This design comes from an exercise in tuning for a short achievable clock period and few clock cycles on the open sky130 flow, not from production work. Function was checked by simulation only, so behaviour that the tests miss may differ from the original. Some runs may be left out. An edit can pass the tests and still lose a function that they never use.

===== flow/design.v =====
module ARM (
    input clk,
    input rst,
    output [31:0] imem_addr,
    input [31:0] imem_data,
    output [17:0] SRAM_ADDR,
    output [15:0] SRAM_DQ_O,
    input [15:0] SRAM_DQ_I,
    output SRAM_WE_N
);
  wire adv;   
  reg  [31:0] pc;
  wire [31:0] pc4 = pc + 32'd4;
  wire        br_taken;
  reg  [31:0] e_target;
  always @(posedge clk)
    if (rst) pc <= 32'd0;
    else if (adv) pc <= br_taken ? e_target : pc4;
  assign imem_addr = pc;
  reg [31:0] d_inst, d_pc4;
  reg        d_valid;
  always @(posedge clk)
    if (rst) begin
      d_valid <= 1'b0;
      d_inst  <= 32'd0;
      d_pc4   <= 32'd0;
    end else if (adv) begin
      d_valid <= 1'b1;
      d_inst  <= imem_data;
      d_pc4   <= pc4;
    end
  wire [3:0] d_cond = d_inst[31:28];
  wire [1:0] d_mode = d_inst[27:26];
  wire d_I = d_inst[25];
  wire [3:0] d_opc = d_inst[24:21];
  wire d_Sb = d_inst[20];
  wire [3:0] d_rn = d_inst[19:16];
  wire [3:0] d_rd = d_inst[15:12];
  wire [11:0] d_sh = d_inst[11:0];
  wire d_dp = d_valid & (d_mode == 2'b00);
  wire d_mem = d_valid & (d_mode == 2'b01) & (d_opc == 4'b0100);
  wire d_ldr = d_mem & d_Sb;
  wire d_str = d_mem & ~d_Sb;
  wire d_b = d_valid & (d_mode == 2'b10) & d_I;
  wire o_mov = d_opc == 4'b1101, o_mvn = d_opc == 4'b1111, o_add = d_opc == 4'b0100,
       o_adc = d_opc == 4'b0101, o_sub = d_opc == 4'b0010, o_sbc = d_opc == 4'b0110,
       o_and = d_opc == 4'b0000, o_orr = d_opc == 4'b1100, o_eor = d_opc == 4'b0001,
       o_cmp = d_opc == 4'b1010;
  wire d_wb = (d_dp & (o_mov | o_mvn | o_add | o_adc | o_sub | o_sbc | o_and | o_orr | o_eor)) | d_ldr;
  wire d_S = d_dp & d_Sb;
  wire a_mov = d_dp & o_mov;
  wire a_mvn = d_dp & o_mvn;
  wire a_add = (d_dp & o_add) | d_mem;
  wire a_adc = d_dp & o_adc;
  wire a_sub = d_dp & (o_sub | o_cmp);
  wire a_sbc = d_dp & o_sbc;
  wire a_orr = d_dp & o_orr;
  wire a_eor = d_dp & o_eor;
  wire a_and = d_dp & ~(o_mov | o_mvn | o_add | o_adc | o_sub | o_cmp | o_sbc | o_orr | o_eor);
  wire [3:0] d_src1 = d_rn;
  wire [3:0] d_src2 = d_str ? d_rd : d_sh[3:0];
  wire d_use1 = d_mem | (d_dp & ~(o_mov | o_mvn));
  wire d_use2 = d_str | (d_dp & ~d_I);
  wire [3:0] rotate_imm = d_sh[11:8];
  wire [7:0] immed_8 = d_sh[7:0];
  reg [31:0] shift_buffer, rot_imm;
  always @* begin
    shift_buffer = {24'd0, immed_8};
    rot_imm = shift_buffer >> (rotate_imm << 1) | shift_buffer << (32 - (rotate_imm << 1));
  end
  wire d_selimm = d_mem | d_I;
  wire [31:0] d_imm = d_mem ? {20'b0, d_sh} : rot_imm;
  wire [4:0] shift_imm = d_sh[11:7];
  wire [1:0] shift = d_sh[6:5];
  wire d_len = (shift == 2'b00) | (shift == 2'b11);
  wire [4:0] d_lamt = shift_imm;
  wire d_ren = (shift == 2'b01) | (shift == 2'b10) | ((shift == 2'b11) & (shift_imm <= 5'd5));
  wire [4:0] d_ramt = (shift == 2'b11) ? (5'd5 - shift_imm) : shift_imm;
  wire [31:0] d_target = d_pc4 + {{6{d_inst[23]}}, d_inst[23:0], 2'b00};
  reg [31:0] rf[0:15];
  reg w2_wb_en, w2_pend, w2_tag;
  reg [3:0] w2_dest;
  reg [31:0] w2_res;
  reg ld_now, ld_now_tag;
  reg [15:0] ld_lo;
  wire w2_arrive = w2_pend & ld_now & (w2_tag == ld_now_tag);
  wire [31:0] w2_val = w2_pend ? {SRAM_DQ_I, ld_lo} : w2_res;
  integer i;
  always @(posedge clk)
    if (rst) begin
      for (i = 0; i < 16; i = i + 1) rf[i] <= i;
    end else if (adv & w2_wb_en) rf[w2_dest] <= w2_val;
  wire [31:0] d_val1 = (w2_wb_en && w2_dest == d_src1) ? w2_val : rf[d_src1];
  wire [31:0] d_val2 = (w2_wb_en && w2_dest == d_src2) ? w2_val : rf[d_src2];
  reg [3:0] e_cond, e_dest;
  reg e_wb, e_S, e_ldr, e_str, e_b, e_use1, e_use2;
  reg e_mov, e_mvn, e_add, e_adc, e_sub, e_sbc, e_and, e_orr, e_eor;
  reg [31:0] e_val1, e_val2, e_imm;
  reg e_selimm, e_len, e_ren;
  reg [4:0] e_lamt, e_ramt;
  reg [2:0] e_m1, e_m2;
  reg m_wb_en, m_pend, m_tag;
  reg [3:0] m_dest;
  reg [31:0] m_res;
  reg w_wb_en, w_pend, w_tag;
  reg [3:0] w_dest;
  reg [31:0] w_res;
  always @(posedge clk)
    if (rst) begin
      {e_wb, e_S, e_ldr, e_str, e_b, e_use1, e_use2} <= 7'b0;
      {e_mov, e_mvn, e_add, e_adc, e_sub, e_sbc, e_and, e_orr, e_eor} <= 9'b0;
      e_cond <= 4'd0;
      e_dest <= 4'd0;
      e_val1 <= 32'd0;
      e_val2 <= 32'd0;
      e_imm <= 32'd0;
      e_selimm <= 1'b0;
      e_len <= 1'b0;
      e_ren <= 1'b0;
      e_lamt <= 5'd0;
      e_ramt <= 5'd0;
      e_target <= 32'd0;
      e_m1 <= 3'd0;
      e_m2 <= 3'd0;
    end else if (adv) begin
      e_cond <= d_cond;
      e_dest <= d_rd;
      e_wb <= d_wb;
      e_S <= d_S;
      e_ldr <= d_ldr;
      e_str <= d_str;
      e_b <= d_b;
      e_use1 <= d_use1;
      e_use2 <= d_use2;
      {e_mov, e_mvn, e_add, e_adc, e_sub, e_sbc, e_and, e_orr, e_eor} <=
          {a_mov, a_mvn, a_add, a_adc, a_sub, a_sbc, a_and, a_orr, a_eor};
      e_val1 <= d_val1;
      e_val2 <= d_val2;
      e_imm <= d_imm;
      e_selimm <= d_selimm;
      e_len <= d_len;
      e_ren <= d_ren;
      e_lamt <= d_lamt;
      e_ramt <= d_ramt;
      e_target <= d_target;
      e_m1 <= {d_src1 == w_dest, d_src1 == m_dest, d_src1 == e_dest};
      e_m2 <= {d_src2 == w_dest, d_src2 == m_dest, d_src2 == e_dest};
    end
  reg [3:0] flags;   
  wire fN = flags[3], fZ = flags[2], fC = flags[1], fV = flags[0];
  reg pass;
  always @* begin
    case (e_cond)
      4'd0: pass = fZ;
      4'd1: pass = ~fZ;
      4'd2: pass = fC;
      4'd3: pass = ~fC;
      4'd4: pass = fN;
      4'd5: pass = ~fN;
      4'd6: pass = fV;
      4'd7: pass = ~fV;
      4'd8: pass = fC & ~fZ;
      4'd9: pass = ~fC & fZ;
      4'd10: pass = fN == fV;
      4'd11: pass = fN != fV;
      4'd12: pass = ~fZ & (fN == fV);
      4'd13: pass = fZ | (fN != fV);
      default: pass = 1'b1;
    endcase
  end
  wire s1_w = e_m1[1] & w_wb_en;
  wire s1_m = ~s1_w & e_m1[0] & m_wb_en;
  wire s1_2 = ~s1_w & ~s1_m & e_m1[2] & w2_wb_en;
  wire s2_w = e_m2[1] & w_wb_en;
  wire s2_m = ~s2_w & e_m2[0] & m_wb_en;
  wire s2_2 = ~s2_w & ~s2_m & e_m2[2] & w2_wb_en;
  wire [31:0] op1 = s1_w ? w_res : s1_m ? m_res : s1_2 ? w2_res : e_val1;
  wire [31:0] op2 = s2_w ? w_res : s2_m ? m_res : s2_2 ? w2_res : e_val2;
  wire pend1 = (s1_w & w_pend) | (s1_m & m_pend) | (s1_2 & w2_pend);
  wire pend2 = (s2_w & w_pend) | (s2_m & m_pend) | (s2_2 & w2_pend);
  wire [31:0] shl = e_len ? (op2 << e_lamt) : 32'd0;
  wire [31:0] shr = e_ren ? (op2 >> e_ramt) : 32'd0;
  wire [31:0] a = op1;
  wire [31:0] b = e_selimm ? e_imm : (shl | shr);
  wire inv = e_sub | e_sbc;
  wire [31:0] bb = inv ? ~b : b;
  wire cin = (e_adc & fC) | e_sub | (e_sbc & ~fC);
  wire [32:0] sum = {1'b0, a} + {1'b0, bb} + {32'd0, cin};
  wire arith = e_add | e_adc | e_sub | e_sbc;
  wire [31:0] res = ({32{arith}} & sum[31:0]) | ({32{e_mov}} & b) | ({32{e_mvn}} & ~b) |
                    ({32{e_and}} & (a & b)) | ({32{e_orr}} & (a | b)) | ({32{e_eor}} & (a ^ b));
  wire rN = res[31];
  wire rZ = res == 32'd0;
  wire a_pos = ~a[31] & (a != 32'd0);
  wire b_pos = ~b[31] & (b != 32'd0);
  wire r_pos = ~res[31] & ~rZ;
  wire rC = (e_add & (a[31] ^ b[31] ^ sum[32])) | (e_adc & sum[32]);
  wire rV = ((e_add | e_adc) & ((a_pos & b_pos & res[31]) | (a[31] & b[31] & r_pos))) |
            ((e_sub | e_sbc) & ((a_pos & b[31] & res[31]) | (a[31] & b_pos & r_pos)));
  wire e_memop = (e_ldr | e_str) & pass;
  assign br_taken = e_b & pass;
  localparam [1:0] S_IDLE = 2'd0, S_STLO = 2'd1, S_LDLO = 2'd2, S_HI = 2'd3;
  reg [1:0] sst;
  reg hi_ld, ld_tag;
  reg [17:0] sa;
  reg swe_n;
  reg [15:0] sdo, st_hi;
  wire port_busy = (sst == S_STLO) | (sst == S_LDLO);
  wire stall = (e_memop & port_busy) | (pass & ((e_use1 & pend1) | (e_use2 & pend2)));
  assign adv = ~stall;
  wire issue = adv & e_memop;
  always @(posedge clk) begin
    if ((sst == S_HI) & hi_ld) ld_lo <= SRAM_DQ_I;
    if (rst) begin
      sst <= S_IDLE;
      swe_n <= 1'b1;
      ld_now <= 1'b0;
      ld_now_tag <= 1'b0;
      ld_tag <= 1'b0;
      hi_ld <= 1'b0;
      sa <= 18'd0;
      sdo <= 16'd0;
      st_hi <= 16'd0;
    end else begin
      ld_now <= (sst == S_HI) & hi_ld;
      ld_now_tag <= ld_tag;
      if (issue) begin
        sa <= {sum[18:2], 1'b0};
        swe_n <= ~e_str;
        sdo <= op2[15:0];
        st_hi <= op2[31:16];
        sst <= e_str ? S_STLO : S_LDLO;
        if (e_ldr) ld_tag <= ~ld_tag;
      end else begin
        case (sst)
          S_STLO: begin
            sa[0] <= 1'b1;
            sdo <= st_hi;
            swe_n <= 1'b0;
            sst <= S_HI;
            hi_ld <= 1'b0;
          end
          S_LDLO: begin
            sa[0] <= 1'b1;
            swe_n <= 1'b1;
            sst <= S_HI;
            hi_ld <= 1'b1;
          end
          default: begin
            swe_n <= 1'b1;
            sst <= S_IDLE;
          end
        endcase
      end
    end
  end
  assign SRAM_ADDR = sa;
  assign SRAM_WE_N = swe_n;
  assign SRAM_DQ_O = sdo;
  always @(posedge clk)
    if (rst) flags <= 4'd0;
    else if (adv & e_S & pass) flags <= {rN, rZ, rC, rV};
  wire [31:0] ld_word = {SRAM_DQ_I, ld_lo};
  wire nm_wb_en = adv ? (e_wb & pass) : m_wb_en;
  wire nm_pend = adv ? (e_ldr & pass) : m_pend;
  wire nm_tag = adv ? ~ld_tag : m_tag;
  wire [3:0] nm_dest = adv ? e_dest : m_dest;
  wire [31:0] nm_res = adv ? res : m_res;
  wire nw_wb_en = adv ? m_wb_en : w_wb_en;
  wire nw_pend = adv ? m_pend : w_pend;
  wire nw_tag = adv ? m_tag : w_tag;
  wire [3:0] nw_dest = adv ? m_dest : w_dest;
  wire [31:0] nw_res = adv ? m_res : w_res;
  wire n2_wb_en = adv ? w_wb_en : w2_wb_en;
  wire n2_pend = adv ? w_pend : w2_pend;
  wire n2_tag = adv ? w_tag : w2_tag;
  wire [3:0] n2_dest = adv ? w_dest : w2_dest;
  wire [31:0] n2_res = adv ? w_res : w2_res;
  wire am = ld_now & nm_pend & (nm_tag == ld_now_tag);
  wire aw = ld_now & nw_pend & (nw_tag == ld_now_tag);
  wire a2 = ld_now & n2_pend & (n2_tag == ld_now_tag);
  always @(posedge clk)
    if (rst) begin
      {m_wb_en, m_pend, m_tag, w_wb_en, w_pend, w_tag, w2_wb_en, w2_pend, w2_tag} <= 9'd0;
      m_dest <= 4'd0;
      w_dest <= 4'd0;
      w2_dest <= 4'd0;
      m_res <= 32'd0;
      w_res <= 32'd0;
      w2_res <= 32'd0;
    end else begin
      m_wb_en <= nm_wb_en;
      m_tag <= nm_tag;
      m_dest <= nm_dest;
      m_pend <= nm_pend & ~am;
      m_res <= am ? ld_word : nm_res;
      w_wb_en <= nw_wb_en;
      w_tag <= nw_tag;
      w_dest <= nw_dest;
      w_pend <= nw_pend & ~aw;
      w_res <= aw ? ld_word : nw_res;
      w2_wb_en <= n2_wb_en;
      w2_tag <= n2_tag;
      w2_dest <= n2_dest;
      w2_pend <= n2_pend & ~a2;
      w2_res <= a2 ? ld_word : n2_res;
    end
endmodule

===== flow/config.mk =====
export PLATFORM = sky130hd
export DESIGN_NAME = ARM
export DESIGN_NICKNAME = ARM
export VERILOG_FILES = /design/flow/design.v
export SDC_FILE = /design/flow/constraint.sdc
export NUM_CORES = 4
export LEC_CHECK = 0
export CAP_MARGIN = 20
export CORE_MARGIN = 2
export CORE_UTILIZATION = 40
export PLACE_DENSITY = 0.6
export SETUP_SLACK_MARGIN = 0.4
export SLEW_MARGIN = 20

===== flow/constraint.sdc =====
create_clock -name core_clock -period 21.0 [get_ports {clk}]
set_input_delay 4.2000 -clock core_clock [delete_from_list [all_inputs] [get_ports {clk}]]
set_output_delay 4.2000 -clock core_clock [all_outputs]
set_load 0.01 [all_outputs]

===== flow/run.sh =====
#!/bin/bash
# synth_recipe.tcl (not shown) runs the flow's synth.tcl, then flattens the netlist and writes it again
# the make line also repeats each setting of config.mk as NAME=value (left out here)
make -C /OpenROAD-flow-scripts/flow DESIGN_CONFIG=/design/flow/config.mk WORK_HOME=/design/flow/orfs CLKGATE_MAP_FILE= SYNTH_SCRIPT=/design/flow/synth_recipe.tcl finish

**Run 1: gate-type map**

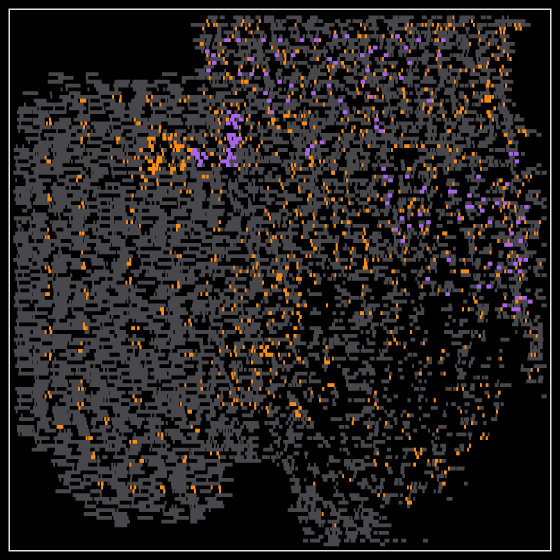
- orange: NAND gates (cells 1022; where widely spread)
- purple: XOR/XNOR gates (cells 141)
multi-input combinational area share: 0.4846
fin cells: 8011
commonest non-fill, non-tap cell in the layout: nor2_1

**Run 1: routed clock nets over the placement**

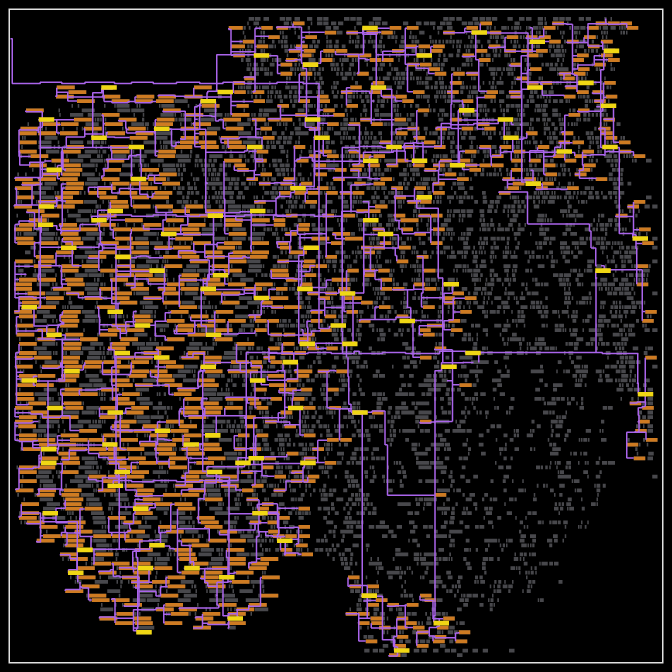
- yellow: clock drivers (count 106)
- orange: flip-flops (count 973)
- purple: clock wires (length 13700 um)
- flops lie: widely spread
- routed clock nets: 107
Worst Skew: 76.82 ps
clock latency on the worst-skew pair: 770 ps

**Run 1: zoomed window**

Scale bar: 10 um. Region (84, 278) to (109, 303) um. Cells in grey, sequential cells in the stronger grey; small squares are vias.
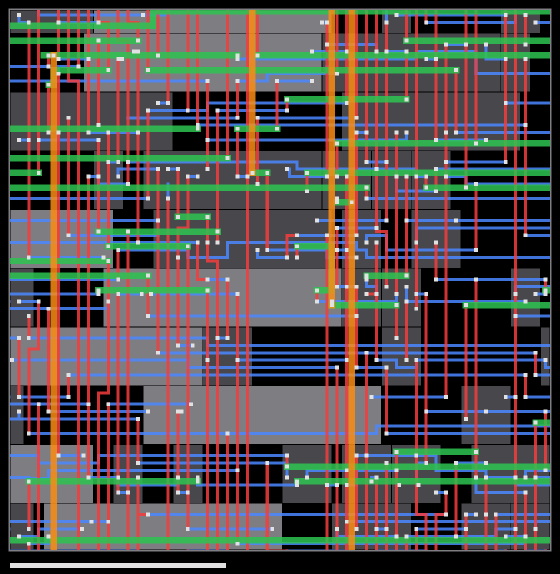
- red: metal 2
- blue: metal 1
- green: metal 3
- orange: metal 4
- sequential cells in the window: 5
- netlist names of flops here include: `rf` (5)
- cells with their middle in the window: 33
- most frequent: nand3_1 (6), mux4_2 (5), edfxtp_1 (5)

==> notes.md, run 1 <==
- CTS Root Cell: clkbuf_16
- Vias per std cell: 6.420
- Worst Tran Pin Value: 1279 ps
- Area of the core: 145700 um^2
- Fin Hold WS: 452.7 ps
- Area of the multi-input gates: 31680 um^2
- Met1 usage: 0.4181
- Period utilization: 0.4137
- Syn Inst Count: 6129
- PostCTS Resize Cnt: 0
- Max Clock Freq: 115.1 MHz
- Fraction of synthesis flops using an asynchronous set or reset pin: 0
- Detailed Route Iter0 Violations: 6404
- Wire length per cell: 30.69 um
- XOR/XNOR Fraction of Synth Area: 0.02100
- Clock-cell share of area: 0.05395
- R2R depth: 22
- Final setup fails: 0
- Commonest cells after routing, fill and taps aside: nor2_1 (1053), nand2_1 (764), edfxtp_1 (528), dfxtp_1 (439), a21oi_1 (357)
- Drt total wl: 245900 um
- Antenna Cells: 5
- CTS max path bufs: 3
- Largest net degree at the start of global routing: 195
- Syn-to-layout area delta: 11.19%
- Met2 WL post-DR: 109900 um
- DR DRC count: 0
- Register area share after synthesis: 0.4212
- Mux share of post-synthesis cell area: 0.1552
- CTS tree: done
- Drt pass-1 iters: 6
- Final Max Slew Viols: 0
- Post-route minimum period: 8688 ps
- Synthesis Warnings: 1
- Final non-clock buffer share: 0.03927
- Worst hold endpoint: d_inst[30]$_SDFFE_PP0N_
- RSZ-0062 raised after global routing: no
- Fin area: 65380 um^2
- Initial antenna violation count: 8
- Inverters: 109
- Via Count: 51434
- Synth area leaders: edfxtp_1 (27%), dfxtp_1 (15%), mux4_2 (13%)
- R2r endpoint: flags[0]$_SDFFE_PP0P_
- Hpwl dp: 169700 um
- Synth Area in Compound Gates: 0.1459
- Worst reg2reg setup slack: 12310 ps
- Largest delay share family, worst path: simple AND/OR/NAND/NOR gates
- Max reg flops: 512
- Final sequential cell count: 973
- Top cell category: multi-input combinational cells
- Width of the die: 387.4 um
- Worst setup path start: w_wb_en$_SDFFE_PP0N_
- Placed Area: 61830 um^2
- Initial core utilization: 0.4034
- Final #Nets: 6183
- Syn avg cell area: 9.593 um^2
- Crit path capture type: register
- Buffers & Inverters on Critical Path: 0
- Multi-input gates: 4510
- Critical Path AT: 9310 ps
- Grt met2 use: 0.4878
- WP data required: 21630 ps
- Synth Area in Adders: 0.02911
- Placed Instances: 7806
- Critical Path Sink: flags[0]$_SDFFE_PP0P_
- Most frequent cell after synthesis: nor2_1
- Max transition margin: 0.1410
- Largest family of logic cells by synthesized area: simple AND/OR/NAND/NOR gates
- Vias in the first global route: 48547
- Crit path launch type: register
- Top-area cell type share of the netlist area: 0.2697
- Seq. cell area: 24780 um^2
- Status: no timing/DRC/antenna violations
Testbench counts for the RTL of run 1, summed over its fixed seeds: cycles 43,177.
==> run 1 -> run 2 <==
==> flow/config.mk (replaced) <==
export PLATFORM = sky130hd
export DESIGN_NAME = ARM
export DESIGN_NICKNAME = ARM
export VERILOG_FILES = /design/flow/design.v
export SDC_FILE = /design/flow/constraint.sdc
export NUM_CORES = 4
export LEC_CHECK = 0
export CAP_MARGIN = 70
export CORE_MARGIN = 2
export CORE_UTILIZATION = 55
export PLACE_DENSITY = 0.7
export SETUP_SLACK_MARGIN = 0.4
export SLEW_MARGIN = 70
**Run 2: local utilization**

Scale bar: 100 um. The die is cut into 33 by 33 equal tiles; dark purple is low, yellow is high, 0 to 100% covered.
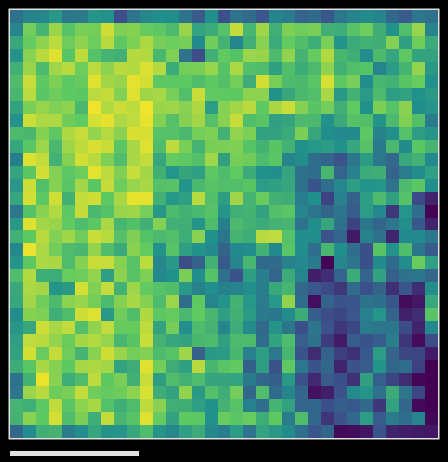
- tiles over 75% full: 31%
- nearly empty tiles: 0.60%
- emptiest ninth of the die: lower right
area of the core: 105700 um^2
initial core utilization: 0.5562
Util after Layout: 0.6483

**Run 2: gate-type map**

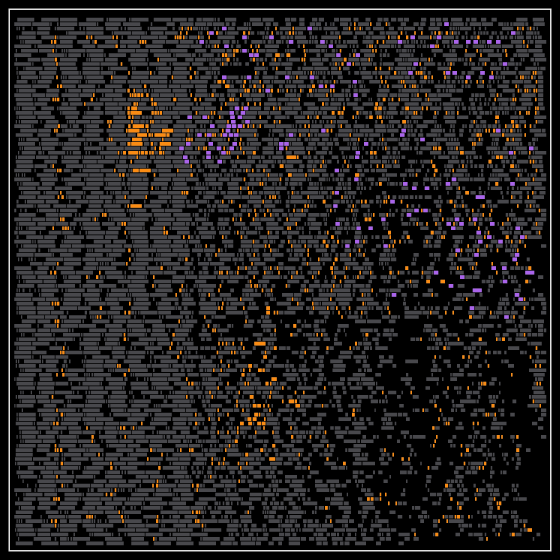
- purple: XOR/XNOR gates (cells 141)
- orange: NAND gates (cells 1022; where widely spread)
fin cells: 7584
multi-input combinational area share: 0.4876

**Run 2: routed clock nets over the placement**

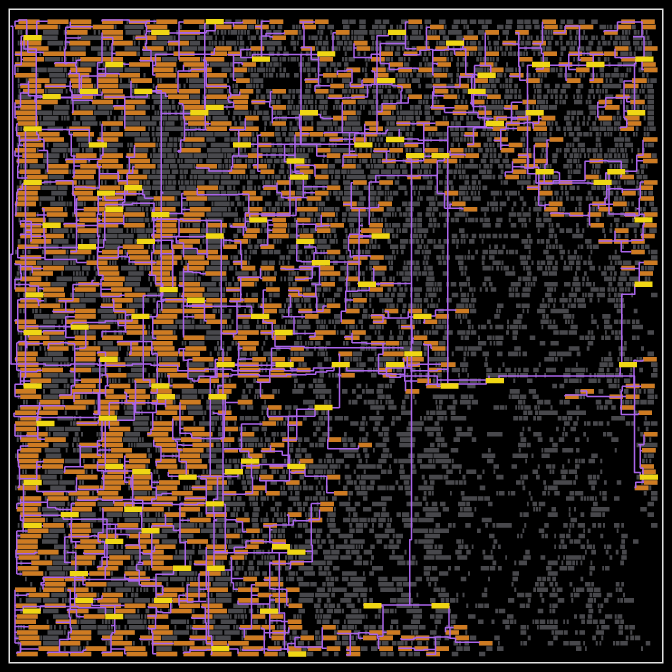
- orange: flip-flops (count 973)
- purple: clock wires (length 12300 um)
- yellow: clock drivers (count 104)
- flops lie: widely spread
Worst Skew: 102.1 ps

**Run 2: zoomed window**

Scale bar: 10 um. Region (70, 236) to (95, 261) um. Cells in grey, sequential cells in the stronger grey; small squares are vias.
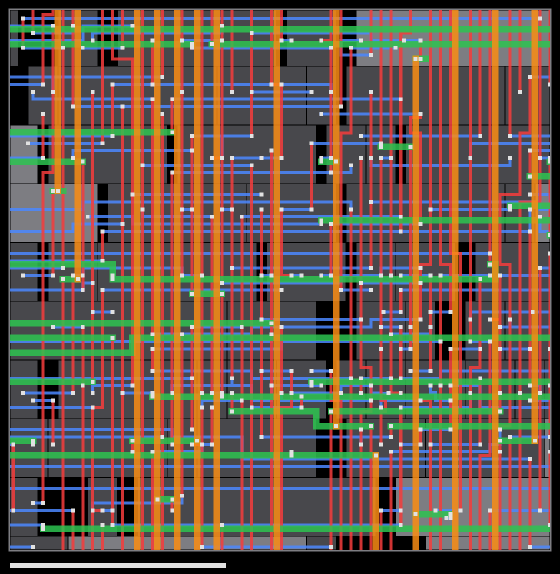
- green: metal 3
- red: metal 2
- blue: metal 1
- orange: metal 4
- netlist names of flops here include: `rf` (2)
- cells with their middle in the window: 47
- most frequent: nand2_1 (10), nand3_1 (5)
- sequential cells in the window: 2

==> notes.md, run 2 <==
- Antenna Cells: 6
- Area of the multi-input gates: 33420 um^2
- Critical Path Sink: flags[0]$_SDFFE_PP0P_
- Max transition margin: 0.6634
- Top cell category: multi-input combinational cells
- Max reg flops: 512
- Worst reg2reg setup slack: 12740 ps
- CTS tree: done
- Most frequent cell after synthesis: nor2_1
- Register area share after synthesis: 0.4212
- RSZ-0062 raised after global routing: no
- Max Clock Freq: 121.0 MHz
- Met2 WL post-DR: 105300 um
- Vias per std cell: 7.020
- Status: no timing/DRC/antenna violations
- Detailed Route Iter0 Violations: 7667
- Period utilization: 0.3935
- Fin Hold WS: 448.5 ps
- Placed Area: 64310 um^2
- Fraction of synthesis flops using an asynchronous set or reset pin: 0
- Clock latency on the worst-skew pair: 740 ps
- Final #Nets: 6282
- Crit path launch type: register
- CTS Root Cell: clkbuf_16
- Largest family of logic cells by synthesized area: simple AND/OR/NAND/NOR gates
- Worst setup path start: w_wb_en$_SDFFE_PP0N_
- Width of the die: 331.0 um
- Placed Instances: 7365
- R2r endpoint: flags[0]$_SDFFE_PP0P_
- Syn Inst Count: 6129
- Worst hold endpoint: e_target[1]$_SDFFE_PP0N_
- WP data required: 21630 ps
- Hpwl dp: 169800 um
- Commonest non-fill, non-tap cell in the layout: nor2_1
- Wire length per cell: 31.73 um
- Multi-input gates: 4510
- Largest net degree at the start of global routing: 78
- Grt met2 use: 0.6497
- DR DRC count: 0
- Synthesis Warnings: 1
## Run 3: files that changed since run 2, shown whole
==> flow/design.v <==
module ARM (
    input clk,
    input rst,
    output [31:0] imem_addr,
    input [31:0] imem_data,
    output [17:0] SRAM_ADDR,
    output [15:0] SRAM_DQ_O,
    input [15:0] SRAM_DQ_I,
    output SRAM_WE_N
);
  wire adv;   
  reg  [31:0] pc;
  wire [31:0] pc4 = pc + 32'd4;
  wire        br_taken;
  reg  [31:0] e_target;
  always @(posedge clk)
    if (rst) pc <= 32'd0;
    else if (adv) pc <= br_taken ? e_target : pc4;
  assign imem_addr = pc;
  reg [31:0] d_inst, d_pc4;
  reg        d_valid;
  always @(posedge clk)
    if (rst) d_valid <= 1'b0;
    else if (adv) d_valid <= 1'b1;
  always @(posedge clk)
    if (adv) begin
      d_inst <= imem_data;
      d_pc4  <= pc4;
    end
  wire [3:0] d_cond = d_inst[31:28];
  wire [1:0] d_mode = d_inst[27:26];
  wire d_I = d_inst[25];
  wire [3:0] d_opc = d_inst[24:21];
  wire d_Sb = d_inst[20];
  wire [3:0] d_rn = d_inst[19:16];
  wire [3:0] d_rd = d_inst[15:12];
  wire [11:0] d_sh = d_inst[11:0];
  wire d_dp = d_valid & (d_mode == 2'b00);
  wire d_mem = d_valid & (d_mode == 2'b01) & (d_opc == 4'b0100);
  wire d_ldr = d_mem & d_Sb;
  wire d_str = d_mem & ~d_Sb;
  wire d_b = d_valid & (d_mode == 2'b10) & d_I;
  wire o_mov = d_opc == 4'b1101, o_mvn = d_opc == 4'b1111, o_add = d_opc == 4'b0100,
       o_adc = d_opc == 4'b0101, o_sub = d_opc == 4'b0010, o_sbc = d_opc == 4'b0110,
       o_and = d_opc == 4'b0000, o_orr = d_opc == 4'b1100, o_eor = d_opc == 4'b0001,
       o_cmp = d_opc == 4'b1010;
  wire d_wb = (d_dp & (o_mov | o_mvn | o_add | o_adc | o_sub | o_sbc | o_and | o_orr | o_eor)) | d_ldr;
  wire d_S = d_dp & d_Sb;
  wire a_mov = d_dp & o_mov;
  wire a_mvn = d_dp & o_mvn;
  wire a_add = (d_dp & o_add) | d_mem;
  wire a_adc = d_dp & o_adc;
  wire a_sub = d_dp & (o_sub | o_cmp);
  wire a_sbc = d_dp & o_sbc;
  wire a_orr = d_dp & o_orr;
  wire a_eor = d_dp & o_eor;
  wire a_and = d_dp & ~(o_mov | o_mvn | o_add | o_adc | o_sub | o_cmp | o_sbc | o_orr | o_eor);
  wire [3:0] d_src1 = d_rn;
  wire [3:0] d_src2 = d_str ? d_rd : d_sh[3:0];
  wire d_use1 = d_mem | (d_dp & ~(o_mov | o_mvn));
  wire d_use2 = d_str | (d_dp & ~d_I);
  wire [3:0] rotate_imm = d_sh[11:8];
  wire [7:0] immed_8 = d_sh[7:0];
  reg [31:0] shift_buffer, rot_imm;
  always @* begin
    shift_buffer = {24'd0, immed_8};
    rot_imm = shift_buffer >> (rotate_imm << 1) | shift_buffer << (32 - (rotate_imm << 1));
  end
  wire d_selimm = d_mem | d_I;
  wire [31:0] d_imm = d_mem ? {20'b0, d_sh} : rot_imm;
  wire [4:0] shift_imm = d_sh[11:7];
  wire [1:0] shift = d_sh[6:5];
  wire d_len = (shift == 2'b00) | (shift == 2'b11);
  wire [4:0] d_lamt = shift_imm;
  wire d_ren = (shift == 2'b01) | (shift == 2'b10) | ((shift == 2'b11) & (shift_imm <= 5'd5));
  wire [4:0] d_ramt = (shift == 2'b11) ? (5'd5 - shift_imm) : shift_imm;
  wire [31:0] d_target = d_pc4 + {{6{d_inst[23]}}, d_inst[23:0], 2'b00};
  reg [31:0] rf[0:15];
  reg w2_wb_en, w2_pend, w2_tag;
  reg [3:0] w2_dest;
  reg [31:0] w2_res;
  reg ld_now, ld_now_tag;
  reg [15:0] ld_lo;
  wire w2_arrive = w2_pend & ld_now & (w2_tag == ld_now_tag);
  wire [31:0] w2_val = w2_pend ? {SRAM_DQ_I, ld_lo} : w2_res;
  reg [15:0] rf_wr;
  always @(posedge clk)
    if (rst) rf_wr <= 16'd0;
    else if (adv & w2_wb_en) rf_wr[w2_dest] <= 1'b1;
  always @(posedge clk)
    if (adv & w2_wb_en) rf[w2_dest] <= w2_val;
  wire [31:0] rf1 = rf_wr[d_src1] ? rf[d_src1] : {28'd0, d_src1};
  wire [31:0] rf2 = rf_wr[d_src2] ? rf[d_src2] : {28'd0, d_src2};
  wire [31:0] d_val1 = (w2_wb_en && w2_dest == d_src1) ? w2_val : rf1;
  wire [31:0] d_val2 = (w2_wb_en && w2_dest == d_src2) ? w2_val : rf2;
  reg [3:0] e_cond, e_dest;
  reg e_wb, e_S, e_ldr, e_str, e_b, e_use1, e_use2;
  reg e_mov, e_mvn, e_add, e_adc, e_sub, e_sbc, e_and, e_orr, e_eor;
  reg [31:0] e_val1, e_val2, e_imm;
  reg e_selimm, e_len, e_ren;
  reg [4:0] e_lamt, e_ramt;
  reg [3:0] e_s1, e_s2;
  reg m_wb_en, m_pend, m_tag;
  reg [3:0] m_dest;
  reg [31:0] m_res;
  reg w_wb_en, w_pend, w_tag;
  reg [3:0] w_dest;
  reg [31:0] w_res;
  wire e_wb_now;   
  wire n1_w = (d_src1 == m_dest) & m_wb_en;
  wire n1_m = ~n1_w & (d_src1 == e_dest) & e_wb_now;
  wire n1_2 = ~n1_w & ~n1_m & (d_src1 == w_dest) & w_wb_en;
  wire n2_w = (d_src2 == m_dest) & m_wb_en;
  wire n2_m = ~n2_w & (d_src2 == e_dest) & e_wb_now;
  wire n2_2 = ~n2_w & ~n2_m & (d_src2 == w_dest) & w_wb_en;
  always @(posedge clk)
    if (rst) begin
      {e_wb, e_S, e_ldr, e_str, e_b, e_use1, e_use2} <= 7'b0;
    end else if (adv) begin
      e_wb <= d_wb;
      e_S <= d_S;
      e_ldr <= d_ldr;
      e_str <= d_str;
      e_b <= d_b;
      e_use1 <= d_use1;
      e_use2 <= d_use2;
    end
  always @(posedge clk)
    if (adv) begin
      e_cond <= d_cond;
      e_dest <= d_rd;
      {e_mov, e_mvn, e_add, e_adc, e_sub, e_sbc, e_and, e_orr, e_eor} <=
          {a_mov, a_mvn, a_add, a_adc, a_sub, a_sbc, a_and, a_orr, a_eor};
      e_val1 <= d_val1;
      e_val2 <= d_val2;
      e_imm <= d_imm;
      e_selimm <= d_selimm;
      e_len <= d_len;
      e_ren <= d_ren;
      e_lamt <= d_lamt;
      e_ramt <= d_ramt;
      e_target <= d_target;
      e_s1 <= {~(n1_w | n1_m | n1_2), n1_2, n1_m, n1_w};
      e_s2 <= {~(n2_w | n2_m | n2_2), n2_2, n2_m, n2_w};
    end
  reg [3:0] flags;   
  wire fN = flags[3], fZ = flags[2], fC = flags[1], fV = flags[0];
  reg pass;
  always @* begin
    case (e_cond)
      4'd0: pass = fZ;
      4'd1: pass = ~fZ;
      4'd2: pass = fC;
      4'd3: pass = ~fC;
      4'd4: pass = fN;
      4'd5: pass = ~fN;
      4'd6: pass = fV;
      4'd7: pass = ~fV;
      4'd8: pass = fC & ~fZ;
      4'd9: pass = ~fC & fZ;
      4'd10: pass = fN == fV;
      4'd11: pass = fN != fV;
      4'd12: pass = ~fZ & (fN == fV);
      4'd13: pass = fZ | (fN != fV);
      default: pass = 1'b1;
    endcase
  end
  wire s1_w = e_s1[0], s1_m = e_s1[1], s1_2 = e_s1[2], s1_i = e_s1[3];
  wire s2_w = e_s2[0], s2_m = e_s2[1], s2_2 = e_s2[2], s2_i = e_s2[3];
  wire [31:0] op1 = ({32{s1_w}} & w_res) | ({32{s1_m}} & m_res) | ({32{s1_2}} & w2_res) | ({32{s1_i}} & e_val1);
  wire [31:0] op2 = ({32{s2_w}} & w_res) | ({32{s2_m}} & m_res) | ({32{s2_2}} & w2_res) | ({32{s2_i}} & e_val2);
  wire pend1 = (s1_w & w_pend) | (s1_m & m_pend) | (s1_2 & w2_pend);
  wire pend2 = (s2_w & w_pend) | (s2_m & m_pend) | (s2_2 & w2_pend);
  wire [31:0] shl = e_len ? (op2 << e_lamt) : 32'd0;
  wire [31:0] shr = e_ren ? (op2 >> e_ramt) : 32'd0;
  wire [31:0] a = op1;
  wire [31:0] b = e_selimm ? e_imm : (shl | shr);
  wire inv = e_sub | e_sbc;
  wire [31:0] bb = inv ? ~b : b;
  wire cin = (e_adc & fC) | e_sub | (e_sbc & ~fC);
  wire [32:0] sum = {1'b0, a} + {1'b0, bb} + {32'd0, cin};
  wire arith = e_add | e_adc | e_sub | e_sbc;
  wire [31:0] lres = ({32{e_mov}} & b) | ({32{e_mvn}} & ~b) |
                     ({32{e_and}} & (a & b)) | ({32{e_orr}} & (a | b)) | ({32{e_eor}} & (a ^ b));
  wire [31:0] res = ({32{arith}} & sum[31:0]) | lres;
  wire [31:0] zk = {a[30:0] | bb[30:0], cin};
  wire zsum = ((a ^ bb) ^ zk) == 32'd0;
  wire rN = res[31];
  wire rZ = arith ? zsum : (lres == 32'd0);
  wire a_pos = ~a[31] & (a != 32'd0);
  wire b_pos = ~b[31] & (b != 32'd0);
  wire r_pos = ~res[31] & ~rZ;
  wire rC = (e_add & (a[31] ^ b[31] ^ sum[32])) | (e_adc & sum[32]);
  wire rV = ((e_add | e_adc) & ((a_pos & b_pos & res[31]) | (a[31] & b[31] & r_pos))) |
            ((e_sub | e_sbc) & ((a_pos & b[31] & res[31]) | (a[31] & b_pos & r_pos)));
  wire e_memop = (e_ldr | e_str) & pass;
  assign e_wb_now = e_wb & pass;
  assign br_taken = e_b & pass;
  localparam [1:0] S_IDLE = 2'd0, S_STLO = 2'd1, S_LDLO = 2'd2, S_HI = 2'd3;
  reg [1:0] sst;
  reg hi_ld, ld_tag;
  reg [17:0] sa;
  reg swe_n;
  reg [15:0] sdo, st_hi;
  wire port_busy = (sst == S_STLO) | (sst == S_LDLO);
  wire stall = (e_memop & port_busy) | (pass & ((e_use1 & pend1) | (e_use2 & pend2)));
  assign adv = ~stall;
  wire issue = adv & e_memop;
  always @(posedge clk) begin
    if ((sst == S_HI) & hi_ld) ld_lo <= SRAM_DQ_I;
    if (rst) begin
      sst <= S_IDLE;
      swe_n <= 1'b1;
      ld_now <= 1'b0;
      ld_now_tag <= 1'b0;
      hi_ld <= 1'b0;
    end else begin
      ld_now <= (sst == S_HI) & hi_ld;
      ld_now_tag <= ld_tag;
      if (issue) begin
        sa <= {sum[18:2], 1'b0};
        swe_n <= ~e_str;
        sdo <= op2[15:0];
        st_hi <= op2[31:16];
        sst <= e_str ? S_STLO : S_LDLO;
        if (e_ldr) ld_tag <= ~ld_tag;
      end else begin
        case (sst)
          S_STLO: begin
            sa[0] <= 1'b1;
            sdo <= st_hi;
            swe_n <= 1'b0;
            sst <= S_HI;
            hi_ld <= 1'b0;
          end
          S_LDLO: begin
            sa[0] <= 1'b1;
            swe_n <= 1'b1;
            sst <= S_HI;
            hi_ld <= 1'b1;
          end
          default: begin
            swe_n <= 1'b1;
            sst <= S_IDLE;
          end
        endcase
      end
    end
  end
  assign SRAM_ADDR = sa;
  assign SRAM_WE_N = swe_n;
  assign SRAM_DQ_O = sdo;
  always @(posedge clk)
    if (rst) flags <= 4'd0;
    else if (adv & e_S & pass) flags <= {rN, rZ, rC, rV};
  wire [31:0] ld_word = {SRAM_DQ_I, ld_lo};
  wire nm_wb_en = adv ? (e_wb & pass) : m_wb_en;
  wire nm_pend = adv ? (e_ldr & pass) : m_pend;
  wire nm_tag = adv ? ~ld_tag : m_tag;
  wire [3:0] nm_dest = adv ? e_dest : m_dest;
  wire [31:0] nm_res = adv ? res : m_res;
  wire nw_wb_en = adv ? m_wb_en : w_wb_en;
  wire nw_pend = adv ? m_pend : w_pend;
  wire nw_tag = adv ? m_tag : w_tag;
  wire [3:0] nw_dest = adv ? m_dest : w_dest;
  wire [31:0] nw_res = adv ? m_res : w_res;
  wire n2_wb_en = adv ? w_wb_en : w2_wb_en;
  wire n2_pend = adv ? w_pend : w2_pend;
  wire n2_tag = adv ? w_tag : w2_tag;
  wire [3:0] n2_dest = adv ? w_dest : w2_dest;
  wire [31:0] n2_res = adv ? w_res : w2_res;
  wire am = ld_now & nm_pend & (nm_tag == ld_now_tag);
  wire aw = ld_now & nw_pend & (nw_tag == ld_now_tag);
  wire a2 = ld_now & n2_pend & (n2_tag == ld_now_tag);
  always @(posedge clk)
    if (rst) begin
      {m_wb_en, m_pend, w_wb_en, w_pend, w2_wb_en, w2_pend} <= 6'd0;
    end else begin
      m_wb_en <= nm_wb_en;
      m_pend <= nm_pend & ~am;
      w_wb_en <= nw_wb_en;
      w_pend <= nw_pend & ~aw;
      w2_wb_en <= n2_wb_en;
      w2_pend <= n2_pend & ~a2;
    end
  always @(posedge clk) begin
    m_tag <= nm_tag;
    m_dest <= nm_dest;
    m_res <= am ? ld_word : nm_res;
    w_tag <= nw_tag;
    w_dest <= nw_dest;
    w_res <= aw ? ld_word : nw_res;
    w2_tag <= n2_tag;
    w2_dest <= n2_dest;
    w2_res <= a2 ? ld_word : n2_res;
  end
endmodule
==> flow/config.mk <==
export PLATFORM = sky130hd
export DESIGN_NAME = ARM
export DESIGN_NICKNAME = ARM
export VERILOG_FILES = /design/flow/design.v
export SDC_FILE = /design/flow/constraint.sdc
export NUM_CORES = 4
export LEC_CHECK = 0
export CAP_MARGIN = 20
export CORE_MARGIN = 2
export CORE_UTILIZATION = 40
export PLACE_DENSITY = 0.6
export SETUP_SLACK_MARGIN = 0.4
export SLEW_MARGIN = 20
**Run 3: routed clock nets over the placement**

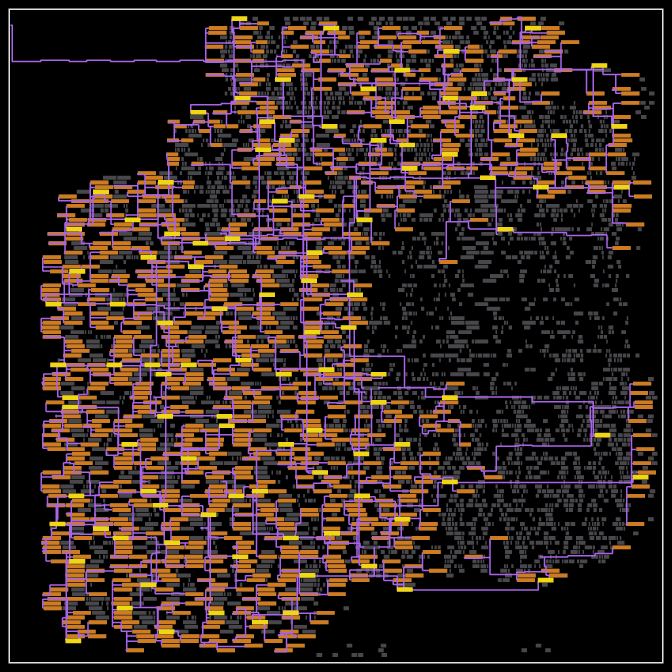
- purple: clock wires (length 13300 um)
- orange: flip-flops (count 995)
- yellow: clock drivers (count 106)
- routed clock nets: 107
- flops lie: widely spread
Worst Skew: 106.2 ps

**Run 3: final layout**

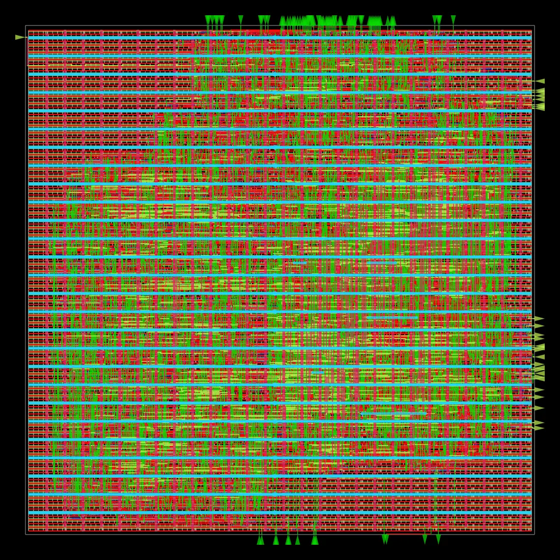
width of the die: 379.1 um
Util after Layout: 0.4520
fin area: 63070 um^2
die area: 143700 um^2

**Run 3: routing view**

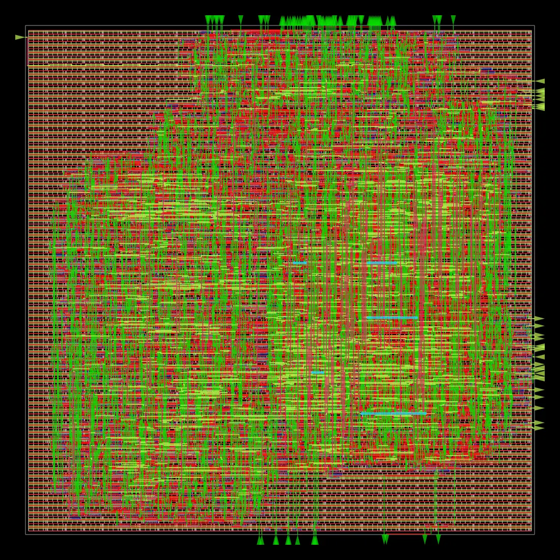
wl on met1: 80660 um
uppermost layer routed: met5
drt total wl: 200600 um
wire length per cell: 31.00 um

**Run 3: zoomed window**

Scale bar: 10 um. Region (82, 272) to (107, 297) um. Cells in grey, sequential cells in the stronger grey; small squares are vias.
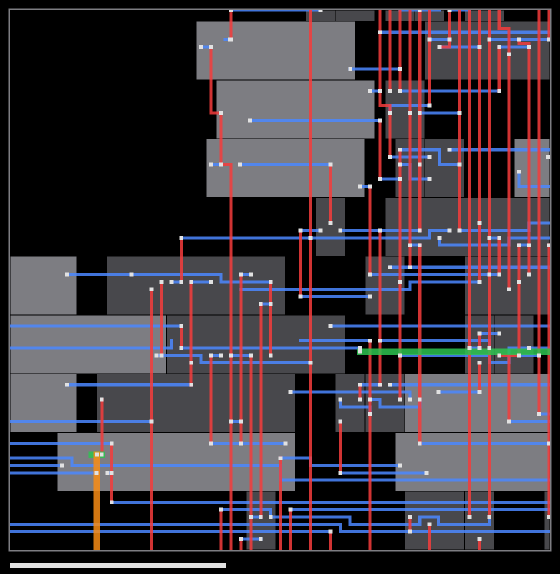
- green: metal 3
- red: metal 2
- orange: metal 4
- blue: metal 1
- most frequent: a21oi_1 (5), dfxtp_1 (5)
- sequential cells in the window: 7
- netlist names of flops here include: `rf_wr` (5), `rf` (2)
- cells with their middle in the window: 24

==> notes.md, run 3 <==
- Worst Tran Pin Value: 1144 ps
- Worst reg2reg setup slack: 13530 ps
- Grt peak-use layer: met2
- Synth Area in Adders: 0.03842
- Synth area leaders: edfxtp_1 (49%), mux4_2 (14%), ha_1 (3.7%)
- DR DRC count: 0
- Final non-clock buffer share: 0.03055
- R2R depth: 22
- Final setup fails: 0
- Initial core utilization: 0.4033
- Synth Area in Compound Gates: 0.1160
- DR WL met3: 17780 um
- Clock transition at the registers of the reported paths: 70 ps
- Syn-to-layout area delta: 12.09%
- XOR/XNOR Fraction of Synth Area: 0.02895
- Max reg flops: 512
- Seq. cell area: 29100 um^2
- Vias in the first global route: 39530
- Fin cells: 6471
- Post-route minimum period: 7472 ps
- Synth Register Bits: 995
- Commonest non-fill, non-tap cell in the layout: edfxtp_1
- Worst hold endpoint: e_target[0]$_DFFE_PN_
- Top-area cell type share of the netlist area: 0.4888
- Crit path capture type: register
- Drt pass-1 iters: 7
- Largest family of logic cells by synthesized area: multiplexers
- Mux share of post-synthesis cell area: 0.1663
- Placed Instances: 6274
- Area of the multi-input gates: 25300 um^2
- Critical Path Sink: m_res[30]$_DFFE_PP_
- CTS tree: done
- Worst setup path start: e_ramt[0]$_DFFE_PN_
- Period utilization: 0.3558
- Fraction of synthesis flops using an asynchronous set or reset pin: 0
- Via Count: 40868
- Synthesis Warnings: 1
- WP data required: 21490 ps
- Largest delay share family, worst path: compound AO/OA/AOI/OAI gates
- CTS max path bufs: 3
- Met2 WL post-DR: 91970 um
- Grt met2 use: 0.4308
- Max Clock Freq: 133.8 MHz
- PostCTS Resize Cnt: 0
- RSZ-0062 raised after global routing: no
- Fin Hold WS: 425.7 ps
- Ratio of cells with drive above 1 in the final layout: 0.1680
- First-pass GRT wire length: 287800 um
- Top cell category: registers
- Inverters: 220
- R2r endpoint: m_res[30]$_DFFE_PP_
- Commonest cells after routing, fill and taps aside: edfxtp_1 (916), nand2_1 (415), mux4_2 (341), nor2_1 (272), inv_1 (211)
- Multi-input combinational area share: 0.4011
- Syn Inst Count: 4483
- Syn avg cell area: 12.55 um^2
- Critical Path AT: 7960 ps
- Most frequent cells after synthesis: edfxtp_1 (916), nand2_1 (416), mux4_2 (341)
- Clock latency on the worst-skew pair: 780 ps
- Crit path launch type: register
- Area of the core: 139500 um^2
- CTS Root Cell: clkbuf_16
- Multi-input gates: 2973
- Max transition margin: 0.2255
- Clock-cell share of area: 0.05652
- Most frequent cell after synthesis: edfxtp_1
- Largest net degree at the start of global routing: 126
- Register area share after synthesis: 0.5170
- Max-cap viol count: 0
- Initial antenna violation count: 6
- RD Place Congestion: 1.015
- Met1 usage: 0.3725
- Detailed Route Iter0 Violations: 5371
- Status: no timing/DRC/antenna violations
- Vias per std cell: 6.316
- Placed Area: 59480 um^2
- Final #Nets: 4728
- Final sequential cell count: 995
- Buffers & Inverters on Critical Path: 3
- Hpwl dp: 136200 um
Testbench counts for the RTL of run 3, summed over its fixed seeds: cycles 43,177.
==> run 3 -> run 4 <==
==> flow/config.mk (replaced) <==
export PLATFORM = sky130hd
export DESIGN_NAME = ARM
export DESIGN_NICKNAME = ARM
export VERILOG_FILES = /design/flow/design.v
export SDC_FILE = /design/flow/constraint.sdc
export NUM_CORES = 4
export LEC_CHECK = 0
export CAP_MARGIN = 70
export CORE_MARGIN = 2
export CORE_UTILIZATION = 55
export PLACE_DENSITY = 0.7
export SETUP_SLACK_MARGIN = 0.4
export SLEW_MARGIN = 70
**Run 4: gate-type map**

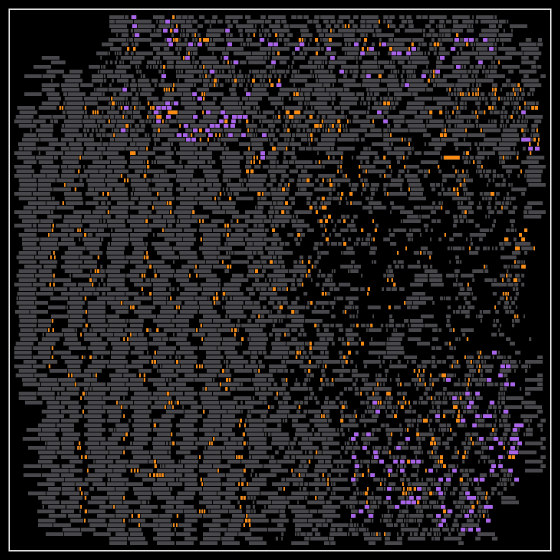
- orange: NAND gates (cells 620; where widely spread)
- purple: XOR/XNOR gates (cells 186; where widely spread)
commonest non-fill, non-tap cell in the layout: edfxtp_1
multi-input combinational area share: 0.4087
fin cells: 6063

**Run 4: zoomed window**

Scale bar: 10 um. Region (68, 230) to (93, 255) um. Cells in grey, sequential cells in the stronger grey; small squares are vias.
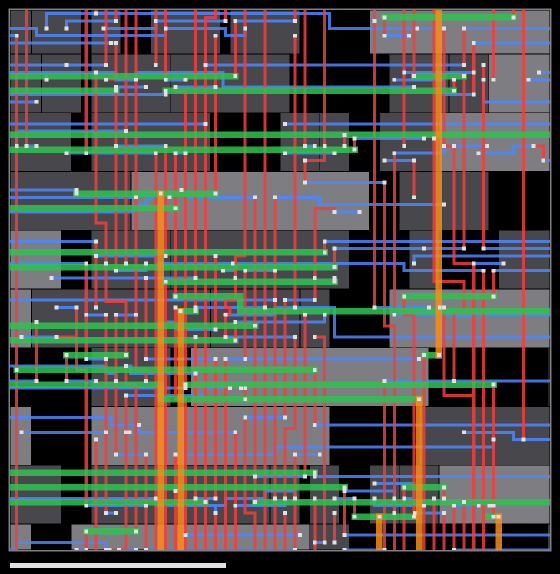
- orange: metal 4
- green: metal 3
- red: metal 2
- blue: metal 1
- most frequent: edfxtp_1 (5), mux4_2 (3), nor2_1 (3)
- sequential cells in the window: 5
- cells with their middle in the window: 33
- netlist names of flops here include: `rf` (3)

==> notes.md, run 4 <==
- Placed Area: 60950 um^2
- Clock transition at the registers of the reported paths: 60 ps
- DR DRC count: 0
- Area of the core: 101600 um^2
- XOR/XNOR Fraction of Synth Area: 0.02895
- Final setup fails: 0
- Uppermost layer routed: met5
- Fin Hold WS: 431.6 ps
- Worst hold endpoint: e_target[0]$_DFFE_PN_
- Detailed Route Iter0 Violations: 5990
- Crit path capture type: register
- Register area share after synthesis: 0.5170
- Worst Tran Pin Value: 507.0 ps
- RD Place Congestion: 1.094
- Largest family of logic cells by synthesized area: multiplexers
- Most frequent cells after synthesis: edfxtp_1 (916), nand2_1 (416), mux4_2 (341)
- R2r endpoint: m_res[30]$_DFFE_PP_
- Grt met2 use: 0.5674
- Max reg flops: 512
- Largest delay share family, worst path: compound AO/OA/AOI/OAI gates
- Vias per std cell: 6.969
- Drt total wl: 196100 um
- R2R depth: 24
- Die area: 104900 um^2
- Largest net degree at the start of global routing: 84
- Synth Register Bits: 995
- Buffers & Inverters on Critical Path: 3
- Critical Path Sink: m_res[30]$_DFFE_PP_
- Synth area leaders: edfxtp_1 (49%), mux4_2 (14%), ha_1 (3.7%)
- Drt pass-1 iters: 6
- Via Count: 42252
- Critical Path AT: 7110 ps
- RSZ-0062 raised after global routing: no
- CTS sink cnt: 995
- Status: no timing/DRC/antenna violations
- PostCTS Resize Cnt: 0
- Final Max Slew Viols: 0
- First-pass GRT wire length: 283400 um
- DR WL met3: 20620 um
- Final non-clock buffer share: 0.04959
- Vias in the first global route: 40279
- Inverters: 220
- Max Clock Freq: 149.9 MHz
- Max-cap viol count: 0
- Initial core utilization: 0.5538
- Synth Area in Compound Gates: 0.1160
- Syn-to-layout area delta: 15.05%
- Fin area: 64740 um^2
- Synthesis Warnings: 1
- Area of the multi-input gates: 26460 um^2
- WP data required: 21440 ps
- Commonest cells after routing, fill and taps aside: edfxtp_1 (916), nand2_1 (400), mux4_2 (341), nor2_1 (258), inv_1 (177)
- Ratio of cells with drive above 1 in the final layout: 0.2277
- Met1 usage: 0.5058
- Most frequent cell after synthesis: edfxtp_1
- Syn Inst Count: 4483
- CTS max path bufs: 3
- Util after Layout: 0.6372
- Worst setup path start: e_s2[0]$_DFFE_PN_
- Mux share of post-synthesis cell area: 0.1663
- Instance count on the critical path: 24
- Width of the die: 323.9 um
- Syn avg cell area: 12.55 um^2
- Seq. cell area: 29100 um^2
- Wl on met1: 74000 um
- Top cell category: registers
- CTS Root Cell: clkbuf_16
- Clock latency on the worst-skew pair: 720 ps
- Final sequential cell count: 995
- Top Ports: 117
- Top-area cell type share of the netlist area: 0.4888
- Antenna Cells: 1
- Clock-cell share of area: 0.05243
- Hpwl dp: 137100 um
- Synth Area in Adders: 0.03842
- Final #Nets: 4826
- Cell area after synthesis: 56270 um^2
- Port Buffers: 116
- Placed Instances: 5854
- Max transition margin: 0.6620
- Grt peak-use layer: met2
- Initial antenna violation count: 3
- Fraction of synthesis flops using an asynchronous set or reset pin: 0
- CTS tree: done
**Run 4: routing view**

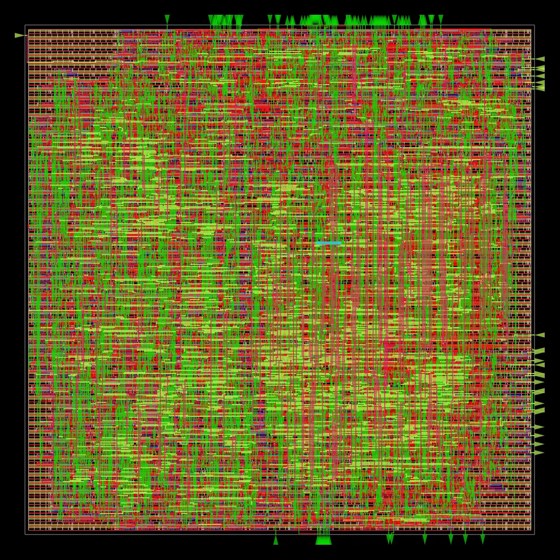
met2 WL post-DR: 88170 um
wire length per cell: 32.35 um

**Run 4: routed clock nets over the placement**

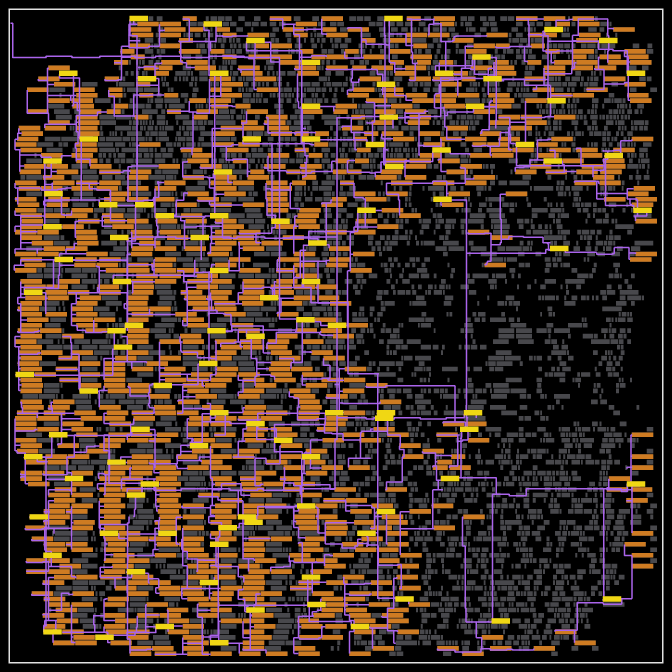
- yellow: clock drivers (count 104)
- purple: clock wires (length 12300 um)
- orange: flip-flops (count 995)
- routed clock nets: 105
- flops lie: widely spread
Worst Skew: 45.31 ps

==> run 4 -> run 5 <==
==> flow/flow/run.sh (new file) <==
#!/bin/bash
set -euo pipefail
bash standard.sh SETUP_SLACK_MARGIN=14.5 finish > standard_flow.log 2>&1
==> flow/standard.sh (new file) <==
#!/bin/bash
# synth_recipe.tcl (not shown) runs the flow's synth.tcl, then flattens the netlist and writes it again
# the make line also repeats each setting of config.mk as NAME=value (left out here)
make -C /OpenROAD-flow-scripts/flow DESIGN_CONFIG=/design/flow/config.mk WORK_HOME=/design/flow/orfs CLKGATE_MAP_FILE= SYNTH_SCRIPT=/design/flow/synth_recipe.tcl "${@:-finish}"
removed: flow/run.sh
**Run 5: zoomed window**

Scale bar: 10 um. Region (68, 230) to (93, 255) um. Cells in grey, sequential cells in the stronger grey; small squares are vias.
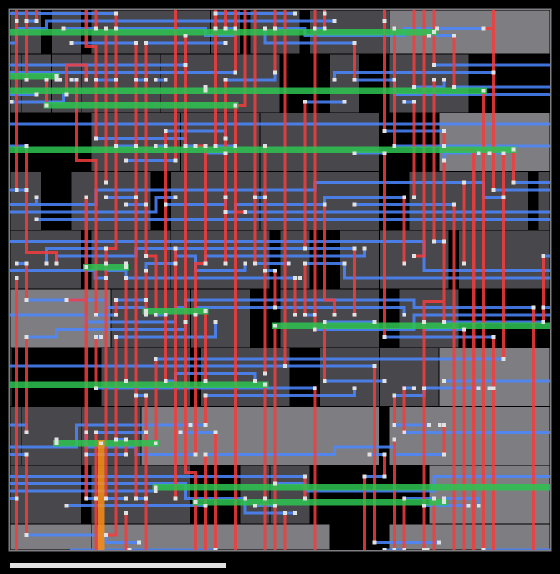
- orange: metal 4
- blue: metal 1
- red: metal 2
- green: metal 3
- cells with their middle in the window: 44
- netlist names of flops here include: `rf` (3), `w2_dest` (1)
- most frequent: buf_4 (6), buf_8 (5)
- sequential cells in the window: 4

**Run 5: routing view**

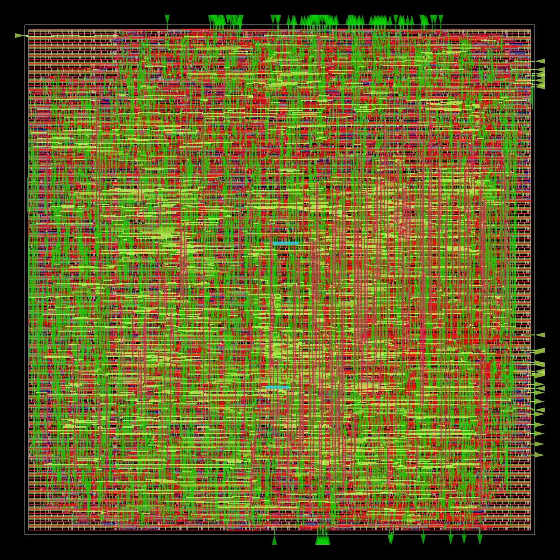
GRT Total Usage: 0.3840
Via Count: 42687
wire length per cell: 33.23 um

**Run 5: routed clock nets over the placement**

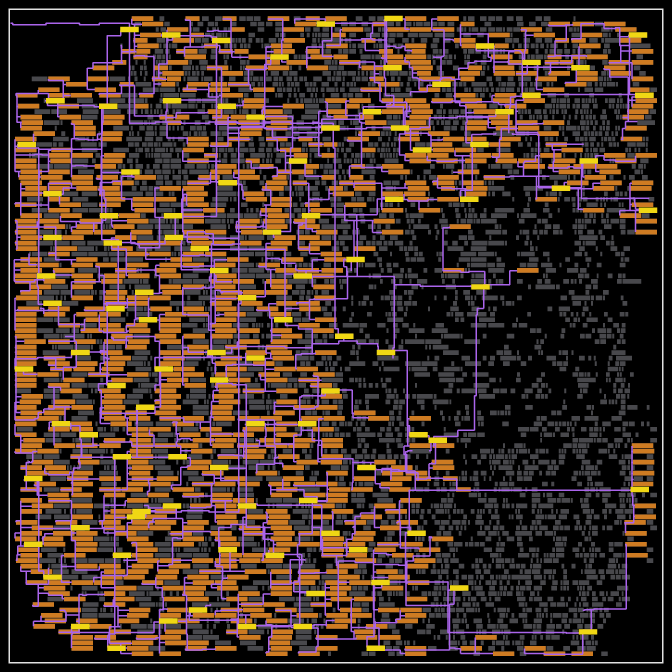
- purple: clock wires (length 12400 um)
- orange: flip-flops (count 995)
- yellow: clock drivers (count 102)
- flops lie: widely spread
clock latency on the worst-skew pair: 730 ps
Worst Skew: 48.93 ps

**Run 5: final layout**

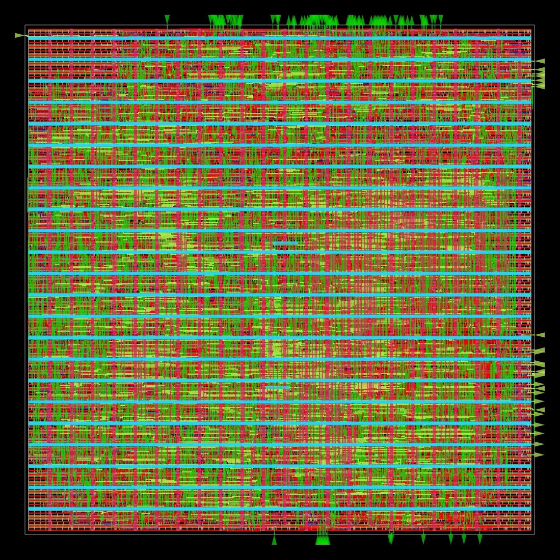
Die Y: 323.9 um
die area: 104900 um^2
Top Ports: 117

==> notes.md, run 5 <==
- Clock transition at the registers of the reported paths: 60 ps
- Placed Instances: 5867
- Top reg by flops: rf
- Final ANT Viol Nets: 0
- DR DRC count: 0
- Dominant cell type by area after synthesis: edfxtp_1
- Worst hold endpoint: e_cond[2]$_DFFE_PN_
- Mux share of post-synthesis cell area: 0.1663
- Initial core utilization: 0.5538
- Top cell category: registers
- Antenna Cells: 2
- Placed Area: 61010 um^2
- Drt pass-1 iters: 8
- Drt total wl: 202000 um
- R2R depth: 25
- Fraction of synthesis flops using an asynchronous set or reset pin: 0
- Commonest non-fill, non-tap cell in the layout: edfxtp_1
- Instance count on the critical path: 25
- Synth Register Bits: 995
- Vias per std cell: 7.022
- Worst reg2reg setup slack: 14680 ps
- Grt peak-use layer: met2
- CP max FO: 36
- R2r endpoint: m_res[30]$_DFFE_PP_
- Hpwl dp: 141600 um
- Worst Tran Pin Value: 548.0 ps
- Wl on met1: 75920 um
- Final #Nets: 4846
- First-pass GRT wire length: 289000 um
- CTS Root Cell: clkbuf_16
- Final sequential cell count: 995
- Multi-input combinational area share: 0.4055
- Synthesis Warnings: 1
- Fin cells: 6079
- Status: no timing/DRC/antenna violations
- Area of the core: 101600 um^2
- CP max-delay cell: ha_1
- Initial antenna violation count: 3
- Post-route minimum period: 6315 ps
- Syn Inst Count: 4483
- Synth Area in Compound Gates: 0.1160
- Inverters: 220
- Crit path launch type: register
- Critical Path Sink: m_res[30]$_DFFE_PP_
- Area of the multi-input gates: 26340 um^2
- Util after Layout: 0.6395
- Commonest cells after routing, fill and taps aside: edfxtp_1 (916), nand2_1 (400), mux4_2 (341), nor2_1 (257), inv_1 (176)
- DR WL met3: 21560 um
- Largest family of logic cells by synthesized area: multiplexers
- Largest delay share family, worst path: compound AO/OA/AOI/OAI gates
- Max reg flops: 512
- Max-cap viol count: 0
- Register area share after synthesis: 0.5170
- CTS max path bufs: 3
- Clock-cell share of area: 0.05197
- Width of the die: 323.9 um
- Critical path type: register to register
- Met1 usage: 0.5275
- WP data required: 21440 ps
- Seq. cell area: 29100 um^2
- XOR/XNOR Fraction of Synth Area: 0.02895
- PostCTS Resize Cnt: 6
- RSZ-0062 raised after global routing: no
- CTS sink cnt: 995
- Top-area cell type share of the netlist area: 0.4888
- Final non-clock buffer share: 0.05517
- Fin Hold WS: 419.1 ps
- Crit path capture type: register
- Uppermost layer routed: met5
- Detailed Route Iter0 Violations: 6045
- Period utilization: 0.3007
- Met2 WL post-DR: 90980 um
- Max transition margin: 0.6346
- Multi-input gates: 2973
- Final setup fails: 0
- Vias in the first global route: 40547
- Worst setup path start: e_s2[1]$_DFFE_PN_
- Fin area: 64970 um^2
- Most frequent cell after synthesis: edfxtp_1
- Port Buffers: 116
- Final Max Slew Viols: 0
- CTS tree: done
- Critical Path AT: 6760 ps
- Syn avg cell area: 12.55 um^2
- Ratio of cells with drive above 1 in the final layout: 0.2293
- Largest net degree at the start of global routing: 82
- Buffers & Inverters on Critical Path: 5
- Synth Area in Adders: 0.03842
- Max Clock Freq: 158.3 MHz
- Grt met2 use: 0.5807
- Worst slack, placed: 14240 ps
- Most frequent cells after synthesis: edfxtp_1 (916), nand2_1 (416), mux4_2 (341)
- Synth area leaders: edfxtp_1 (49%), mux4_2 (14%), ha_1 (3.7%)
- Cell area after synthesis: 56270 um^2
- Syn-to-layout area delta: 15.47%
- RD Place Congestion: 1.090
==> run 5 -> run 6 <==
--- a/flow/design.v
+++ b/flow/design.v
@@ -178,7 +178,8 @@
   wire inv = e_sub | e_sbc;
   wire [31:0] bb = inv ? ~b : b;
   wire cin = (e_adc & fC) | e_sub | (e_sbc & ~fC);
-  wire [32:0] sum = {1'b0, a} + {1'b0, bb} + {32'd0, cin};
+  wire [33:0] sumc = {1'b0, a, 1'b1} + {1'b0, bb, cin};
+  wire [32:0] sum = sumc[33:1];
   wire arith = e_add | e_adc | e_sub | e_sbc;
   wire [31:0] lres = ({32{e_mov}} & b) | ({32{e_mvn}} & ~b) |
                      ({32{e_and}} & (a & b)) | ({32{e_orr}} & (a | b)) | ({32{e_eor}} & (a ^ b));
==> flow/flow/run.sh (replaced) <==
#!/bin/bash
set -euo pipefail
bash standard.sh SETUP_SLACK_MARGIN=16.5 finish > standard_flow.log 2>&1
==> notes.md, run 6 <==
- Worst slack, placed: 14530 ps
- Max reg flops: 512
- R2R depth: 22
- Syn-to-layout area delta: 21.53%
- Synth Area in Compound Gates: 0.1157
- Final non-clock buffer share: 0.07358
- Antenna Cells: 0
- RD Place Congestion: 1.032
- Detailed Route Iter0 Violations: 5961
- R2r endpoint: m_res[31]$_DFFE_PP_
- Vias in the first global route: 41750
- Synth area leaders: edfxtp_1 (49%), mux4_2 (14%), ha_1 (3.8%)
- Port Buffers: 116
- Final #Nets: 5002
- Final setup fails: 0
- Top reg by flops: rf
- Largest family of logic cells by synthesized area: multiplexers
- Most frequent cell after synthesis: edfxtp_1
- Uppermost layer routed: met5
- PostCTS Resize Cnt: 525
- Clock transition at the registers of the reported paths: 60 ps
- Instance count on the critical path: 22
- DR WL met3: 22370 um
- Critical Path AT: 6320 ps
- Largest net degree at the start of global routing: 82
- Status: no timing/DRC/antenna violations
- Period utilization: 0.2793
- Vias per std cell: 6.948
- Final Max Slew Viols: 0
- Mux share of post-synthesis cell area: 0.1674
- Largest delay share family, worst path: compound AO/OA/AOI/OAI gates
- Cell area after synthesis: 56150 um^2
- Post-route minimum period: 5866 ps
- Buffers & Inverters on Critical Path: 3
- Worst setup path start: e_s2[0]$_DFFE_PN_
- Clock latency on the worst-skew pair: 740 ps
- Width of the die: 323.5 um
- First-pass GRT wire length: 299800 um
- Met2 WL post-DR: 94900 um
- Syn avg cell area: 12.49 um^2
- Inverters: 207
- Crit path capture type: register
- Worst hold endpoint: e_cond[0]$_DFFE_PN_
- Hold Startpoint: d_inst[28]$_DFFE_PN_
- Area of the multi-input gates: 27690 um^2
- XOR/XNOR Fraction of Synth Area: 0.02808
- DR DRC count: 0
- Fraction of synthesis flops using an asynchronous set or reset pin: 0
- Drt pass-1 iters: 6
- Wl on met1: 78470 um
- Top Ports: 117
- Top cell category: registers
- CP max-delay cell: a221o_2
- Grt met2 use: 0.6076
- Grt peak-use layer: met2
- Crit path launch type: register
- Max transition margin: 0.6630
- RSZ-0062 raised after global routing: yes
- Synthesis Warnings: 1
- CTS max path bufs: 3
- Worst Tran Pin Value: 500.0 ps
- Area of the core: 101400 um^2
- Max Clock Freq: 170.5 MHz
- Critical Path Sink: m_res[31]$_DFFE_PP_
- Final sequential cell count: 995
- CTS Root Cell: clkbuf_16
- Hpwl dp: 144500 um
- Critical path type: register to register
- Synth Register Bits: 995
- CTS sink cnt: 995
- Placed Instances: 5868
- Seq. cell area: 29220 um^2
- Dominant cell type by area after synthesis: edfxtp_1
- Reg2Reg Launch Point: e_s2[0]$_DFFE_PN_
- Most frequent cells after synthesis: edfxtp_1 (916), nand2_1 (445), mux4_2 (343)
- Fin Hold WS: 414.1 ps
- CTS tree: done
- WP data required: 21460 ps
- Met1 usage: 0.5381
- CP max FO: 8
- Multi-input gates: 2990
- Initial antenna violation count: 4
- Ratio of cells with drive above 1 in the final layout: 0.3174
Testbench counts for the RTL of run 6, summed over its fixed seeds: cycles 43,177.
**Run 6: routing view**

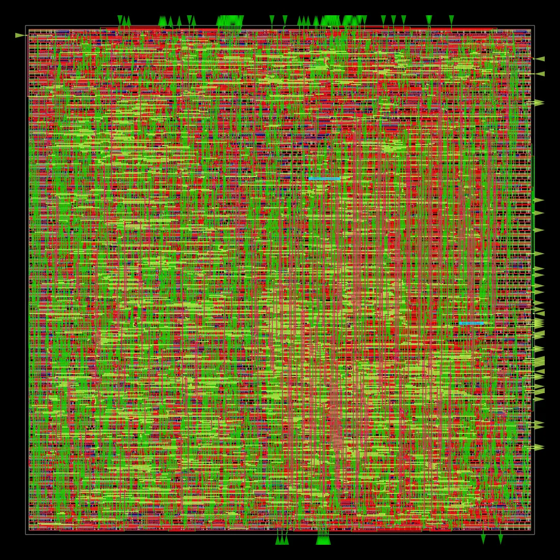
Via Count: 43372
drt total wl: 210400 um
wire length per cell: 33.70 um

**Run 6: zoomed window**

Scale bar: 10 um. Region (68, 230) to (93, 255) um. Cells in grey, sequential cells in the stronger grey; small squares are vias.
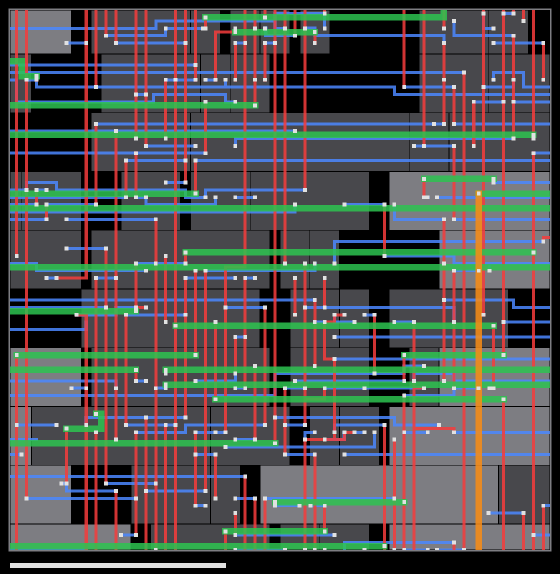
- red: metal 2
- blue: metal 1
- green: metal 3
- orange: metal 4
- netlist names of flops here include: `rf` (2), `w2_dest` (1)
- sequential cells in the window: 3
- cells with their middle in the window: 40
- most frequent: nor2_1 (6), mux4_2 (4), nand2_1 (4)

**Run 6: final layout**

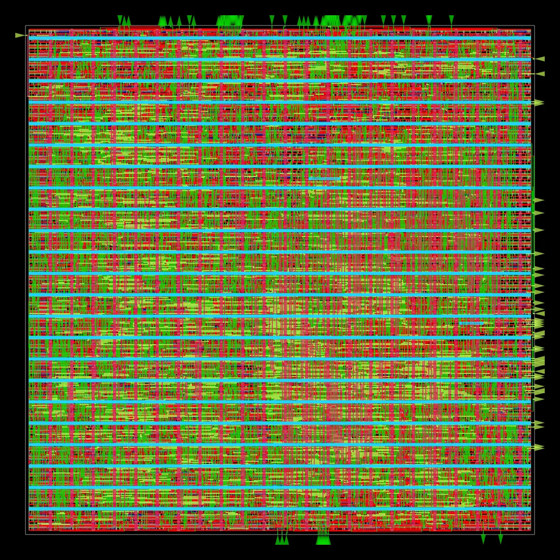
Util after Layout: 0.6726
die area: 104700 um^2
fin cells: 6242
Die Y: 323.5 um
Site Rows: 117

**Run 6: gate-type map**

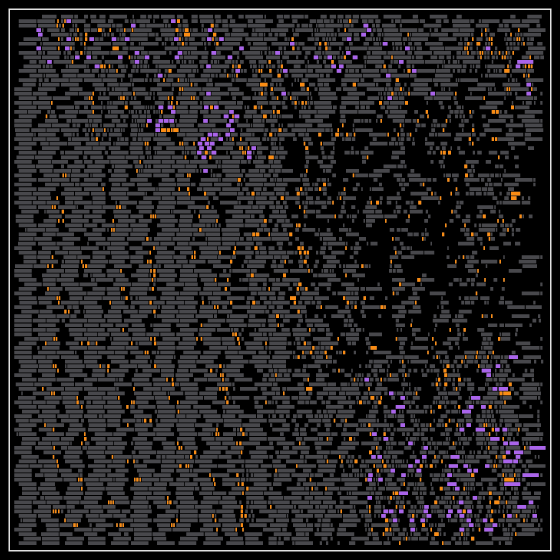
- purple: XOR/XNOR gates (cells 180; where widely spread)
- orange: NAND gates (cells 655; where widely spread)
multi-input combinational area share: 0.4058

**Run 6: routed clock nets over the placement**

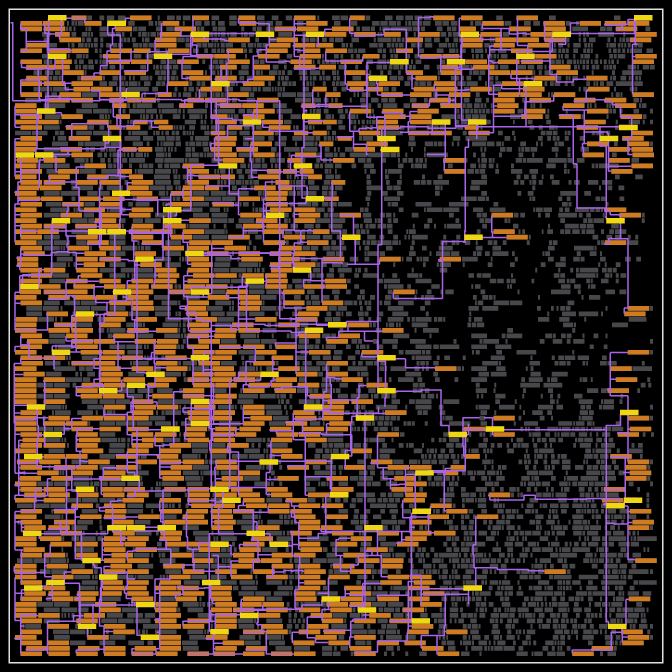

==> run 6 -> run 7 <==
--- a/flow/design.v
+++ b/flow/design.v
@@ -92,12 +92,16 @@
   wire [31:0] rf1 = rf_wr[d_src1] ? rf[d_src1] : {28'd0, d_src1};
   wire [31:0] rf2 = rf_wr[d_src2] ? rf[d_src2] : {28'd0, d_src2};
   wire [31:0] d_val1 = (w2_wb_en && w2_dest == d_src1) ? w2_val : rf1;
-  wire [31:0] d_val2 = (w2_wb_en && w2_dest == d_src2) ? w2_val : rf2;
+  wire d_byp2 = w2_wb_en && w2_dest == d_src2;
+  wire [31:0] d_val2 = d_byp2 ? w2_val : rf2;
+  wire [31:0] d_val2r = d_byp2 ? w2_res : rf2;   
   reg [3:0] e_cond, e_dest;
-  reg e_wb, e_S, e_ldr, e_str, e_b, e_use1, e_use2;
+  reg e_wb, e_S, e_ldr, e_str, e_isb, e_use1, e_use2;
   reg e_mov, e_mvn, e_add, e_adc, e_sub, e_sbc, e_and, e_orr, e_eor;
-  reg [31:0] e_val1, e_val2, e_imm;
-  reg e_selimm, e_len, e_ren;
+  reg [31:0] e_val1, e_val2;
+  reg e_len, e_ren;
+  reg [31:0] e_b, e_bb;
+  reg e_bok;
   reg [4:0] e_lamt, e_ramt;
   reg [3:0] e_s1, e_s2;
   reg m_wb_en, m_pend, m_tag;
@@ -113,15 +117,20 @@
   wire n2_w = (d_src2 == m_dest) & m_wb_en;
   wire n2_m = ~n2_w & (d_src2 == e_dest) & e_wb_now;
   wire n2_2 = ~n2_w & ~n2_m & (d_src2 == w_dest) & w_wb_en;
+  wire [31:0] pre_src = n2_w ? m_res : n2_2 ? w_res : d_val2r;
+  wire pre_ok = ~n2_m & ~(n2_w & m_pend) & ~(n2_2 & w_pend) & ~(~n2_w & ~n2_2 & d_byp2 & w2_pend);
+  wire [31:0] pre_sh = (d_len ? (pre_src << d_lamt) : 32'd0) | (d_ren ? (pre_src >> d_ramt) : 32'd0);
+  wire [31:0] d_bval = d_selimm ? d_imm : pre_sh;
+  wire d_inv = a_sub | a_sbc;
   always @(posedge clk)
     if (rst) begin
-      {e_wb, e_S, e_ldr, e_str, e_b, e_use1, e_use2} <= 7'b0;
+      {e_wb, e_S, e_ldr, e_str, e_isb, e_use1, e_use2} <= 7'b0;
     end else if (adv) begin
       e_wb <= d_wb;
       e_S <= d_S;
       e_ldr <= d_ldr;
       e_str <= d_str;
-      e_b <= d_b;
+      e_isb <= d_b;
       e_use1 <= d_use1;
       e_use2 <= d_use2;
     end
@@ -133,8 +142,6 @@
           {a_mov, a_mvn, a_add, a_adc, a_sub, a_sbc, a_and, a_orr, a_eor};
       e_val1 <= d_val1;
       e_val2 <= d_val2;
-      e_imm <= d_imm;
-      e_selimm <= d_selimm;
       e_len <= d_len;
       e_ren <= d_ren;
       e_lamt <= d_lamt;
@@ -171,12 +178,11 @@
   wire [31:0] op2 = ({32{s2_w}} & w_res) | ({32{s2_m}} & m_res) | ({32{s2_2}} & w2_res) | ({32{s2_i}} & e_val2);
   wire pend1 = (s1_w & w_pend) | (s1_m & m_pend) | (s1_2 & w2_pend);
   wire pend2 = (s2_w & w_pend) | (s2_m & m_pend) | (s2_2 & w2_pend);
-  wire [31:0] shl = e_len ? (op2 << e_lamt) : 32'd0;
-  wire [31:0] shr = e_ren ? (op2 >> e_ramt) : 32'd0;
-  wire [31:0] a = op1;
-  wire [31:0] b = e_selimm ? e_imm : (shl | shr);
   wire inv = e_sub | e_sbc;
-  wire [31:0] bb = inv ? ~b : b;
+  wire [31:0] ex_sh = (e_len ? (op2 << e_lamt) : 32'd0) | (e_ren ? (op2 >> e_ramt) : 32'd0);
+  wire [31:0] a = op1;
+  wire [31:0] b = e_b;
+  wire [31:0] bb = e_bb;
   wire cin = (e_adc & fC) | e_sub | (e_sbc & ~fC);
   wire [33:0] sumc = {1'b0, a, 1'b1} + {1'b0, bb, cin};
   wire [32:0] sum = sumc[33:1];
@@ -196,7 +202,7 @@
             ((e_sub | e_sbc) & ((a_pos & b[31] & res[31]) | (a[31] & b_pos & r_pos)));
   wire e_memop = (e_ldr | e_str) & pass;
   assign e_wb_now = e_wb & pass;
-  assign br_taken = e_b & pass;
+  assign br_taken = e_isb & pass;
   localparam [1:0] S_IDLE = 2'd0, S_STLO = 2'd1, S_LDLO = 2'd2, S_HI = 2'd3;
   reg [1:0] sst;
   reg hi_ld, ld_tag;
@@ -204,7 +210,7 @@
   reg swe_n;
   reg [15:0] sdo, st_hi;
   wire port_busy = (sst == S_STLO) | (sst == S_LDLO);
-  wire stall = (e_memop & port_busy) | (pass & ((e_use1 & pend1) | (e_use2 & pend2)));
+  wire stall = (e_memop & port_busy) | (pass & ((e_use1 & pend1) | (e_str & pend2) | ~e_bok));
   assign adv = ~stall;
   wire issue = adv & e_memop;
   always @(posedge clk) begin
@@ -215,6 +221,7 @@
       ld_now <= 1'b0;
       ld_now_tag <= 1'b0;
       hi_ld <= 1'b0;
+      ld_tag <= 1'b0;
     end else begin
       ld_now <= (sst == S_HI) & hi_ld;
       ld_now_tag <= ld_tag;
@@ -252,6 +259,18 @@
   assign SRAM_WE_N = swe_n;
   assign SRAM_DQ_O = sdo;
   always @(posedge clk)
+    if (adv) begin
+      e_b  <= d_bval;
+      e_bb <= d_bval ^ {32{d_inv}};
+    end else if (~e_bok) begin
+      e_b  <= ex_sh;
+      e_bb <= ex_sh ^ {32{inv}};
+    end
+  always @(posedge clk)
+    if (rst) e_bok <= 1'b1;
+    else if (adv) e_bok <= d_selimm | ~d_use2 | pre_ok;
+    else if (~e_bok) e_bok <= ~pend2;
+  always @(posedge clk)
     if (rst) flags <= 4'd0;
     else if (adv & e_S & pass) flags <= {rN, rZ, rC, rV};
   wire [31:0] ld_word = {SRAM_DQ_I, ld_lo};
==> flow/flow/run.sh (replaced) <==
#!/bin/bash
set -euo pipefail
bash standard.sh SETUP_SLACK_MARGIN=15.8 finish > standard_flow.log 2>&1
--- a/flow/config.mk
+++ b/flow/config.mk
@@ -7,7 +7,7 @@
 export LEC_CHECK = 0
 export CAP_MARGIN = 70
 export CORE_MARGIN = 2
-export CORE_UTILIZATION = 55
-export PLACE_DENSITY = 0.7
+export CORE_UTILIZATION = 45
+export PLACE_DENSITY = 0.62
 export SETUP_SLACK_MARGIN = 0.4
 export SLEW_MARGIN = 70
**Run 7: routed clock nets over the placement**

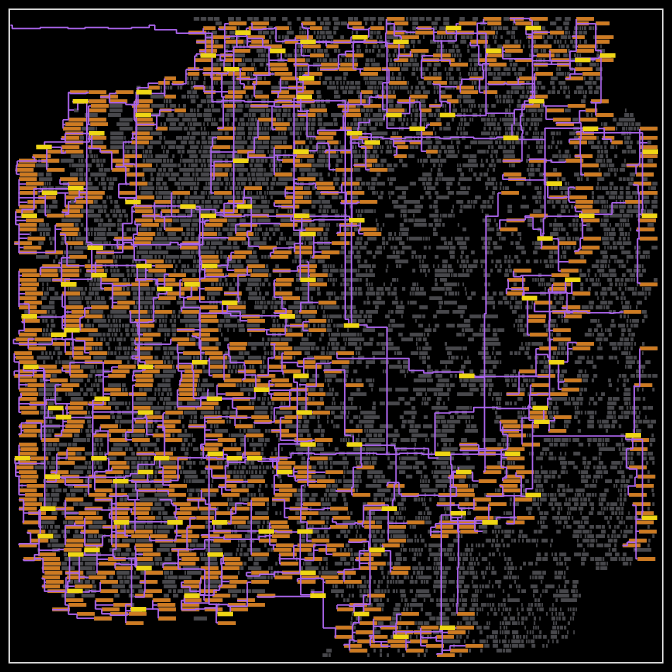
- purple: clock wires (length 14200 um)
- yellow: clock drivers (count 117)
- orange: flip-flops (count 1026)
- flops lie: widely spread
- routed clock nets: 118
clock latency on the worst-skew pair: 800 ps
Worst Skew: 76.60 ps

**Run 7: routing view**

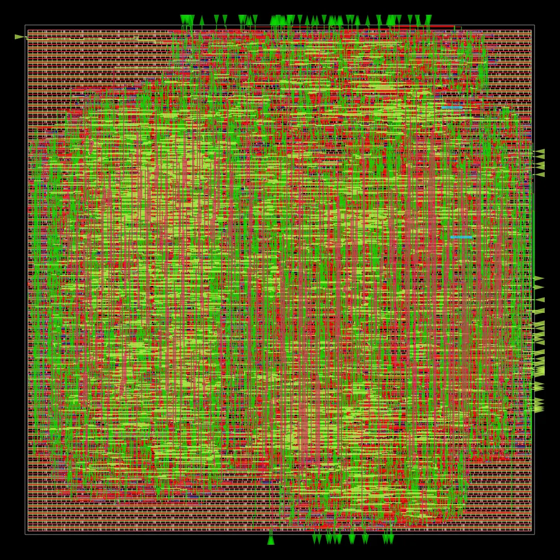
met2 WL post-DR: 127300 um
wire length per cell: 34.33 um
Via Count: 59642

==> notes.md, run 7 <==
- Status: no timing/DRC/antenna violations
- Final Max Slew Viols: 0
- Commonest non-fill, non-tap cell in the layout: edfxtp_1
- Initial core utilization: 0.4539
- Most frequent cells after synthesis: edfxtp_1 (946), nand2_1 (604), nor2_1 (447)
- Top Ports: 117
- Final #Nets: 6827
- Seq. cell area: 30130 um^2
- Hpwl dp: 202600 um
- R2R depth: 22
- Drt total wl: 296300 um
- Worst Tran Pin Value: 546.7 ps
- Worst setup path start: sa[0]$_SDFFCE_PP0P_
- WP data required: 16800 ps
- Critical Path AT: 1360 ps
- R2r endpoint: e_b[18]$_DFFE_PP_
- Most frequent cell after synthesis: edfxtp_1
- CP max FO: 1
- Worst hold endpoint: e_target[0]$_DFFE_PP_
- Max-cap viol count: 0
- Largest delay share family, worst path: flip-flops
- Instance count on the critical path: 1
- Synth Area in Compound Gates: 0.1806
- Placed Instances: 8144
- Fin Hold WS: 421.9 ps
- Uppermost layer routed: met5
- Final ANT Viol Nets: 0
- Critical Path Sink: SRAM_ADDR[0]
- Max Clock Freq: 179.9 MHz
- Mux share of post-synthesis cell area: 0.1339
- CP max-delay cell: edfxtp_1
- Drt pass-1 iters: 8
- Area of the core: 145700 um^2
- Crit path capture type: primary output
- Final non-clock buffer share: 0.09589
- Top reg by flops: rf
- Die area: 150100 um^2
- Buffers & Inverters on Critical Path: 1
- Synthesis Warnings: 1
- Detailed Route Iter0 Violations: 8937
- First-pass GRT wire length: 417400 um
- Clock transition at the registers of the reported paths: 60 ps
- Width of the die: 387.4 um
- Commonest cells after routing, fill and taps aside: edfxtp_1 (946), nand2_1 (573), nor2_1 (411), a21oi_1 (370), o21ai_0 (280)
- Die Y: 387.4 um
- Syn avg cell area: 10.55 um^2
- Largest net degree at the start of global routing: 65
- Final setup fails: 0
- Vias per std cell: 6.909
- Vias in the first global route: 56140
- Max reg flops: 512
- Port Buffers: 116
- Cell area after synthesis: 66160 um^2
- Period utilization: 0.2647
- CTS tree: done
- Largest family of logic cells by synthesized area: compound AO/OA/AOI/OAI gates
- Post-route minimum period: 5559 ps
- Grt peak-use layer: met2
- Grt met2 use: 0.5660
- Max transition margin: 0.6335
- Top cell category: multi-input combinational cells
- Top-area cell type share of the netlist area: 0.4294
- Met1 usage: 0.4864
- RSZ-0062 raised after global routing: yes
- PostCTS Resize Cnt: 605
Testbench counts for the RTL of run 7, summed over its fixed seeds: cycles 43,485.
**Run 7: zoomed window**

Scale bar: 10 um. Region (84, 278) to (109, 303) um. Cells in grey, sequential cells in the stronger grey; small squares are vias.
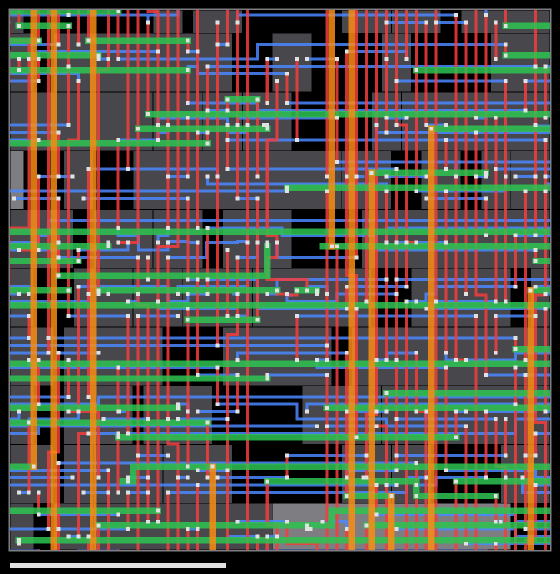
- orange: metal 4
- green: metal 3
- blue: metal 1
- red: metal 2
- cells with their middle in the window: 42
- netlist names of flops here include: `rf` (1)
- most frequent: nand2b_1 (6), a21oi_1 (6), a311oi_4 (4)
- sequential cells in the window: 1

**Run 7: gate-type map**

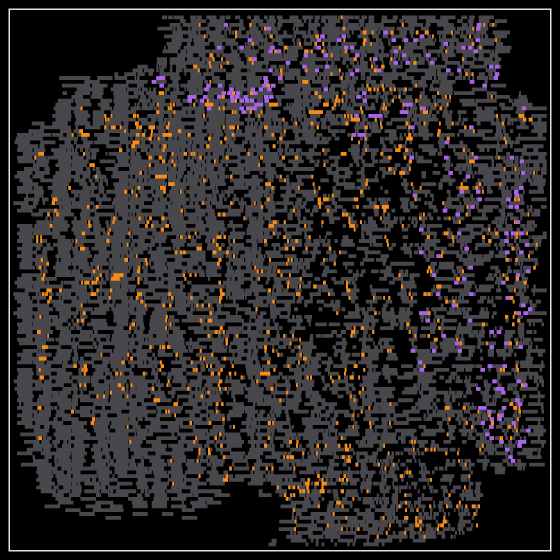
- orange: NAND gates (cells 953; where widely spread)
- purple: XOR/XNOR gates (cells 207)
fin cells: 8632
multi-input combinational area share: 0.4515

==> run 7 -> run 8 <==
==> flow/flow/run.sh (replaced) <==
#!/bin/bash
set -euo pipefail
bash standard.sh SETUP_SLACK_MARGIN=16.5 finish > standard_flow.log 2>&1
--- a/flow/config.mk
+++ b/flow/config.mk
@@ -7,7 +7,7 @@
 export LEC_CHECK = 0
 export CAP_MARGIN = 70
 export CORE_MARGIN = 2
-export CORE_UTILIZATION = 45
-export PLACE_DENSITY = 0.62
+export CORE_UTILIZATION = 50
+export PLACE_DENSITY = 0.68
 export SETUP_SLACK_MARGIN = 0.4
 export SLEW_MARGIN = 70
**Run 8: zoomed window**

Scale bar: 10 um. Region (79, 263) to (104, 288) um. Cells in grey, sequential cells in the stronger grey; small squares are vias.
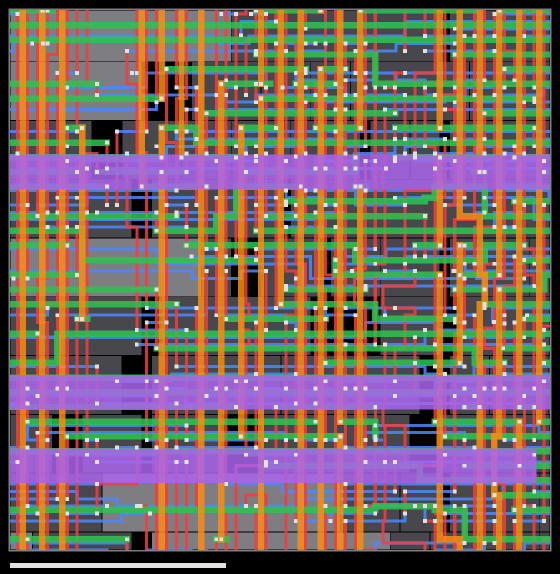
- orange: metal 4
- red: metal 2
- blue: metal 1
- green: metal 3
- purple: metal 5
- cells with their middle in the window: 52
- netlist names of flops here include: `rf` (4)
- sequential cells in the window: 4
- most frequent: buf_4 (9), edfxtp_1 (4)

**Run 8: gate-type map**

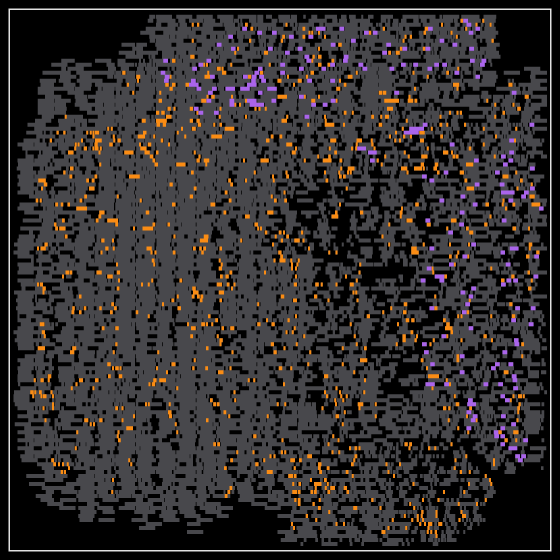
- orange: NAND gates (cells 954; where widely spread)
- purple: XOR/XNOR gates (cells 207)
multi-input combinational area share: 0.4465
fin cells: 8659

==> notes.md, run 8 <==
- Drt pass-1 iters: 20
- Final non-clock buffer share: 0.1238
- Detailed Route Iter0 Violations: 11548
- DR WL met3: 45480 um
- R2R depth: 24
- Top reg by flops: rf
- Max reg flops: 512
- CTS tree: done
- Met2 WL post-DR: 131500 um
- Hold Startpoint: d_pc4[0]$_DFFE_PP_
- Synth Area in Adders: 0.03257
- Worst slack, placed: 14670 ps
- Grt peak-use layer: met2
- Post-route minimum period: 5607 ps
- Top Ports: 117
- Period utilization: 0.2670
- Clock latency on the worst-skew pair: 830 ps
- Synth Area in Compound Gates: 0.1806
- Seq. cell area: 30140 um^2
- Area of the multi-input gates: 38820 um^2
- Worst Tran Pin Value: 554.7 ps
- Final sequential cell count: 1026
- Initial antenna violation count: 12
- XOR/XNOR Fraction of Synth Area: 0.02740
- CTS max path bufs: 3
- Via Count: 63910
- Wl on met1: 105800 um
- Crit path launch type: register
- Port Buffers: 116
- Max Clock Freq: 178.4 MHz
- RD Place Congestion: 1.087
- Antenna Cells: 10
- Final #Nets: 7016
- Critical path type: register to primary output
- PostCTS Resize Cnt: 848
- Dominant cell type by area after synthesis: edfxtp_1
- Worst Skew: 91.28 ps
- CP max-delay cell: edfxtp_1
- Placed Instances: 7976
- Critical Path AT: 1410 ps
- Crit path capture type: primary output
- Max-cap viol count: 0
- WP data required: 16800 ps
- R2r endpoint: e_bb[23]$_DFFE_PP_
- Fraction of synthesis flops using an asynchronous set or reset pin: 0
- Worst hold endpoint: e_target[0]$_DFFE_PP_
- Largest net degree at the start of global routing: 102
- Instance count on the critical path: 1
- Syn Inst Count: 6269
- Inverters: 228
- Clock transition at the registers of the reported paths: 60 ps
- Syn-to-layout area delta: 31.41%
- Most frequent cell after synthesis: edfxtp_1
- Status: no timing/DRC/antenna violations
- Vias in the first global route: 59449
- Hpwl dp: 198000 um
- Wire length per cell: 36.67 um
- Fin area: 86940 um^2
- Max transition margin: 0.6277
- Buffers & Inverters on Critical Path: 1
- Synth Register Bits: 1026
- Final ANT Viol Nets: 0
- Final Max Slew Viols: 0
- Vias per std cell: 7.381
- Final setup fails: 0
- Mux share of post-synthesis cell area: 0.1339
- Met1 usage: 0.5391
- Critical Path Sink: SRAM_ADDR[0]
- Top-area cell type share of the netlist area: 0.4294
- Syn avg cell area: 10.55 um^2
- DR DRC count: 0
- Worst reg2reg setup slack: 15410 ps
- CP max FO: 1
- Uppermost layer routed: met5
- CTS Root Cell: clkbuf_16
**Run 8: local utilization**

Scale bar: 100 um. The die is cut into 37 by 37 equal tiles; dark purple is low, yellow is high, 0 to 100% covered.
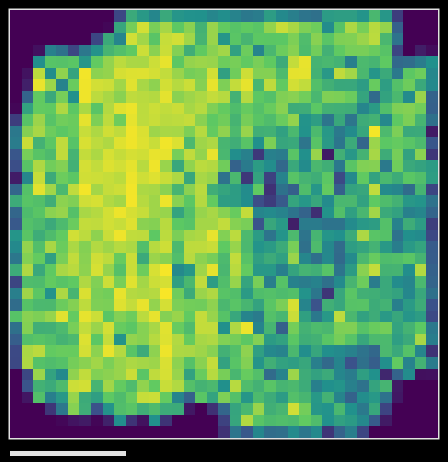
- fullest tile: 99%
- tiles over 75% full: 40%
- nearly empty tiles: 7.2%
initial core utilization: 0.5032
area of the core: 131500 um^2

**Run 8: final layout**

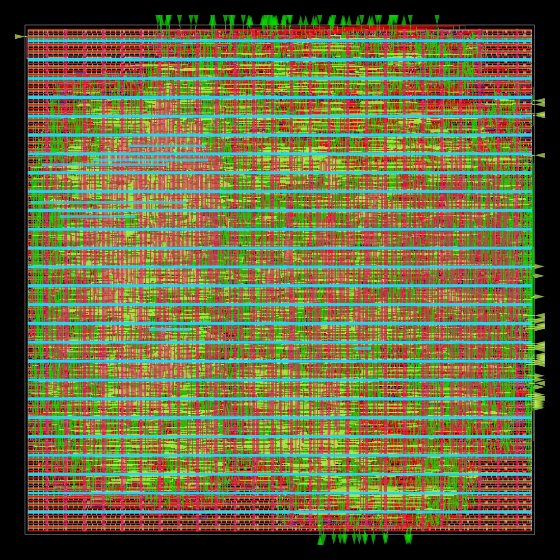
Util after Layout: 0.6613
Site Rows: 133
drt total wl: 317500 um
width of the die: 367.8 um

==> run 8 -> run 9 <==
--- a/flow/design.v
+++ b/flow/design.v
@@ -22,10 +22,13 @@
   always @(posedge clk)
     if (rst) d_valid <= 1'b0;
     else if (adv) d_valid <= 1'b1;
+  wire f_str = (imem_data[27:26] == 2'b01) & (imem_data[24:21] == 4'b0100) & ~imem_data[20];
+  reg [3:0] d_src2;
   always @(posedge clk)
     if (adv) begin
       d_inst <= imem_data;
       d_pc4  <= pc4;
+      d_src2 <= f_str ? imem_data[15:12] : imem_data[3:0];
     end
   wire [3:0] d_cond = d_inst[31:28];
   wire [1:0] d_mode = d_inst[27:26];
@@ -56,7 +59,6 @@
   wire a_eor = d_dp & o_eor;
   wire a_and = d_dp & ~(o_mov | o_mvn | o_add | o_adc | o_sub | o_cmp | o_sbc | o_orr | o_eor);
   wire [3:0] d_src1 = d_rn;
-  wire [3:0] d_src2 = d_str ? d_rd : d_sh[3:0];
   wire d_use1 = d_mem | (d_dp & ~(o_mov | o_mvn));
   wire d_use2 = d_str | (d_dp & ~d_I);
   wire [3:0] rotate_imm = d_sh[11:8];
==> flow/flow/run.sh (replaced) <==
#!/bin/bash
set -euo pipefail
bash standard.sh SETUP_SLACK_MARGIN=15.8 finish > standard_flow.log 2>&1
--- a/flow/config.mk
+++ b/flow/config.mk
@@ -8,6 +8,6 @@
 export CAP_MARGIN = 70
 export CORE_MARGIN = 2
 export CORE_UTILIZATION = 50
-export PLACE_DENSITY = 0.68
+export PLACE_DENSITY = 0.72
 export SETUP_SLACK_MARGIN = 0.4
 export SLEW_MARGIN = 70
**Run 9: routed clock nets over the placement**

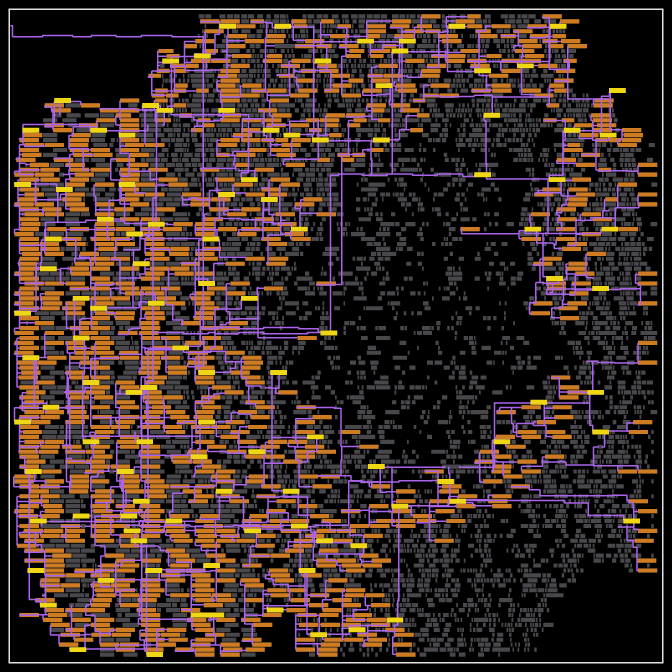
- yellow: clock drivers (count 109)
- orange: flip-flops (count 1034)
- purple: clock wires (length 13500 um)
- flops lie: widely spread
- routed clock nets: 110
Worst Skew: 70.02 ps
clock latency on the worst-skew pair: 780 ps

**Run 9: gate-type map**

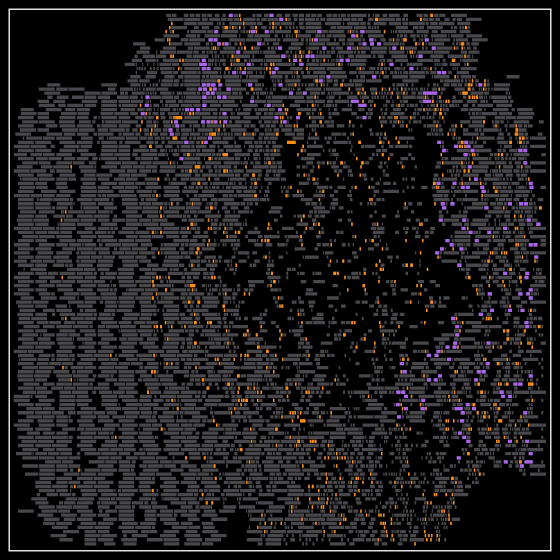
- orange: NAND gates (cells 720)
- purple: XOR/XNOR gates (cells 208)
multi-input combinational area share: 0.4380
fin cells: 7416

==> notes.md, run 9 <==
- Area of the multi-input gates: 32660 um^2
- RD Place Congestion: 1.102
- Clock-cell share of area: 0.05181
- Instance count on the critical path: 1
- Commonest non-fill, non-tap cell in the layout: edfxtp_1
- R2r endpoint: flags[1]$_SDFFE_PP0P_
- CTS tree: done
- Status: no timing/DRC/antenna violations
- Initial antenna violation count: 11
- Port Buffers: 116
- XOR/XNOR Fraction of Synth Area: 0.02900
- Synth Area in Compound Gates: 0.1471
- CTS Root Cell: clkbuf_16
- DR DRC count: 0
- Worst setup path start: sa[5]$_DFFE_PP_
- Largest delay share family, worst path: flip-flops
- Drt pass-1 iters: 9
- Mux share of post-synthesis cell area: 0.1700
- Placed Area: 69070 um^2
- Worst slack, placed: 14900 ps
- Most frequent cells after synthesis: edfxtp_1 (950), nand2_1 (548), nor2_1 (401)
- Wire length per cell: 34.90 um
- Critical Path Sink: SRAM_ADDR[5]
- Post-route minimum period: 5507 ps
- CTS sink cnt: 1034
- Crit path launch type: register
- Largest family of logic cells by synthesized area: multiplexers
- Multi-input gates: 3822
- Buffers & Inverters on Critical Path: 1
- Top-area cell type share of the netlist area: 0.4541
- Site Rows: 130
- CP max-delay cell: edfxtp_1
- Synth area leaders: edfxtp_1 (45%), mux4_2 (12%), ha_1 (3.4%)
- Max-cap viol count: 0
- Max Clock Freq: 181.6 MHz
- Ratio of cells with drive above 1 in the final layout: 0.2684
- Final ANT Viol Nets: 0
- Register area share after synthesis: 0.4809
- Hpwl dp: 182100 um
- First-pass GRT wire length: 363600 um
- Top cell category: multi-input combinational cells
Testbench counts for the RTL of run 9, summed over its fixed seeds: cycles 43,485.
**Run 9: final layout**

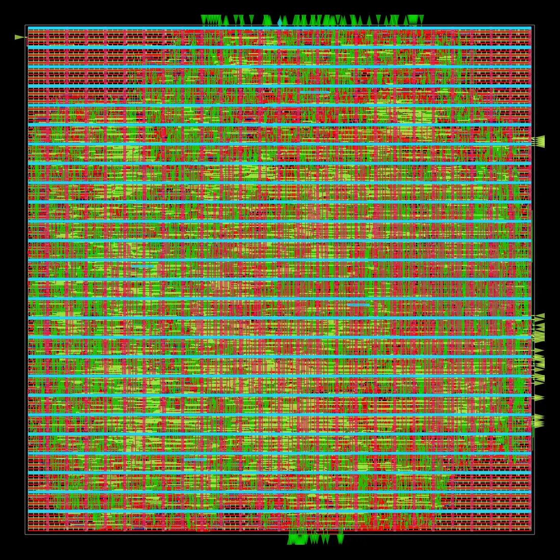
width of the die: 358.5 um
fin area: 74570 um^2
drt total wl: 258800 um
die area: 128500 um^2
Die Y: 358.5 um

**Run 9: local utilization**

Scale bar: 100 um. The die is cut into 36 by 36 equal tiles; dark purple is low, yellow is high, 0 to 100% covered.
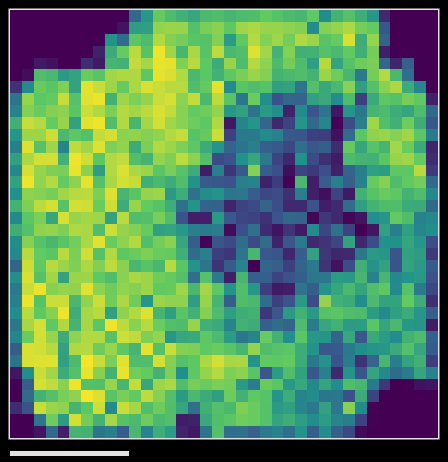
- densest ninth of the die: middle left
- mean over tiles: 56%
- nearly empty tiles: 7.6%
- fullest tile: 99%
initial core utilization: 0.5023
area of the core: 125100 um^2
Util after Layout: 0.5962

==> run 9 -> run 10 <==
--- a/flow/design.v
+++ b/flow/design.v
@@ -228,23 +228,18 @@
       ld_now <= (sst == S_HI) & hi_ld;
       ld_now_tag <= ld_tag;
       if (issue) begin
-        sa <= {sum[18:2], 1'b0};
         swe_n <= ~e_str;
-        sdo <= op2[15:0];
         st_hi <= op2[31:16];
         sst <= e_str ? S_STLO : S_LDLO;
         if (e_ldr) ld_tag <= ~ld_tag;
       end else begin
         case (sst)
           S_STLO: begin
-            sa[0] <= 1'b1;
-            sdo <= st_hi;
             swe_n <= 1'b0;
             sst <= S_HI;
             hi_ld <= 1'b0;
           end
           S_LDLO: begin
-            sa[0] <= 1'b1;
             swe_n <= 1'b1;
             sst <= S_HI;
             hi_ld <= 1'b1;
@@ -257,6 +252,10 @@
       end
     end
   end
+  always @(posedge clk) begin
+    sa  <= issue ? {sum[18:2], 1'b0} : {m_res[18:2], 1'b1};
+    sdo <= issue ? op2[15:0] : st_hi;
+  end
   assign SRAM_ADDR = sa;
   assign SRAM_WE_N = swe_n;
   assign SRAM_DQ_O = sdo;
==> notes.md, run 10 <==
- Status: no timing/DRC/antenna violations
- Inverters: 212
- Multi-input gates: 3770
- Worst slack, placed: 14920 ps
- Worst setup path start: sa[13]$_DFF_P_
- Crit path launch type: register
- Fin Hold WS: 424.5 ps
- CTS sink cnt: 1034
- Fin area: 73570 um^2
- Clock-cell share of area: 0.04888
- Commonest cells after routing, fill and taps aside: edfxtp_1 (916), nand2_1 (420), nor2_1 (380), mux4_2 (358), a21oi_1 (262)
- CTS max path bufs: 3
- Final Max Slew Viols: 0
- Synth area leaders: edfxtp_1 (44%), mux4_2 (13%), dfxtp_1 (3.7%)
- Hpwl dp: 169300 um
- Reg2Reg Launch Point: d_src2[0]$_DFFE_PP_
- Largest family of logic cells by synthesized area: multiplexers
- Instance count on the critical path: 1
- DR DRC count: 0
- Worst reg2reg setup slack: 15870 ps
- RSZ-0062 raised after global routing: yes
- Grt met2 use: 0.5496
- Die area: 129000 um^2
- XOR/XNOR Fraction of Synth Area: 0.02679
- Worst Tran Pin Value: 513.8 ps
- Hold Startpoint: d_pc4[1]$_DFFE_PP_
- Top cell category: multi-input combinational cells
- Final non-clock buffer share: 0.05833
- Final #Nets: 5784
- Most frequent cell after synthesis: edfxtp_1
- Max Clock Freq: 184.7 MHz
- Register area share after synthesis: 0.4734
- Post-route minimum period: 5414 ps
- Top reg by flops: rf
- Synth Area in Adders: 0.03415
- Fraction of synthesis flops using an asynchronous set or reset pin: 0
- CP max FO: 1
- Top-area cell type share of the netlist area: 0.4360
- WP data required: 16800 ps
- Synth Area in Compound Gates: 0.1424
- Dominant cell type by area after synthesis: edfxtp_1
- Syn Inst Count: 5417
- Worst hold endpoint: e_target[1]$_DFFE_PP_
- Worst Skew: 103.6 ps
- Width of the die: 359.2 um
- Mux share of post-synthesis cell area: 0.1845
- Multi-input combinational area share: 0.4454
- Seq. cell area: 30010 um^2
- Cell area after synthesis: 63090 um^2
- Drt pass-1 iters: 6
- Site Rows: 130
- Final ANT Viol Nets: 0
- Fin cells: 7308
- Crit path capture type: primary output
- Via Count: 51681
- Port Buffers: 116
- Max reg flops: 512
- Buffers & Inverters on Critical Path: 1
- R2r endpoint: e_bb[19]$_DFFE_PP_
- Initial antenna violation count: 3
- Antenna Cells: 5
- Synth Register Bits: 1034
- Clock transition at the registers of the reported paths: 70 ps
- Met1 usage: 0.4643
- First-pass GRT wire length: 343800 um
- RD Place Congestion: 1.141
- Syn avg cell area: 11.65 um^2
Testbench counts for the RTL of run 10, summed over its fixed seeds: cycles 43,485.
**Run 10: zoomed window**

Scale bar: 10 um. Region (77, 257) to (102, 282) um. Cells in grey, sequential cells in the stronger grey; small squares are vias.
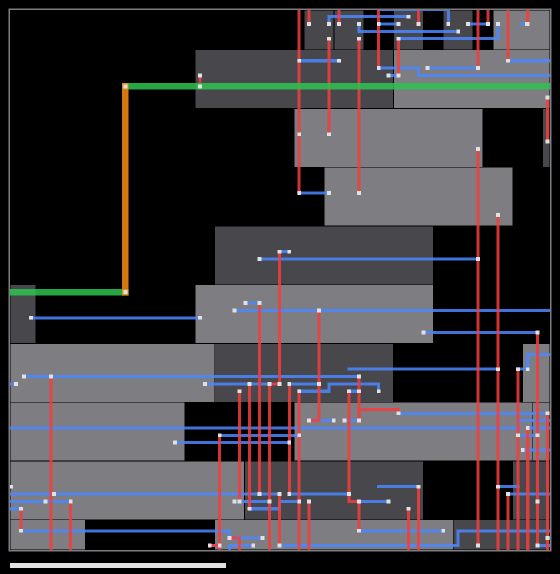
- orange: metal 4
- blue: metal 1
- red: metal 2
- green: metal 3
- most frequent: edfxtp_1 (6), nand2_1 (4)
- cells with their middle in the window: 18
- netlist names of flops here include: `rf` (6)
- sequential cells in the window: 9

**Run 10: routed clock nets over the placement**

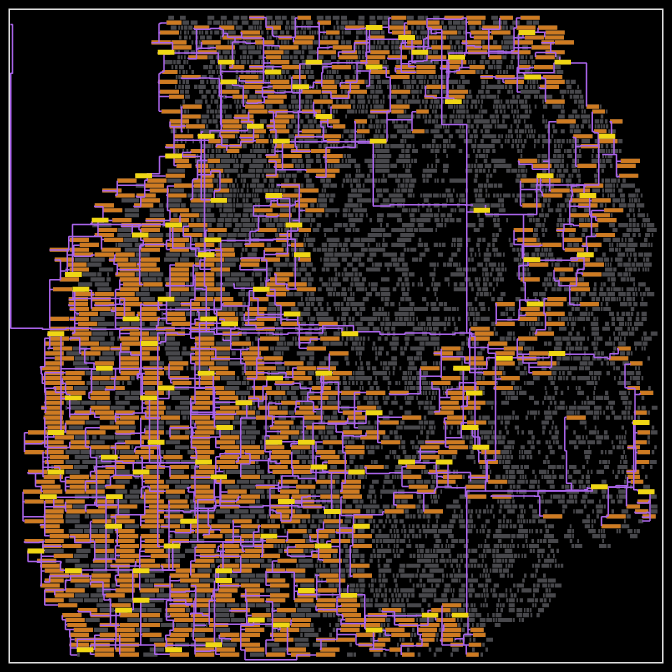
- purple: clock wires (length 13100 um)
- yellow: clock drivers (count 108)
- orange: flip-flops (count 1034)
- flops lie: widely spread
clock latency on the worst-skew pair: 800 ps

**Run 10: local utilization**

Scale bar: 100 um. The die is cut into 36 by 36 equal tiles; dark purple is low, yellow is high, 0 to 100% covered.
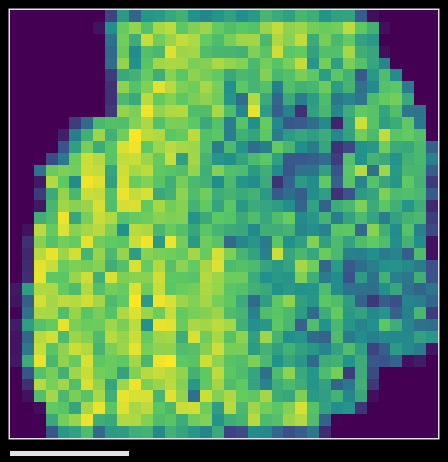
- mean over tiles: 55%
- emptiest ninth of the die: upper left
- tiles over 75% full: 31%
- fullest tile: 100%
- nearly empty tiles: 14%
Util after Layout: 0.5866
area of the core: 125400 um^2
initial core utilization: 0.5031

**Run 10: routing view**

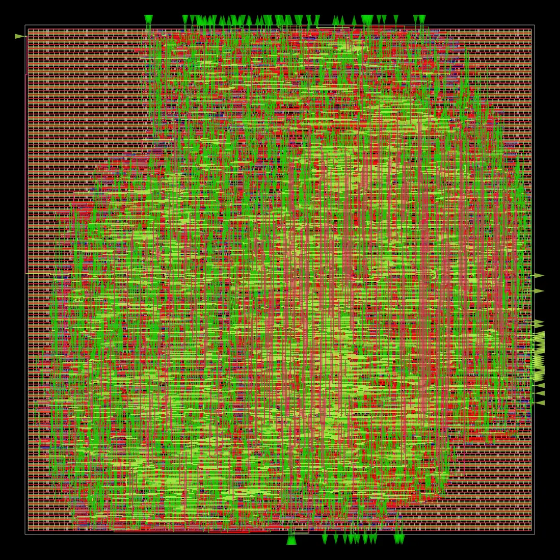
met2 WL post-DR: 106500 um
drt total wl: 239100 um
GRT Total Usage: 0.3615
wl on met1: 85100 um
DR WL met3: 28600 um

**Run 10: gate-type map**

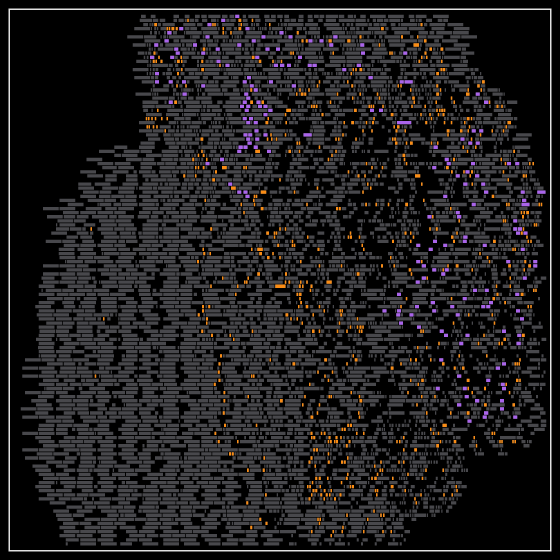

==> run 10 -> run 11 <==
--- a/flow/config.mk
+++ b/flow/config.mk
@@ -7,7 +7,7 @@
 export LEC_CHECK = 0
 export CAP_MARGIN = 70
 export CORE_MARGIN = 2
-export CORE_UTILIZATION = 50
-export PLACE_DENSITY = 0.72
+export CORE_UTILIZATION = 45
+export PLACE_DENSITY = 0.85
 export SETUP_SLACK_MARGIN = 0.4
 export SLEW_MARGIN = 70
**Run 11: gate-type map**

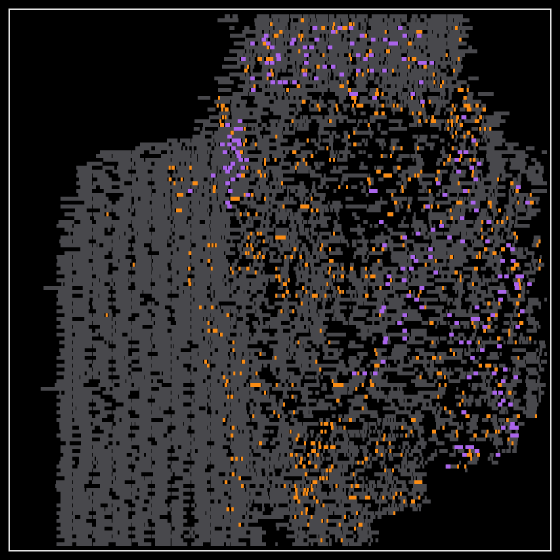
- purple: XOR/XNOR gates (cells 193)
- orange: NAND gates (cells 642)
multi-input combinational area share: 0.4416
fin cells: 7540

**Run 11: zoomed window**

Scale bar: 10 um. Region (82, 271) to (107, 296) um. Cells in grey, sequential cells in the stronger grey; small squares are vias.
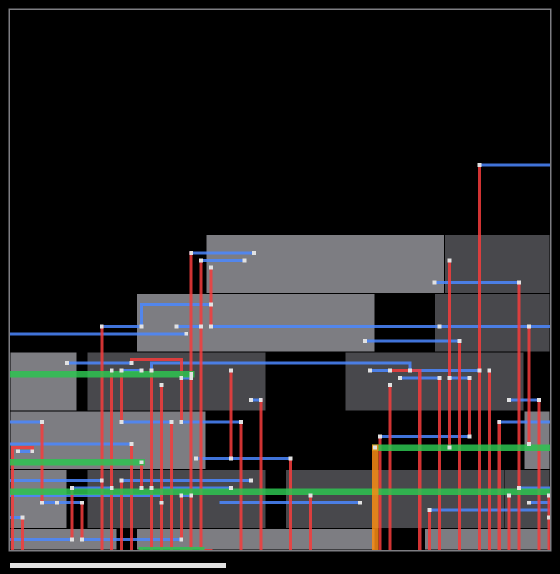
- red: metal 2
- green: metal 3
- orange: metal 4
- blue: metal 1
- netlist names of flops here include: `rf` (3)
- sequential cells in the window: 3
- cells with their middle in the window: 9
- most frequent: mux4_2 (3), edfxtp_1 (3)

**Run 11: routed clock nets over the placement**

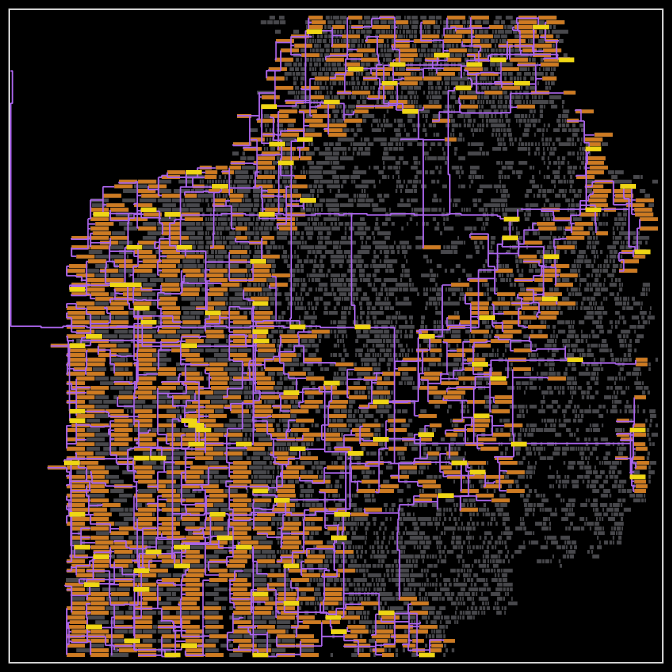
- yellow: clock drivers (count 106)
- orange: flip-flops (count 1034)
- purple: clock wires (length 13500 um)
- routed clock nets: 107
- flops lie: widely spread
Worst Skew: 105.1 ps

**Run 11: final layout**

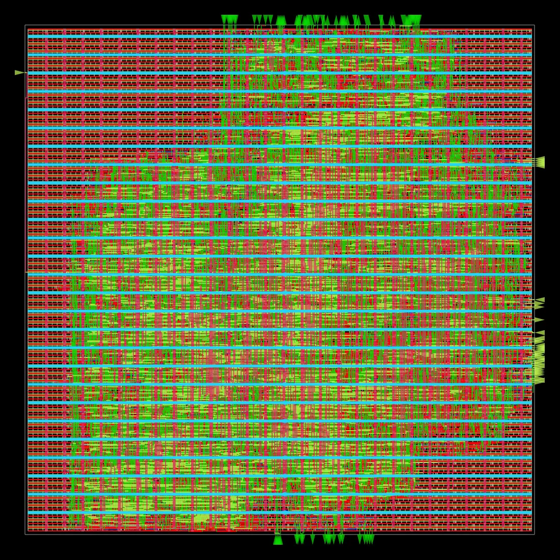
width of the die: 378.4 um
die area: 143200 um^2
fin area: 74470 um^2
Die Y: 378.4 um
drt total wl: 260200 um

==> notes.md, run 11 <==
- Status: no timing/DRC/antenna violations
- Multi-input gates: 3769
- R2R depth: 16
- Vias in the first global route: 50584
- CP max FO: 6
- Max Clock Freq: 184.6 MHz
- First-pass GRT wire length: 368500 um
- Wire length per cell: 34.51 um
- Final setup fails: 0
- Synth Area in Simple Gates: 0.09902
- GRT Total Usage: 0.3555
- Initial antenna violation count: 7
- EDFF count, synth: 916
- Top reg by flops: rf
- Seq. cell area: 30010 um^2
- Critical path type: register to primary output
- Largest family of logic cells by synthesized area: multiplexers
- Critical Path Sink: imem_addr[6]
- CTS tree: done
- CTS max path bufs: 3
- Site Rows: 137
- Util after Layout: 0.5344
- Synth area leaders: edfxtp_1 (44%), mux4_2 (13%), dfxtp_1 (3.7%)
- Syn Inst Count: 5417
- PostCTS Resize Cnt: 372
- Synth Register Bits: 1034
- RSZ-0062 raised after global routing: yes
- Buffers & Inverters on Critical Path: 1
- Final non-clock buffer share: 0.06272
- Final ANT Viol Nets: 0
- Fraction of synthesis flops using an asynchronous set or reset pin: 0
- CTS Root Cell: clkbuf_16
- Port Buffers: 116
- CLK BUF: 123
- Drt pass-1 iters: 9
- Final Max Slew Viols: 0
- Most frequent cells after synthesis: edfxtp_1 (916), nand2_1 (446), nor2_1 (421)
- Dominant cell type by area after synthesis: edfxtp_1
- Crit path launch type: register
- Uppermost layer routed: met4
- Largest net degree at the start of global routing: 64
- Hpwl dp: 178000 um
- Met1 usage: 0.4433
- Antenna Cells: 4
- Worst slack, placed: 14890 ps
- Ratio of cells with drive above 1 in the final layout: 0.2655
- DR WL met3: 34470 um
- Largest delay share family, worst path: flip-flops
- Hold Startpoint: d_pc4[1]$_DFFE_PP_
- Fin Hold WS: 424.2 ps
- Met2 WL post-DR: 115900 um
- Worst hold endpoint: e_target[1]$_DFFE_PP_
- Post-route minimum period: 5417 ps
- Worst Hold Class: register to register
- Grt peak-use layer: met2
- Worst setup path start: pc[6]$_SDFFE_PP0P_
- Clock latency on the worst-skew pair: 810 ps
- Syn avg cell area: 11.65 um^2
- Commonest non-fill, non-tap cell in the layout: edfxtp_1
- Inverters: 212
- Mux share of post-synthesis cell area: 0.1845
- Placed Area: 69410 um^2
- Area of the core: 139400 um^2
- Via Count: 53326
- Instance count on the critical path: 1
- Critical Path AT: 1220 ps
- Synth Area in Adders: 0.03415
- Reg2Reg Launch Point: d_src2[0]$_DFFE_PP_
- CTS sink cnt: 1034
- Wl on met1: 88590 um
- Worst Tran Pin Value: 495.7 ps
- XOR/XNOR Fraction of Synth Area: 0.02679
- Final sequential cell count: 1034
- Clock transition at the registers of the reported paths: 60 ps
- Top Ports: 117
- Cell area after synthesis: 63090 um^2
- Period utilization: 0.2579
- WP data required: 16800 ps
- CP max-delay cell: dfxtp_4
- RD Place Congestion: 1.075
- Max reg flops: 512
- Detailed Route Iter0 Violations: 9735
- Vias per std cell: 7.072
- Grt met2 use: 0.5412
- Max-cap viol count: 0
- Syn-to-layout area delta: 18.04%
- Commonest cells after routing, fill and taps aside: edfxtp_1 (916), nand2_1 (420), nor2_1 (385), mux4_2 (358), a21oi_1 (267)
- Placed Instances: 7263
- R2r endpoint: e_b[1]$_DFFE_PP_
- Synth Area in Compound Gates: 0.1424
- Area of the multi-input gates: 32890 um^2
- Final #Nets: 5792
- Top cell category: multi-input combinational cells
- Most frequent cell after synthesis: edfxtp_1
- Clock-cell share of area: 0.05002
- Initial core utilization: 0.4527
- Synthesis Warnings: 1
- Register area share after synthesis: 0.4734
- DR DRC count: 0
- Crit path capture type: primary output
- Top-area cell type share of the netlist area: 0.4360
- Worst reg2reg setup slack: 15890 ps

==> screenshots <==
Local utilization.
image #1
Scale bar: 100 um. The die is cut into 32 by 32 equal tiles; dark purple is low, yellow is high, 0 to 100% covered.
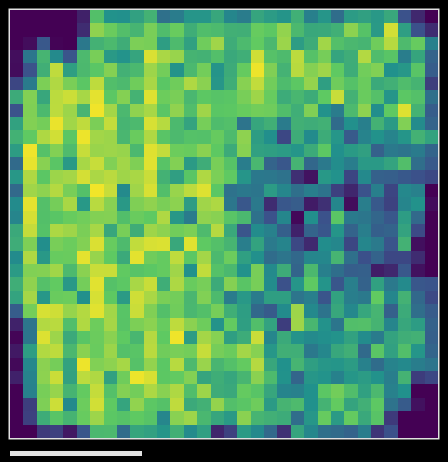
image #2
Scale bar: 100 um. The die is cut into 38 by 38 equal tiles; dark purple is low, yellow is high, 0 to 100% covered.
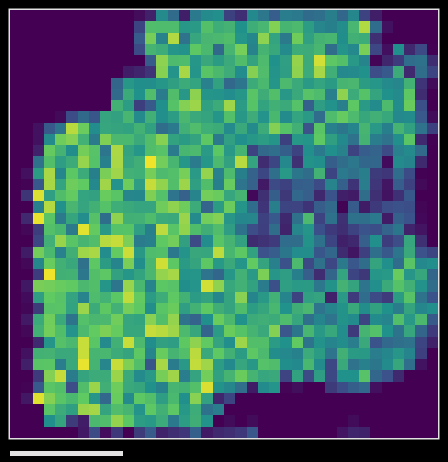
image #3
Scale bar: 100 um. The die is cut into 39 by 39 equal tiles; dark purple is low, yellow is high, 0 to 100% covered.
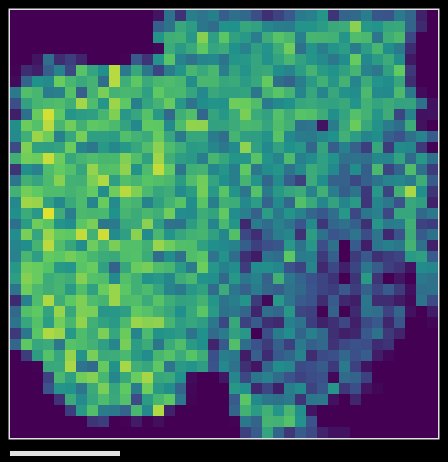
image #4
Scale bar: 100 um. The die is cut into 39 by 39 equal tiles; dark purple is low, yellow is high, 0 to 100% covered.
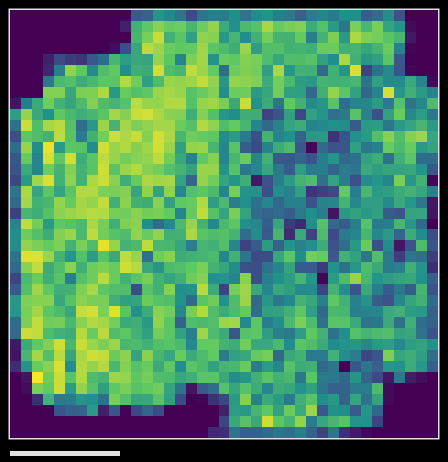
image #5
Scale bar: 100 um. The die is cut into 32 by 32 equal tiles; dark purple is low, yellow is high, 0 to 100% covered.
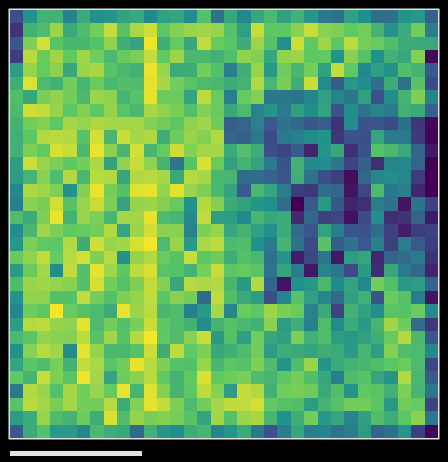
image #6
Scale bar: 100 um. The die is cut into 38 by 38 equal tiles; dark purple is low, yellow is high, 0 to 100% covered.
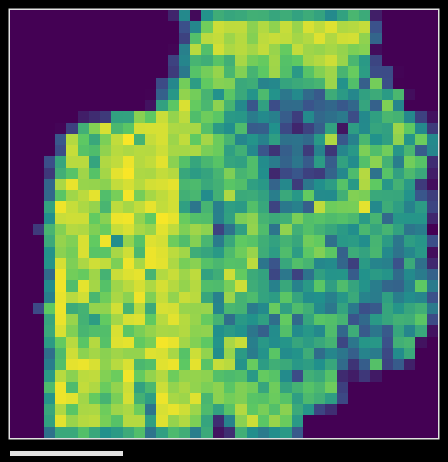
run 3 -> image #2
run 4 -> image #1
run 1 -> image #3
run 7 -> image #4
run 6 -> image #5
run 11 -> image #6

Key to image #2:
- tiles over 75% full: 11%
- fullest tile: 98%
- mean over tiles: 42%
- nearly empty tiles: 18%
- emptiest ninth of the die: upper left


==> layout pictures side by side <==
Routing view.
panel A
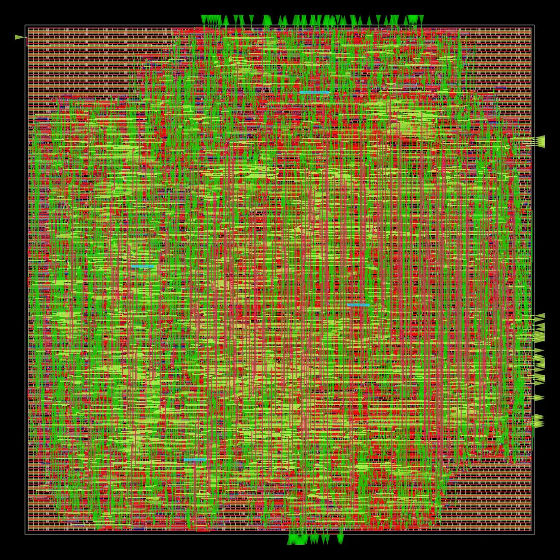
panel B
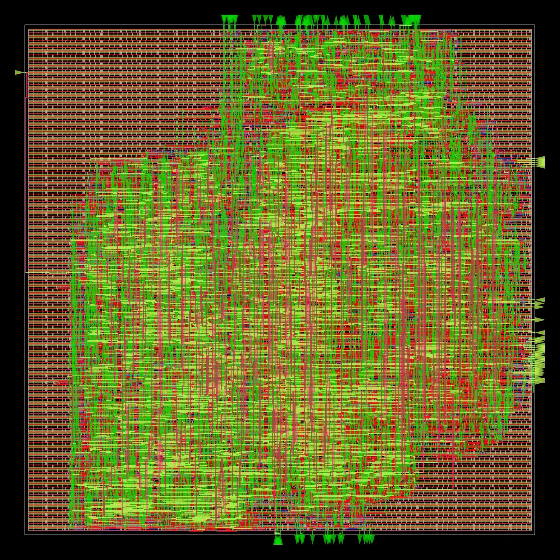
panel C
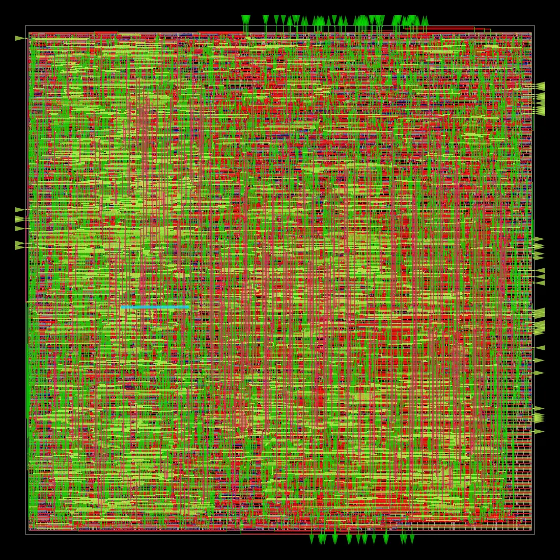
panel D
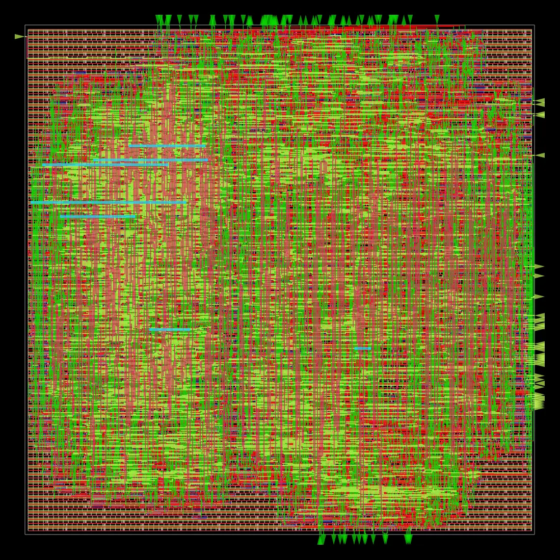
The one with the most wire is panel D.
Panel C comes from run 2.
Panel B comes from run 11.
Panel A comes from run 9.
Panel D comes from run 8.

## separate check: timing with driven ports
How much do the figures lean on ideal ports? The routed layouts below were timed once more, with nothing changed but the port constraints. Step 1, drivers: a clkbuf_16 drives clk and a buf_2 each remaining input, both assumed. Step 2 adds t to the input delays and takes it off the output delays; t is the mean of the earliest and latest rising clock arrival at the registers after step 1. Input paths then give back, and output paths get back, about the clock's delay inside the block. Three values: ideal ports, drivers, drivers and shift; two values: the first two.
| run | t (ns) | setup WS [ns] | hold WS [ns] | worst data-port slew with drivers (ns) |
|---|---|---|---|---|
| run 1 | 0.808 | 12.312 / 12.312 / 12.276 | 0.453 / 0.453 / 0.453 | 0.09 |
| run 2 | 0.777 | 12.737 / 12.737 / 12.737 | 0.449 / 0.449 / 0.449 | 0.06 |
| run 3 | 0.810 | 13.529 / 13.529 / 13.529 | 0.426 / 0.426 / 0.426 | 0.07 |
| run 4 | 0.773 | 14.329 / 14.329 / 14.329 | 0.432 / 0.432 / 0.432 | 0.06 |
| run 5 | 0.778 | 14.685 / 14.685 / 14.685 | 0.419 / 0.419 / 0.419 | 0.06 |
| run 6 | 0.780 | 15.134 / 15.134 / 15.134 | 0.414 / 0.414 / 0.414 | 0.09 |
| run 7 | 0.846 | 15.441 / 15.357 / 15.062 | 0.422 / 0.422 / 0.422 | 0.07 |
| run 8 | 0.864 | 15.393 / 15.308 / 15.410 | 0.423 / 0.423 / 0.423 | 0.27 |
| run 9 | 0.830 | 15.493 / 15.411 / 15.040 | 0.424 / 0.424 / 0.424 | 0.15 |
| run 10 | 0.825 | 15.586 / 15.514 / 15.054 | 0.424 / 0.424 / 0.424 | 0.12 |
| run 11 | 0.831 | 15.583 / 15.509 / 15.085 | 0.424 / 0.424 / 0.424 | 0.11 |
After both steps every run listed still meets setup and hold. The setup slack of run 10, which loses most, moves by -0.072 ns with the drivers and by -0.532 ns with both steps.
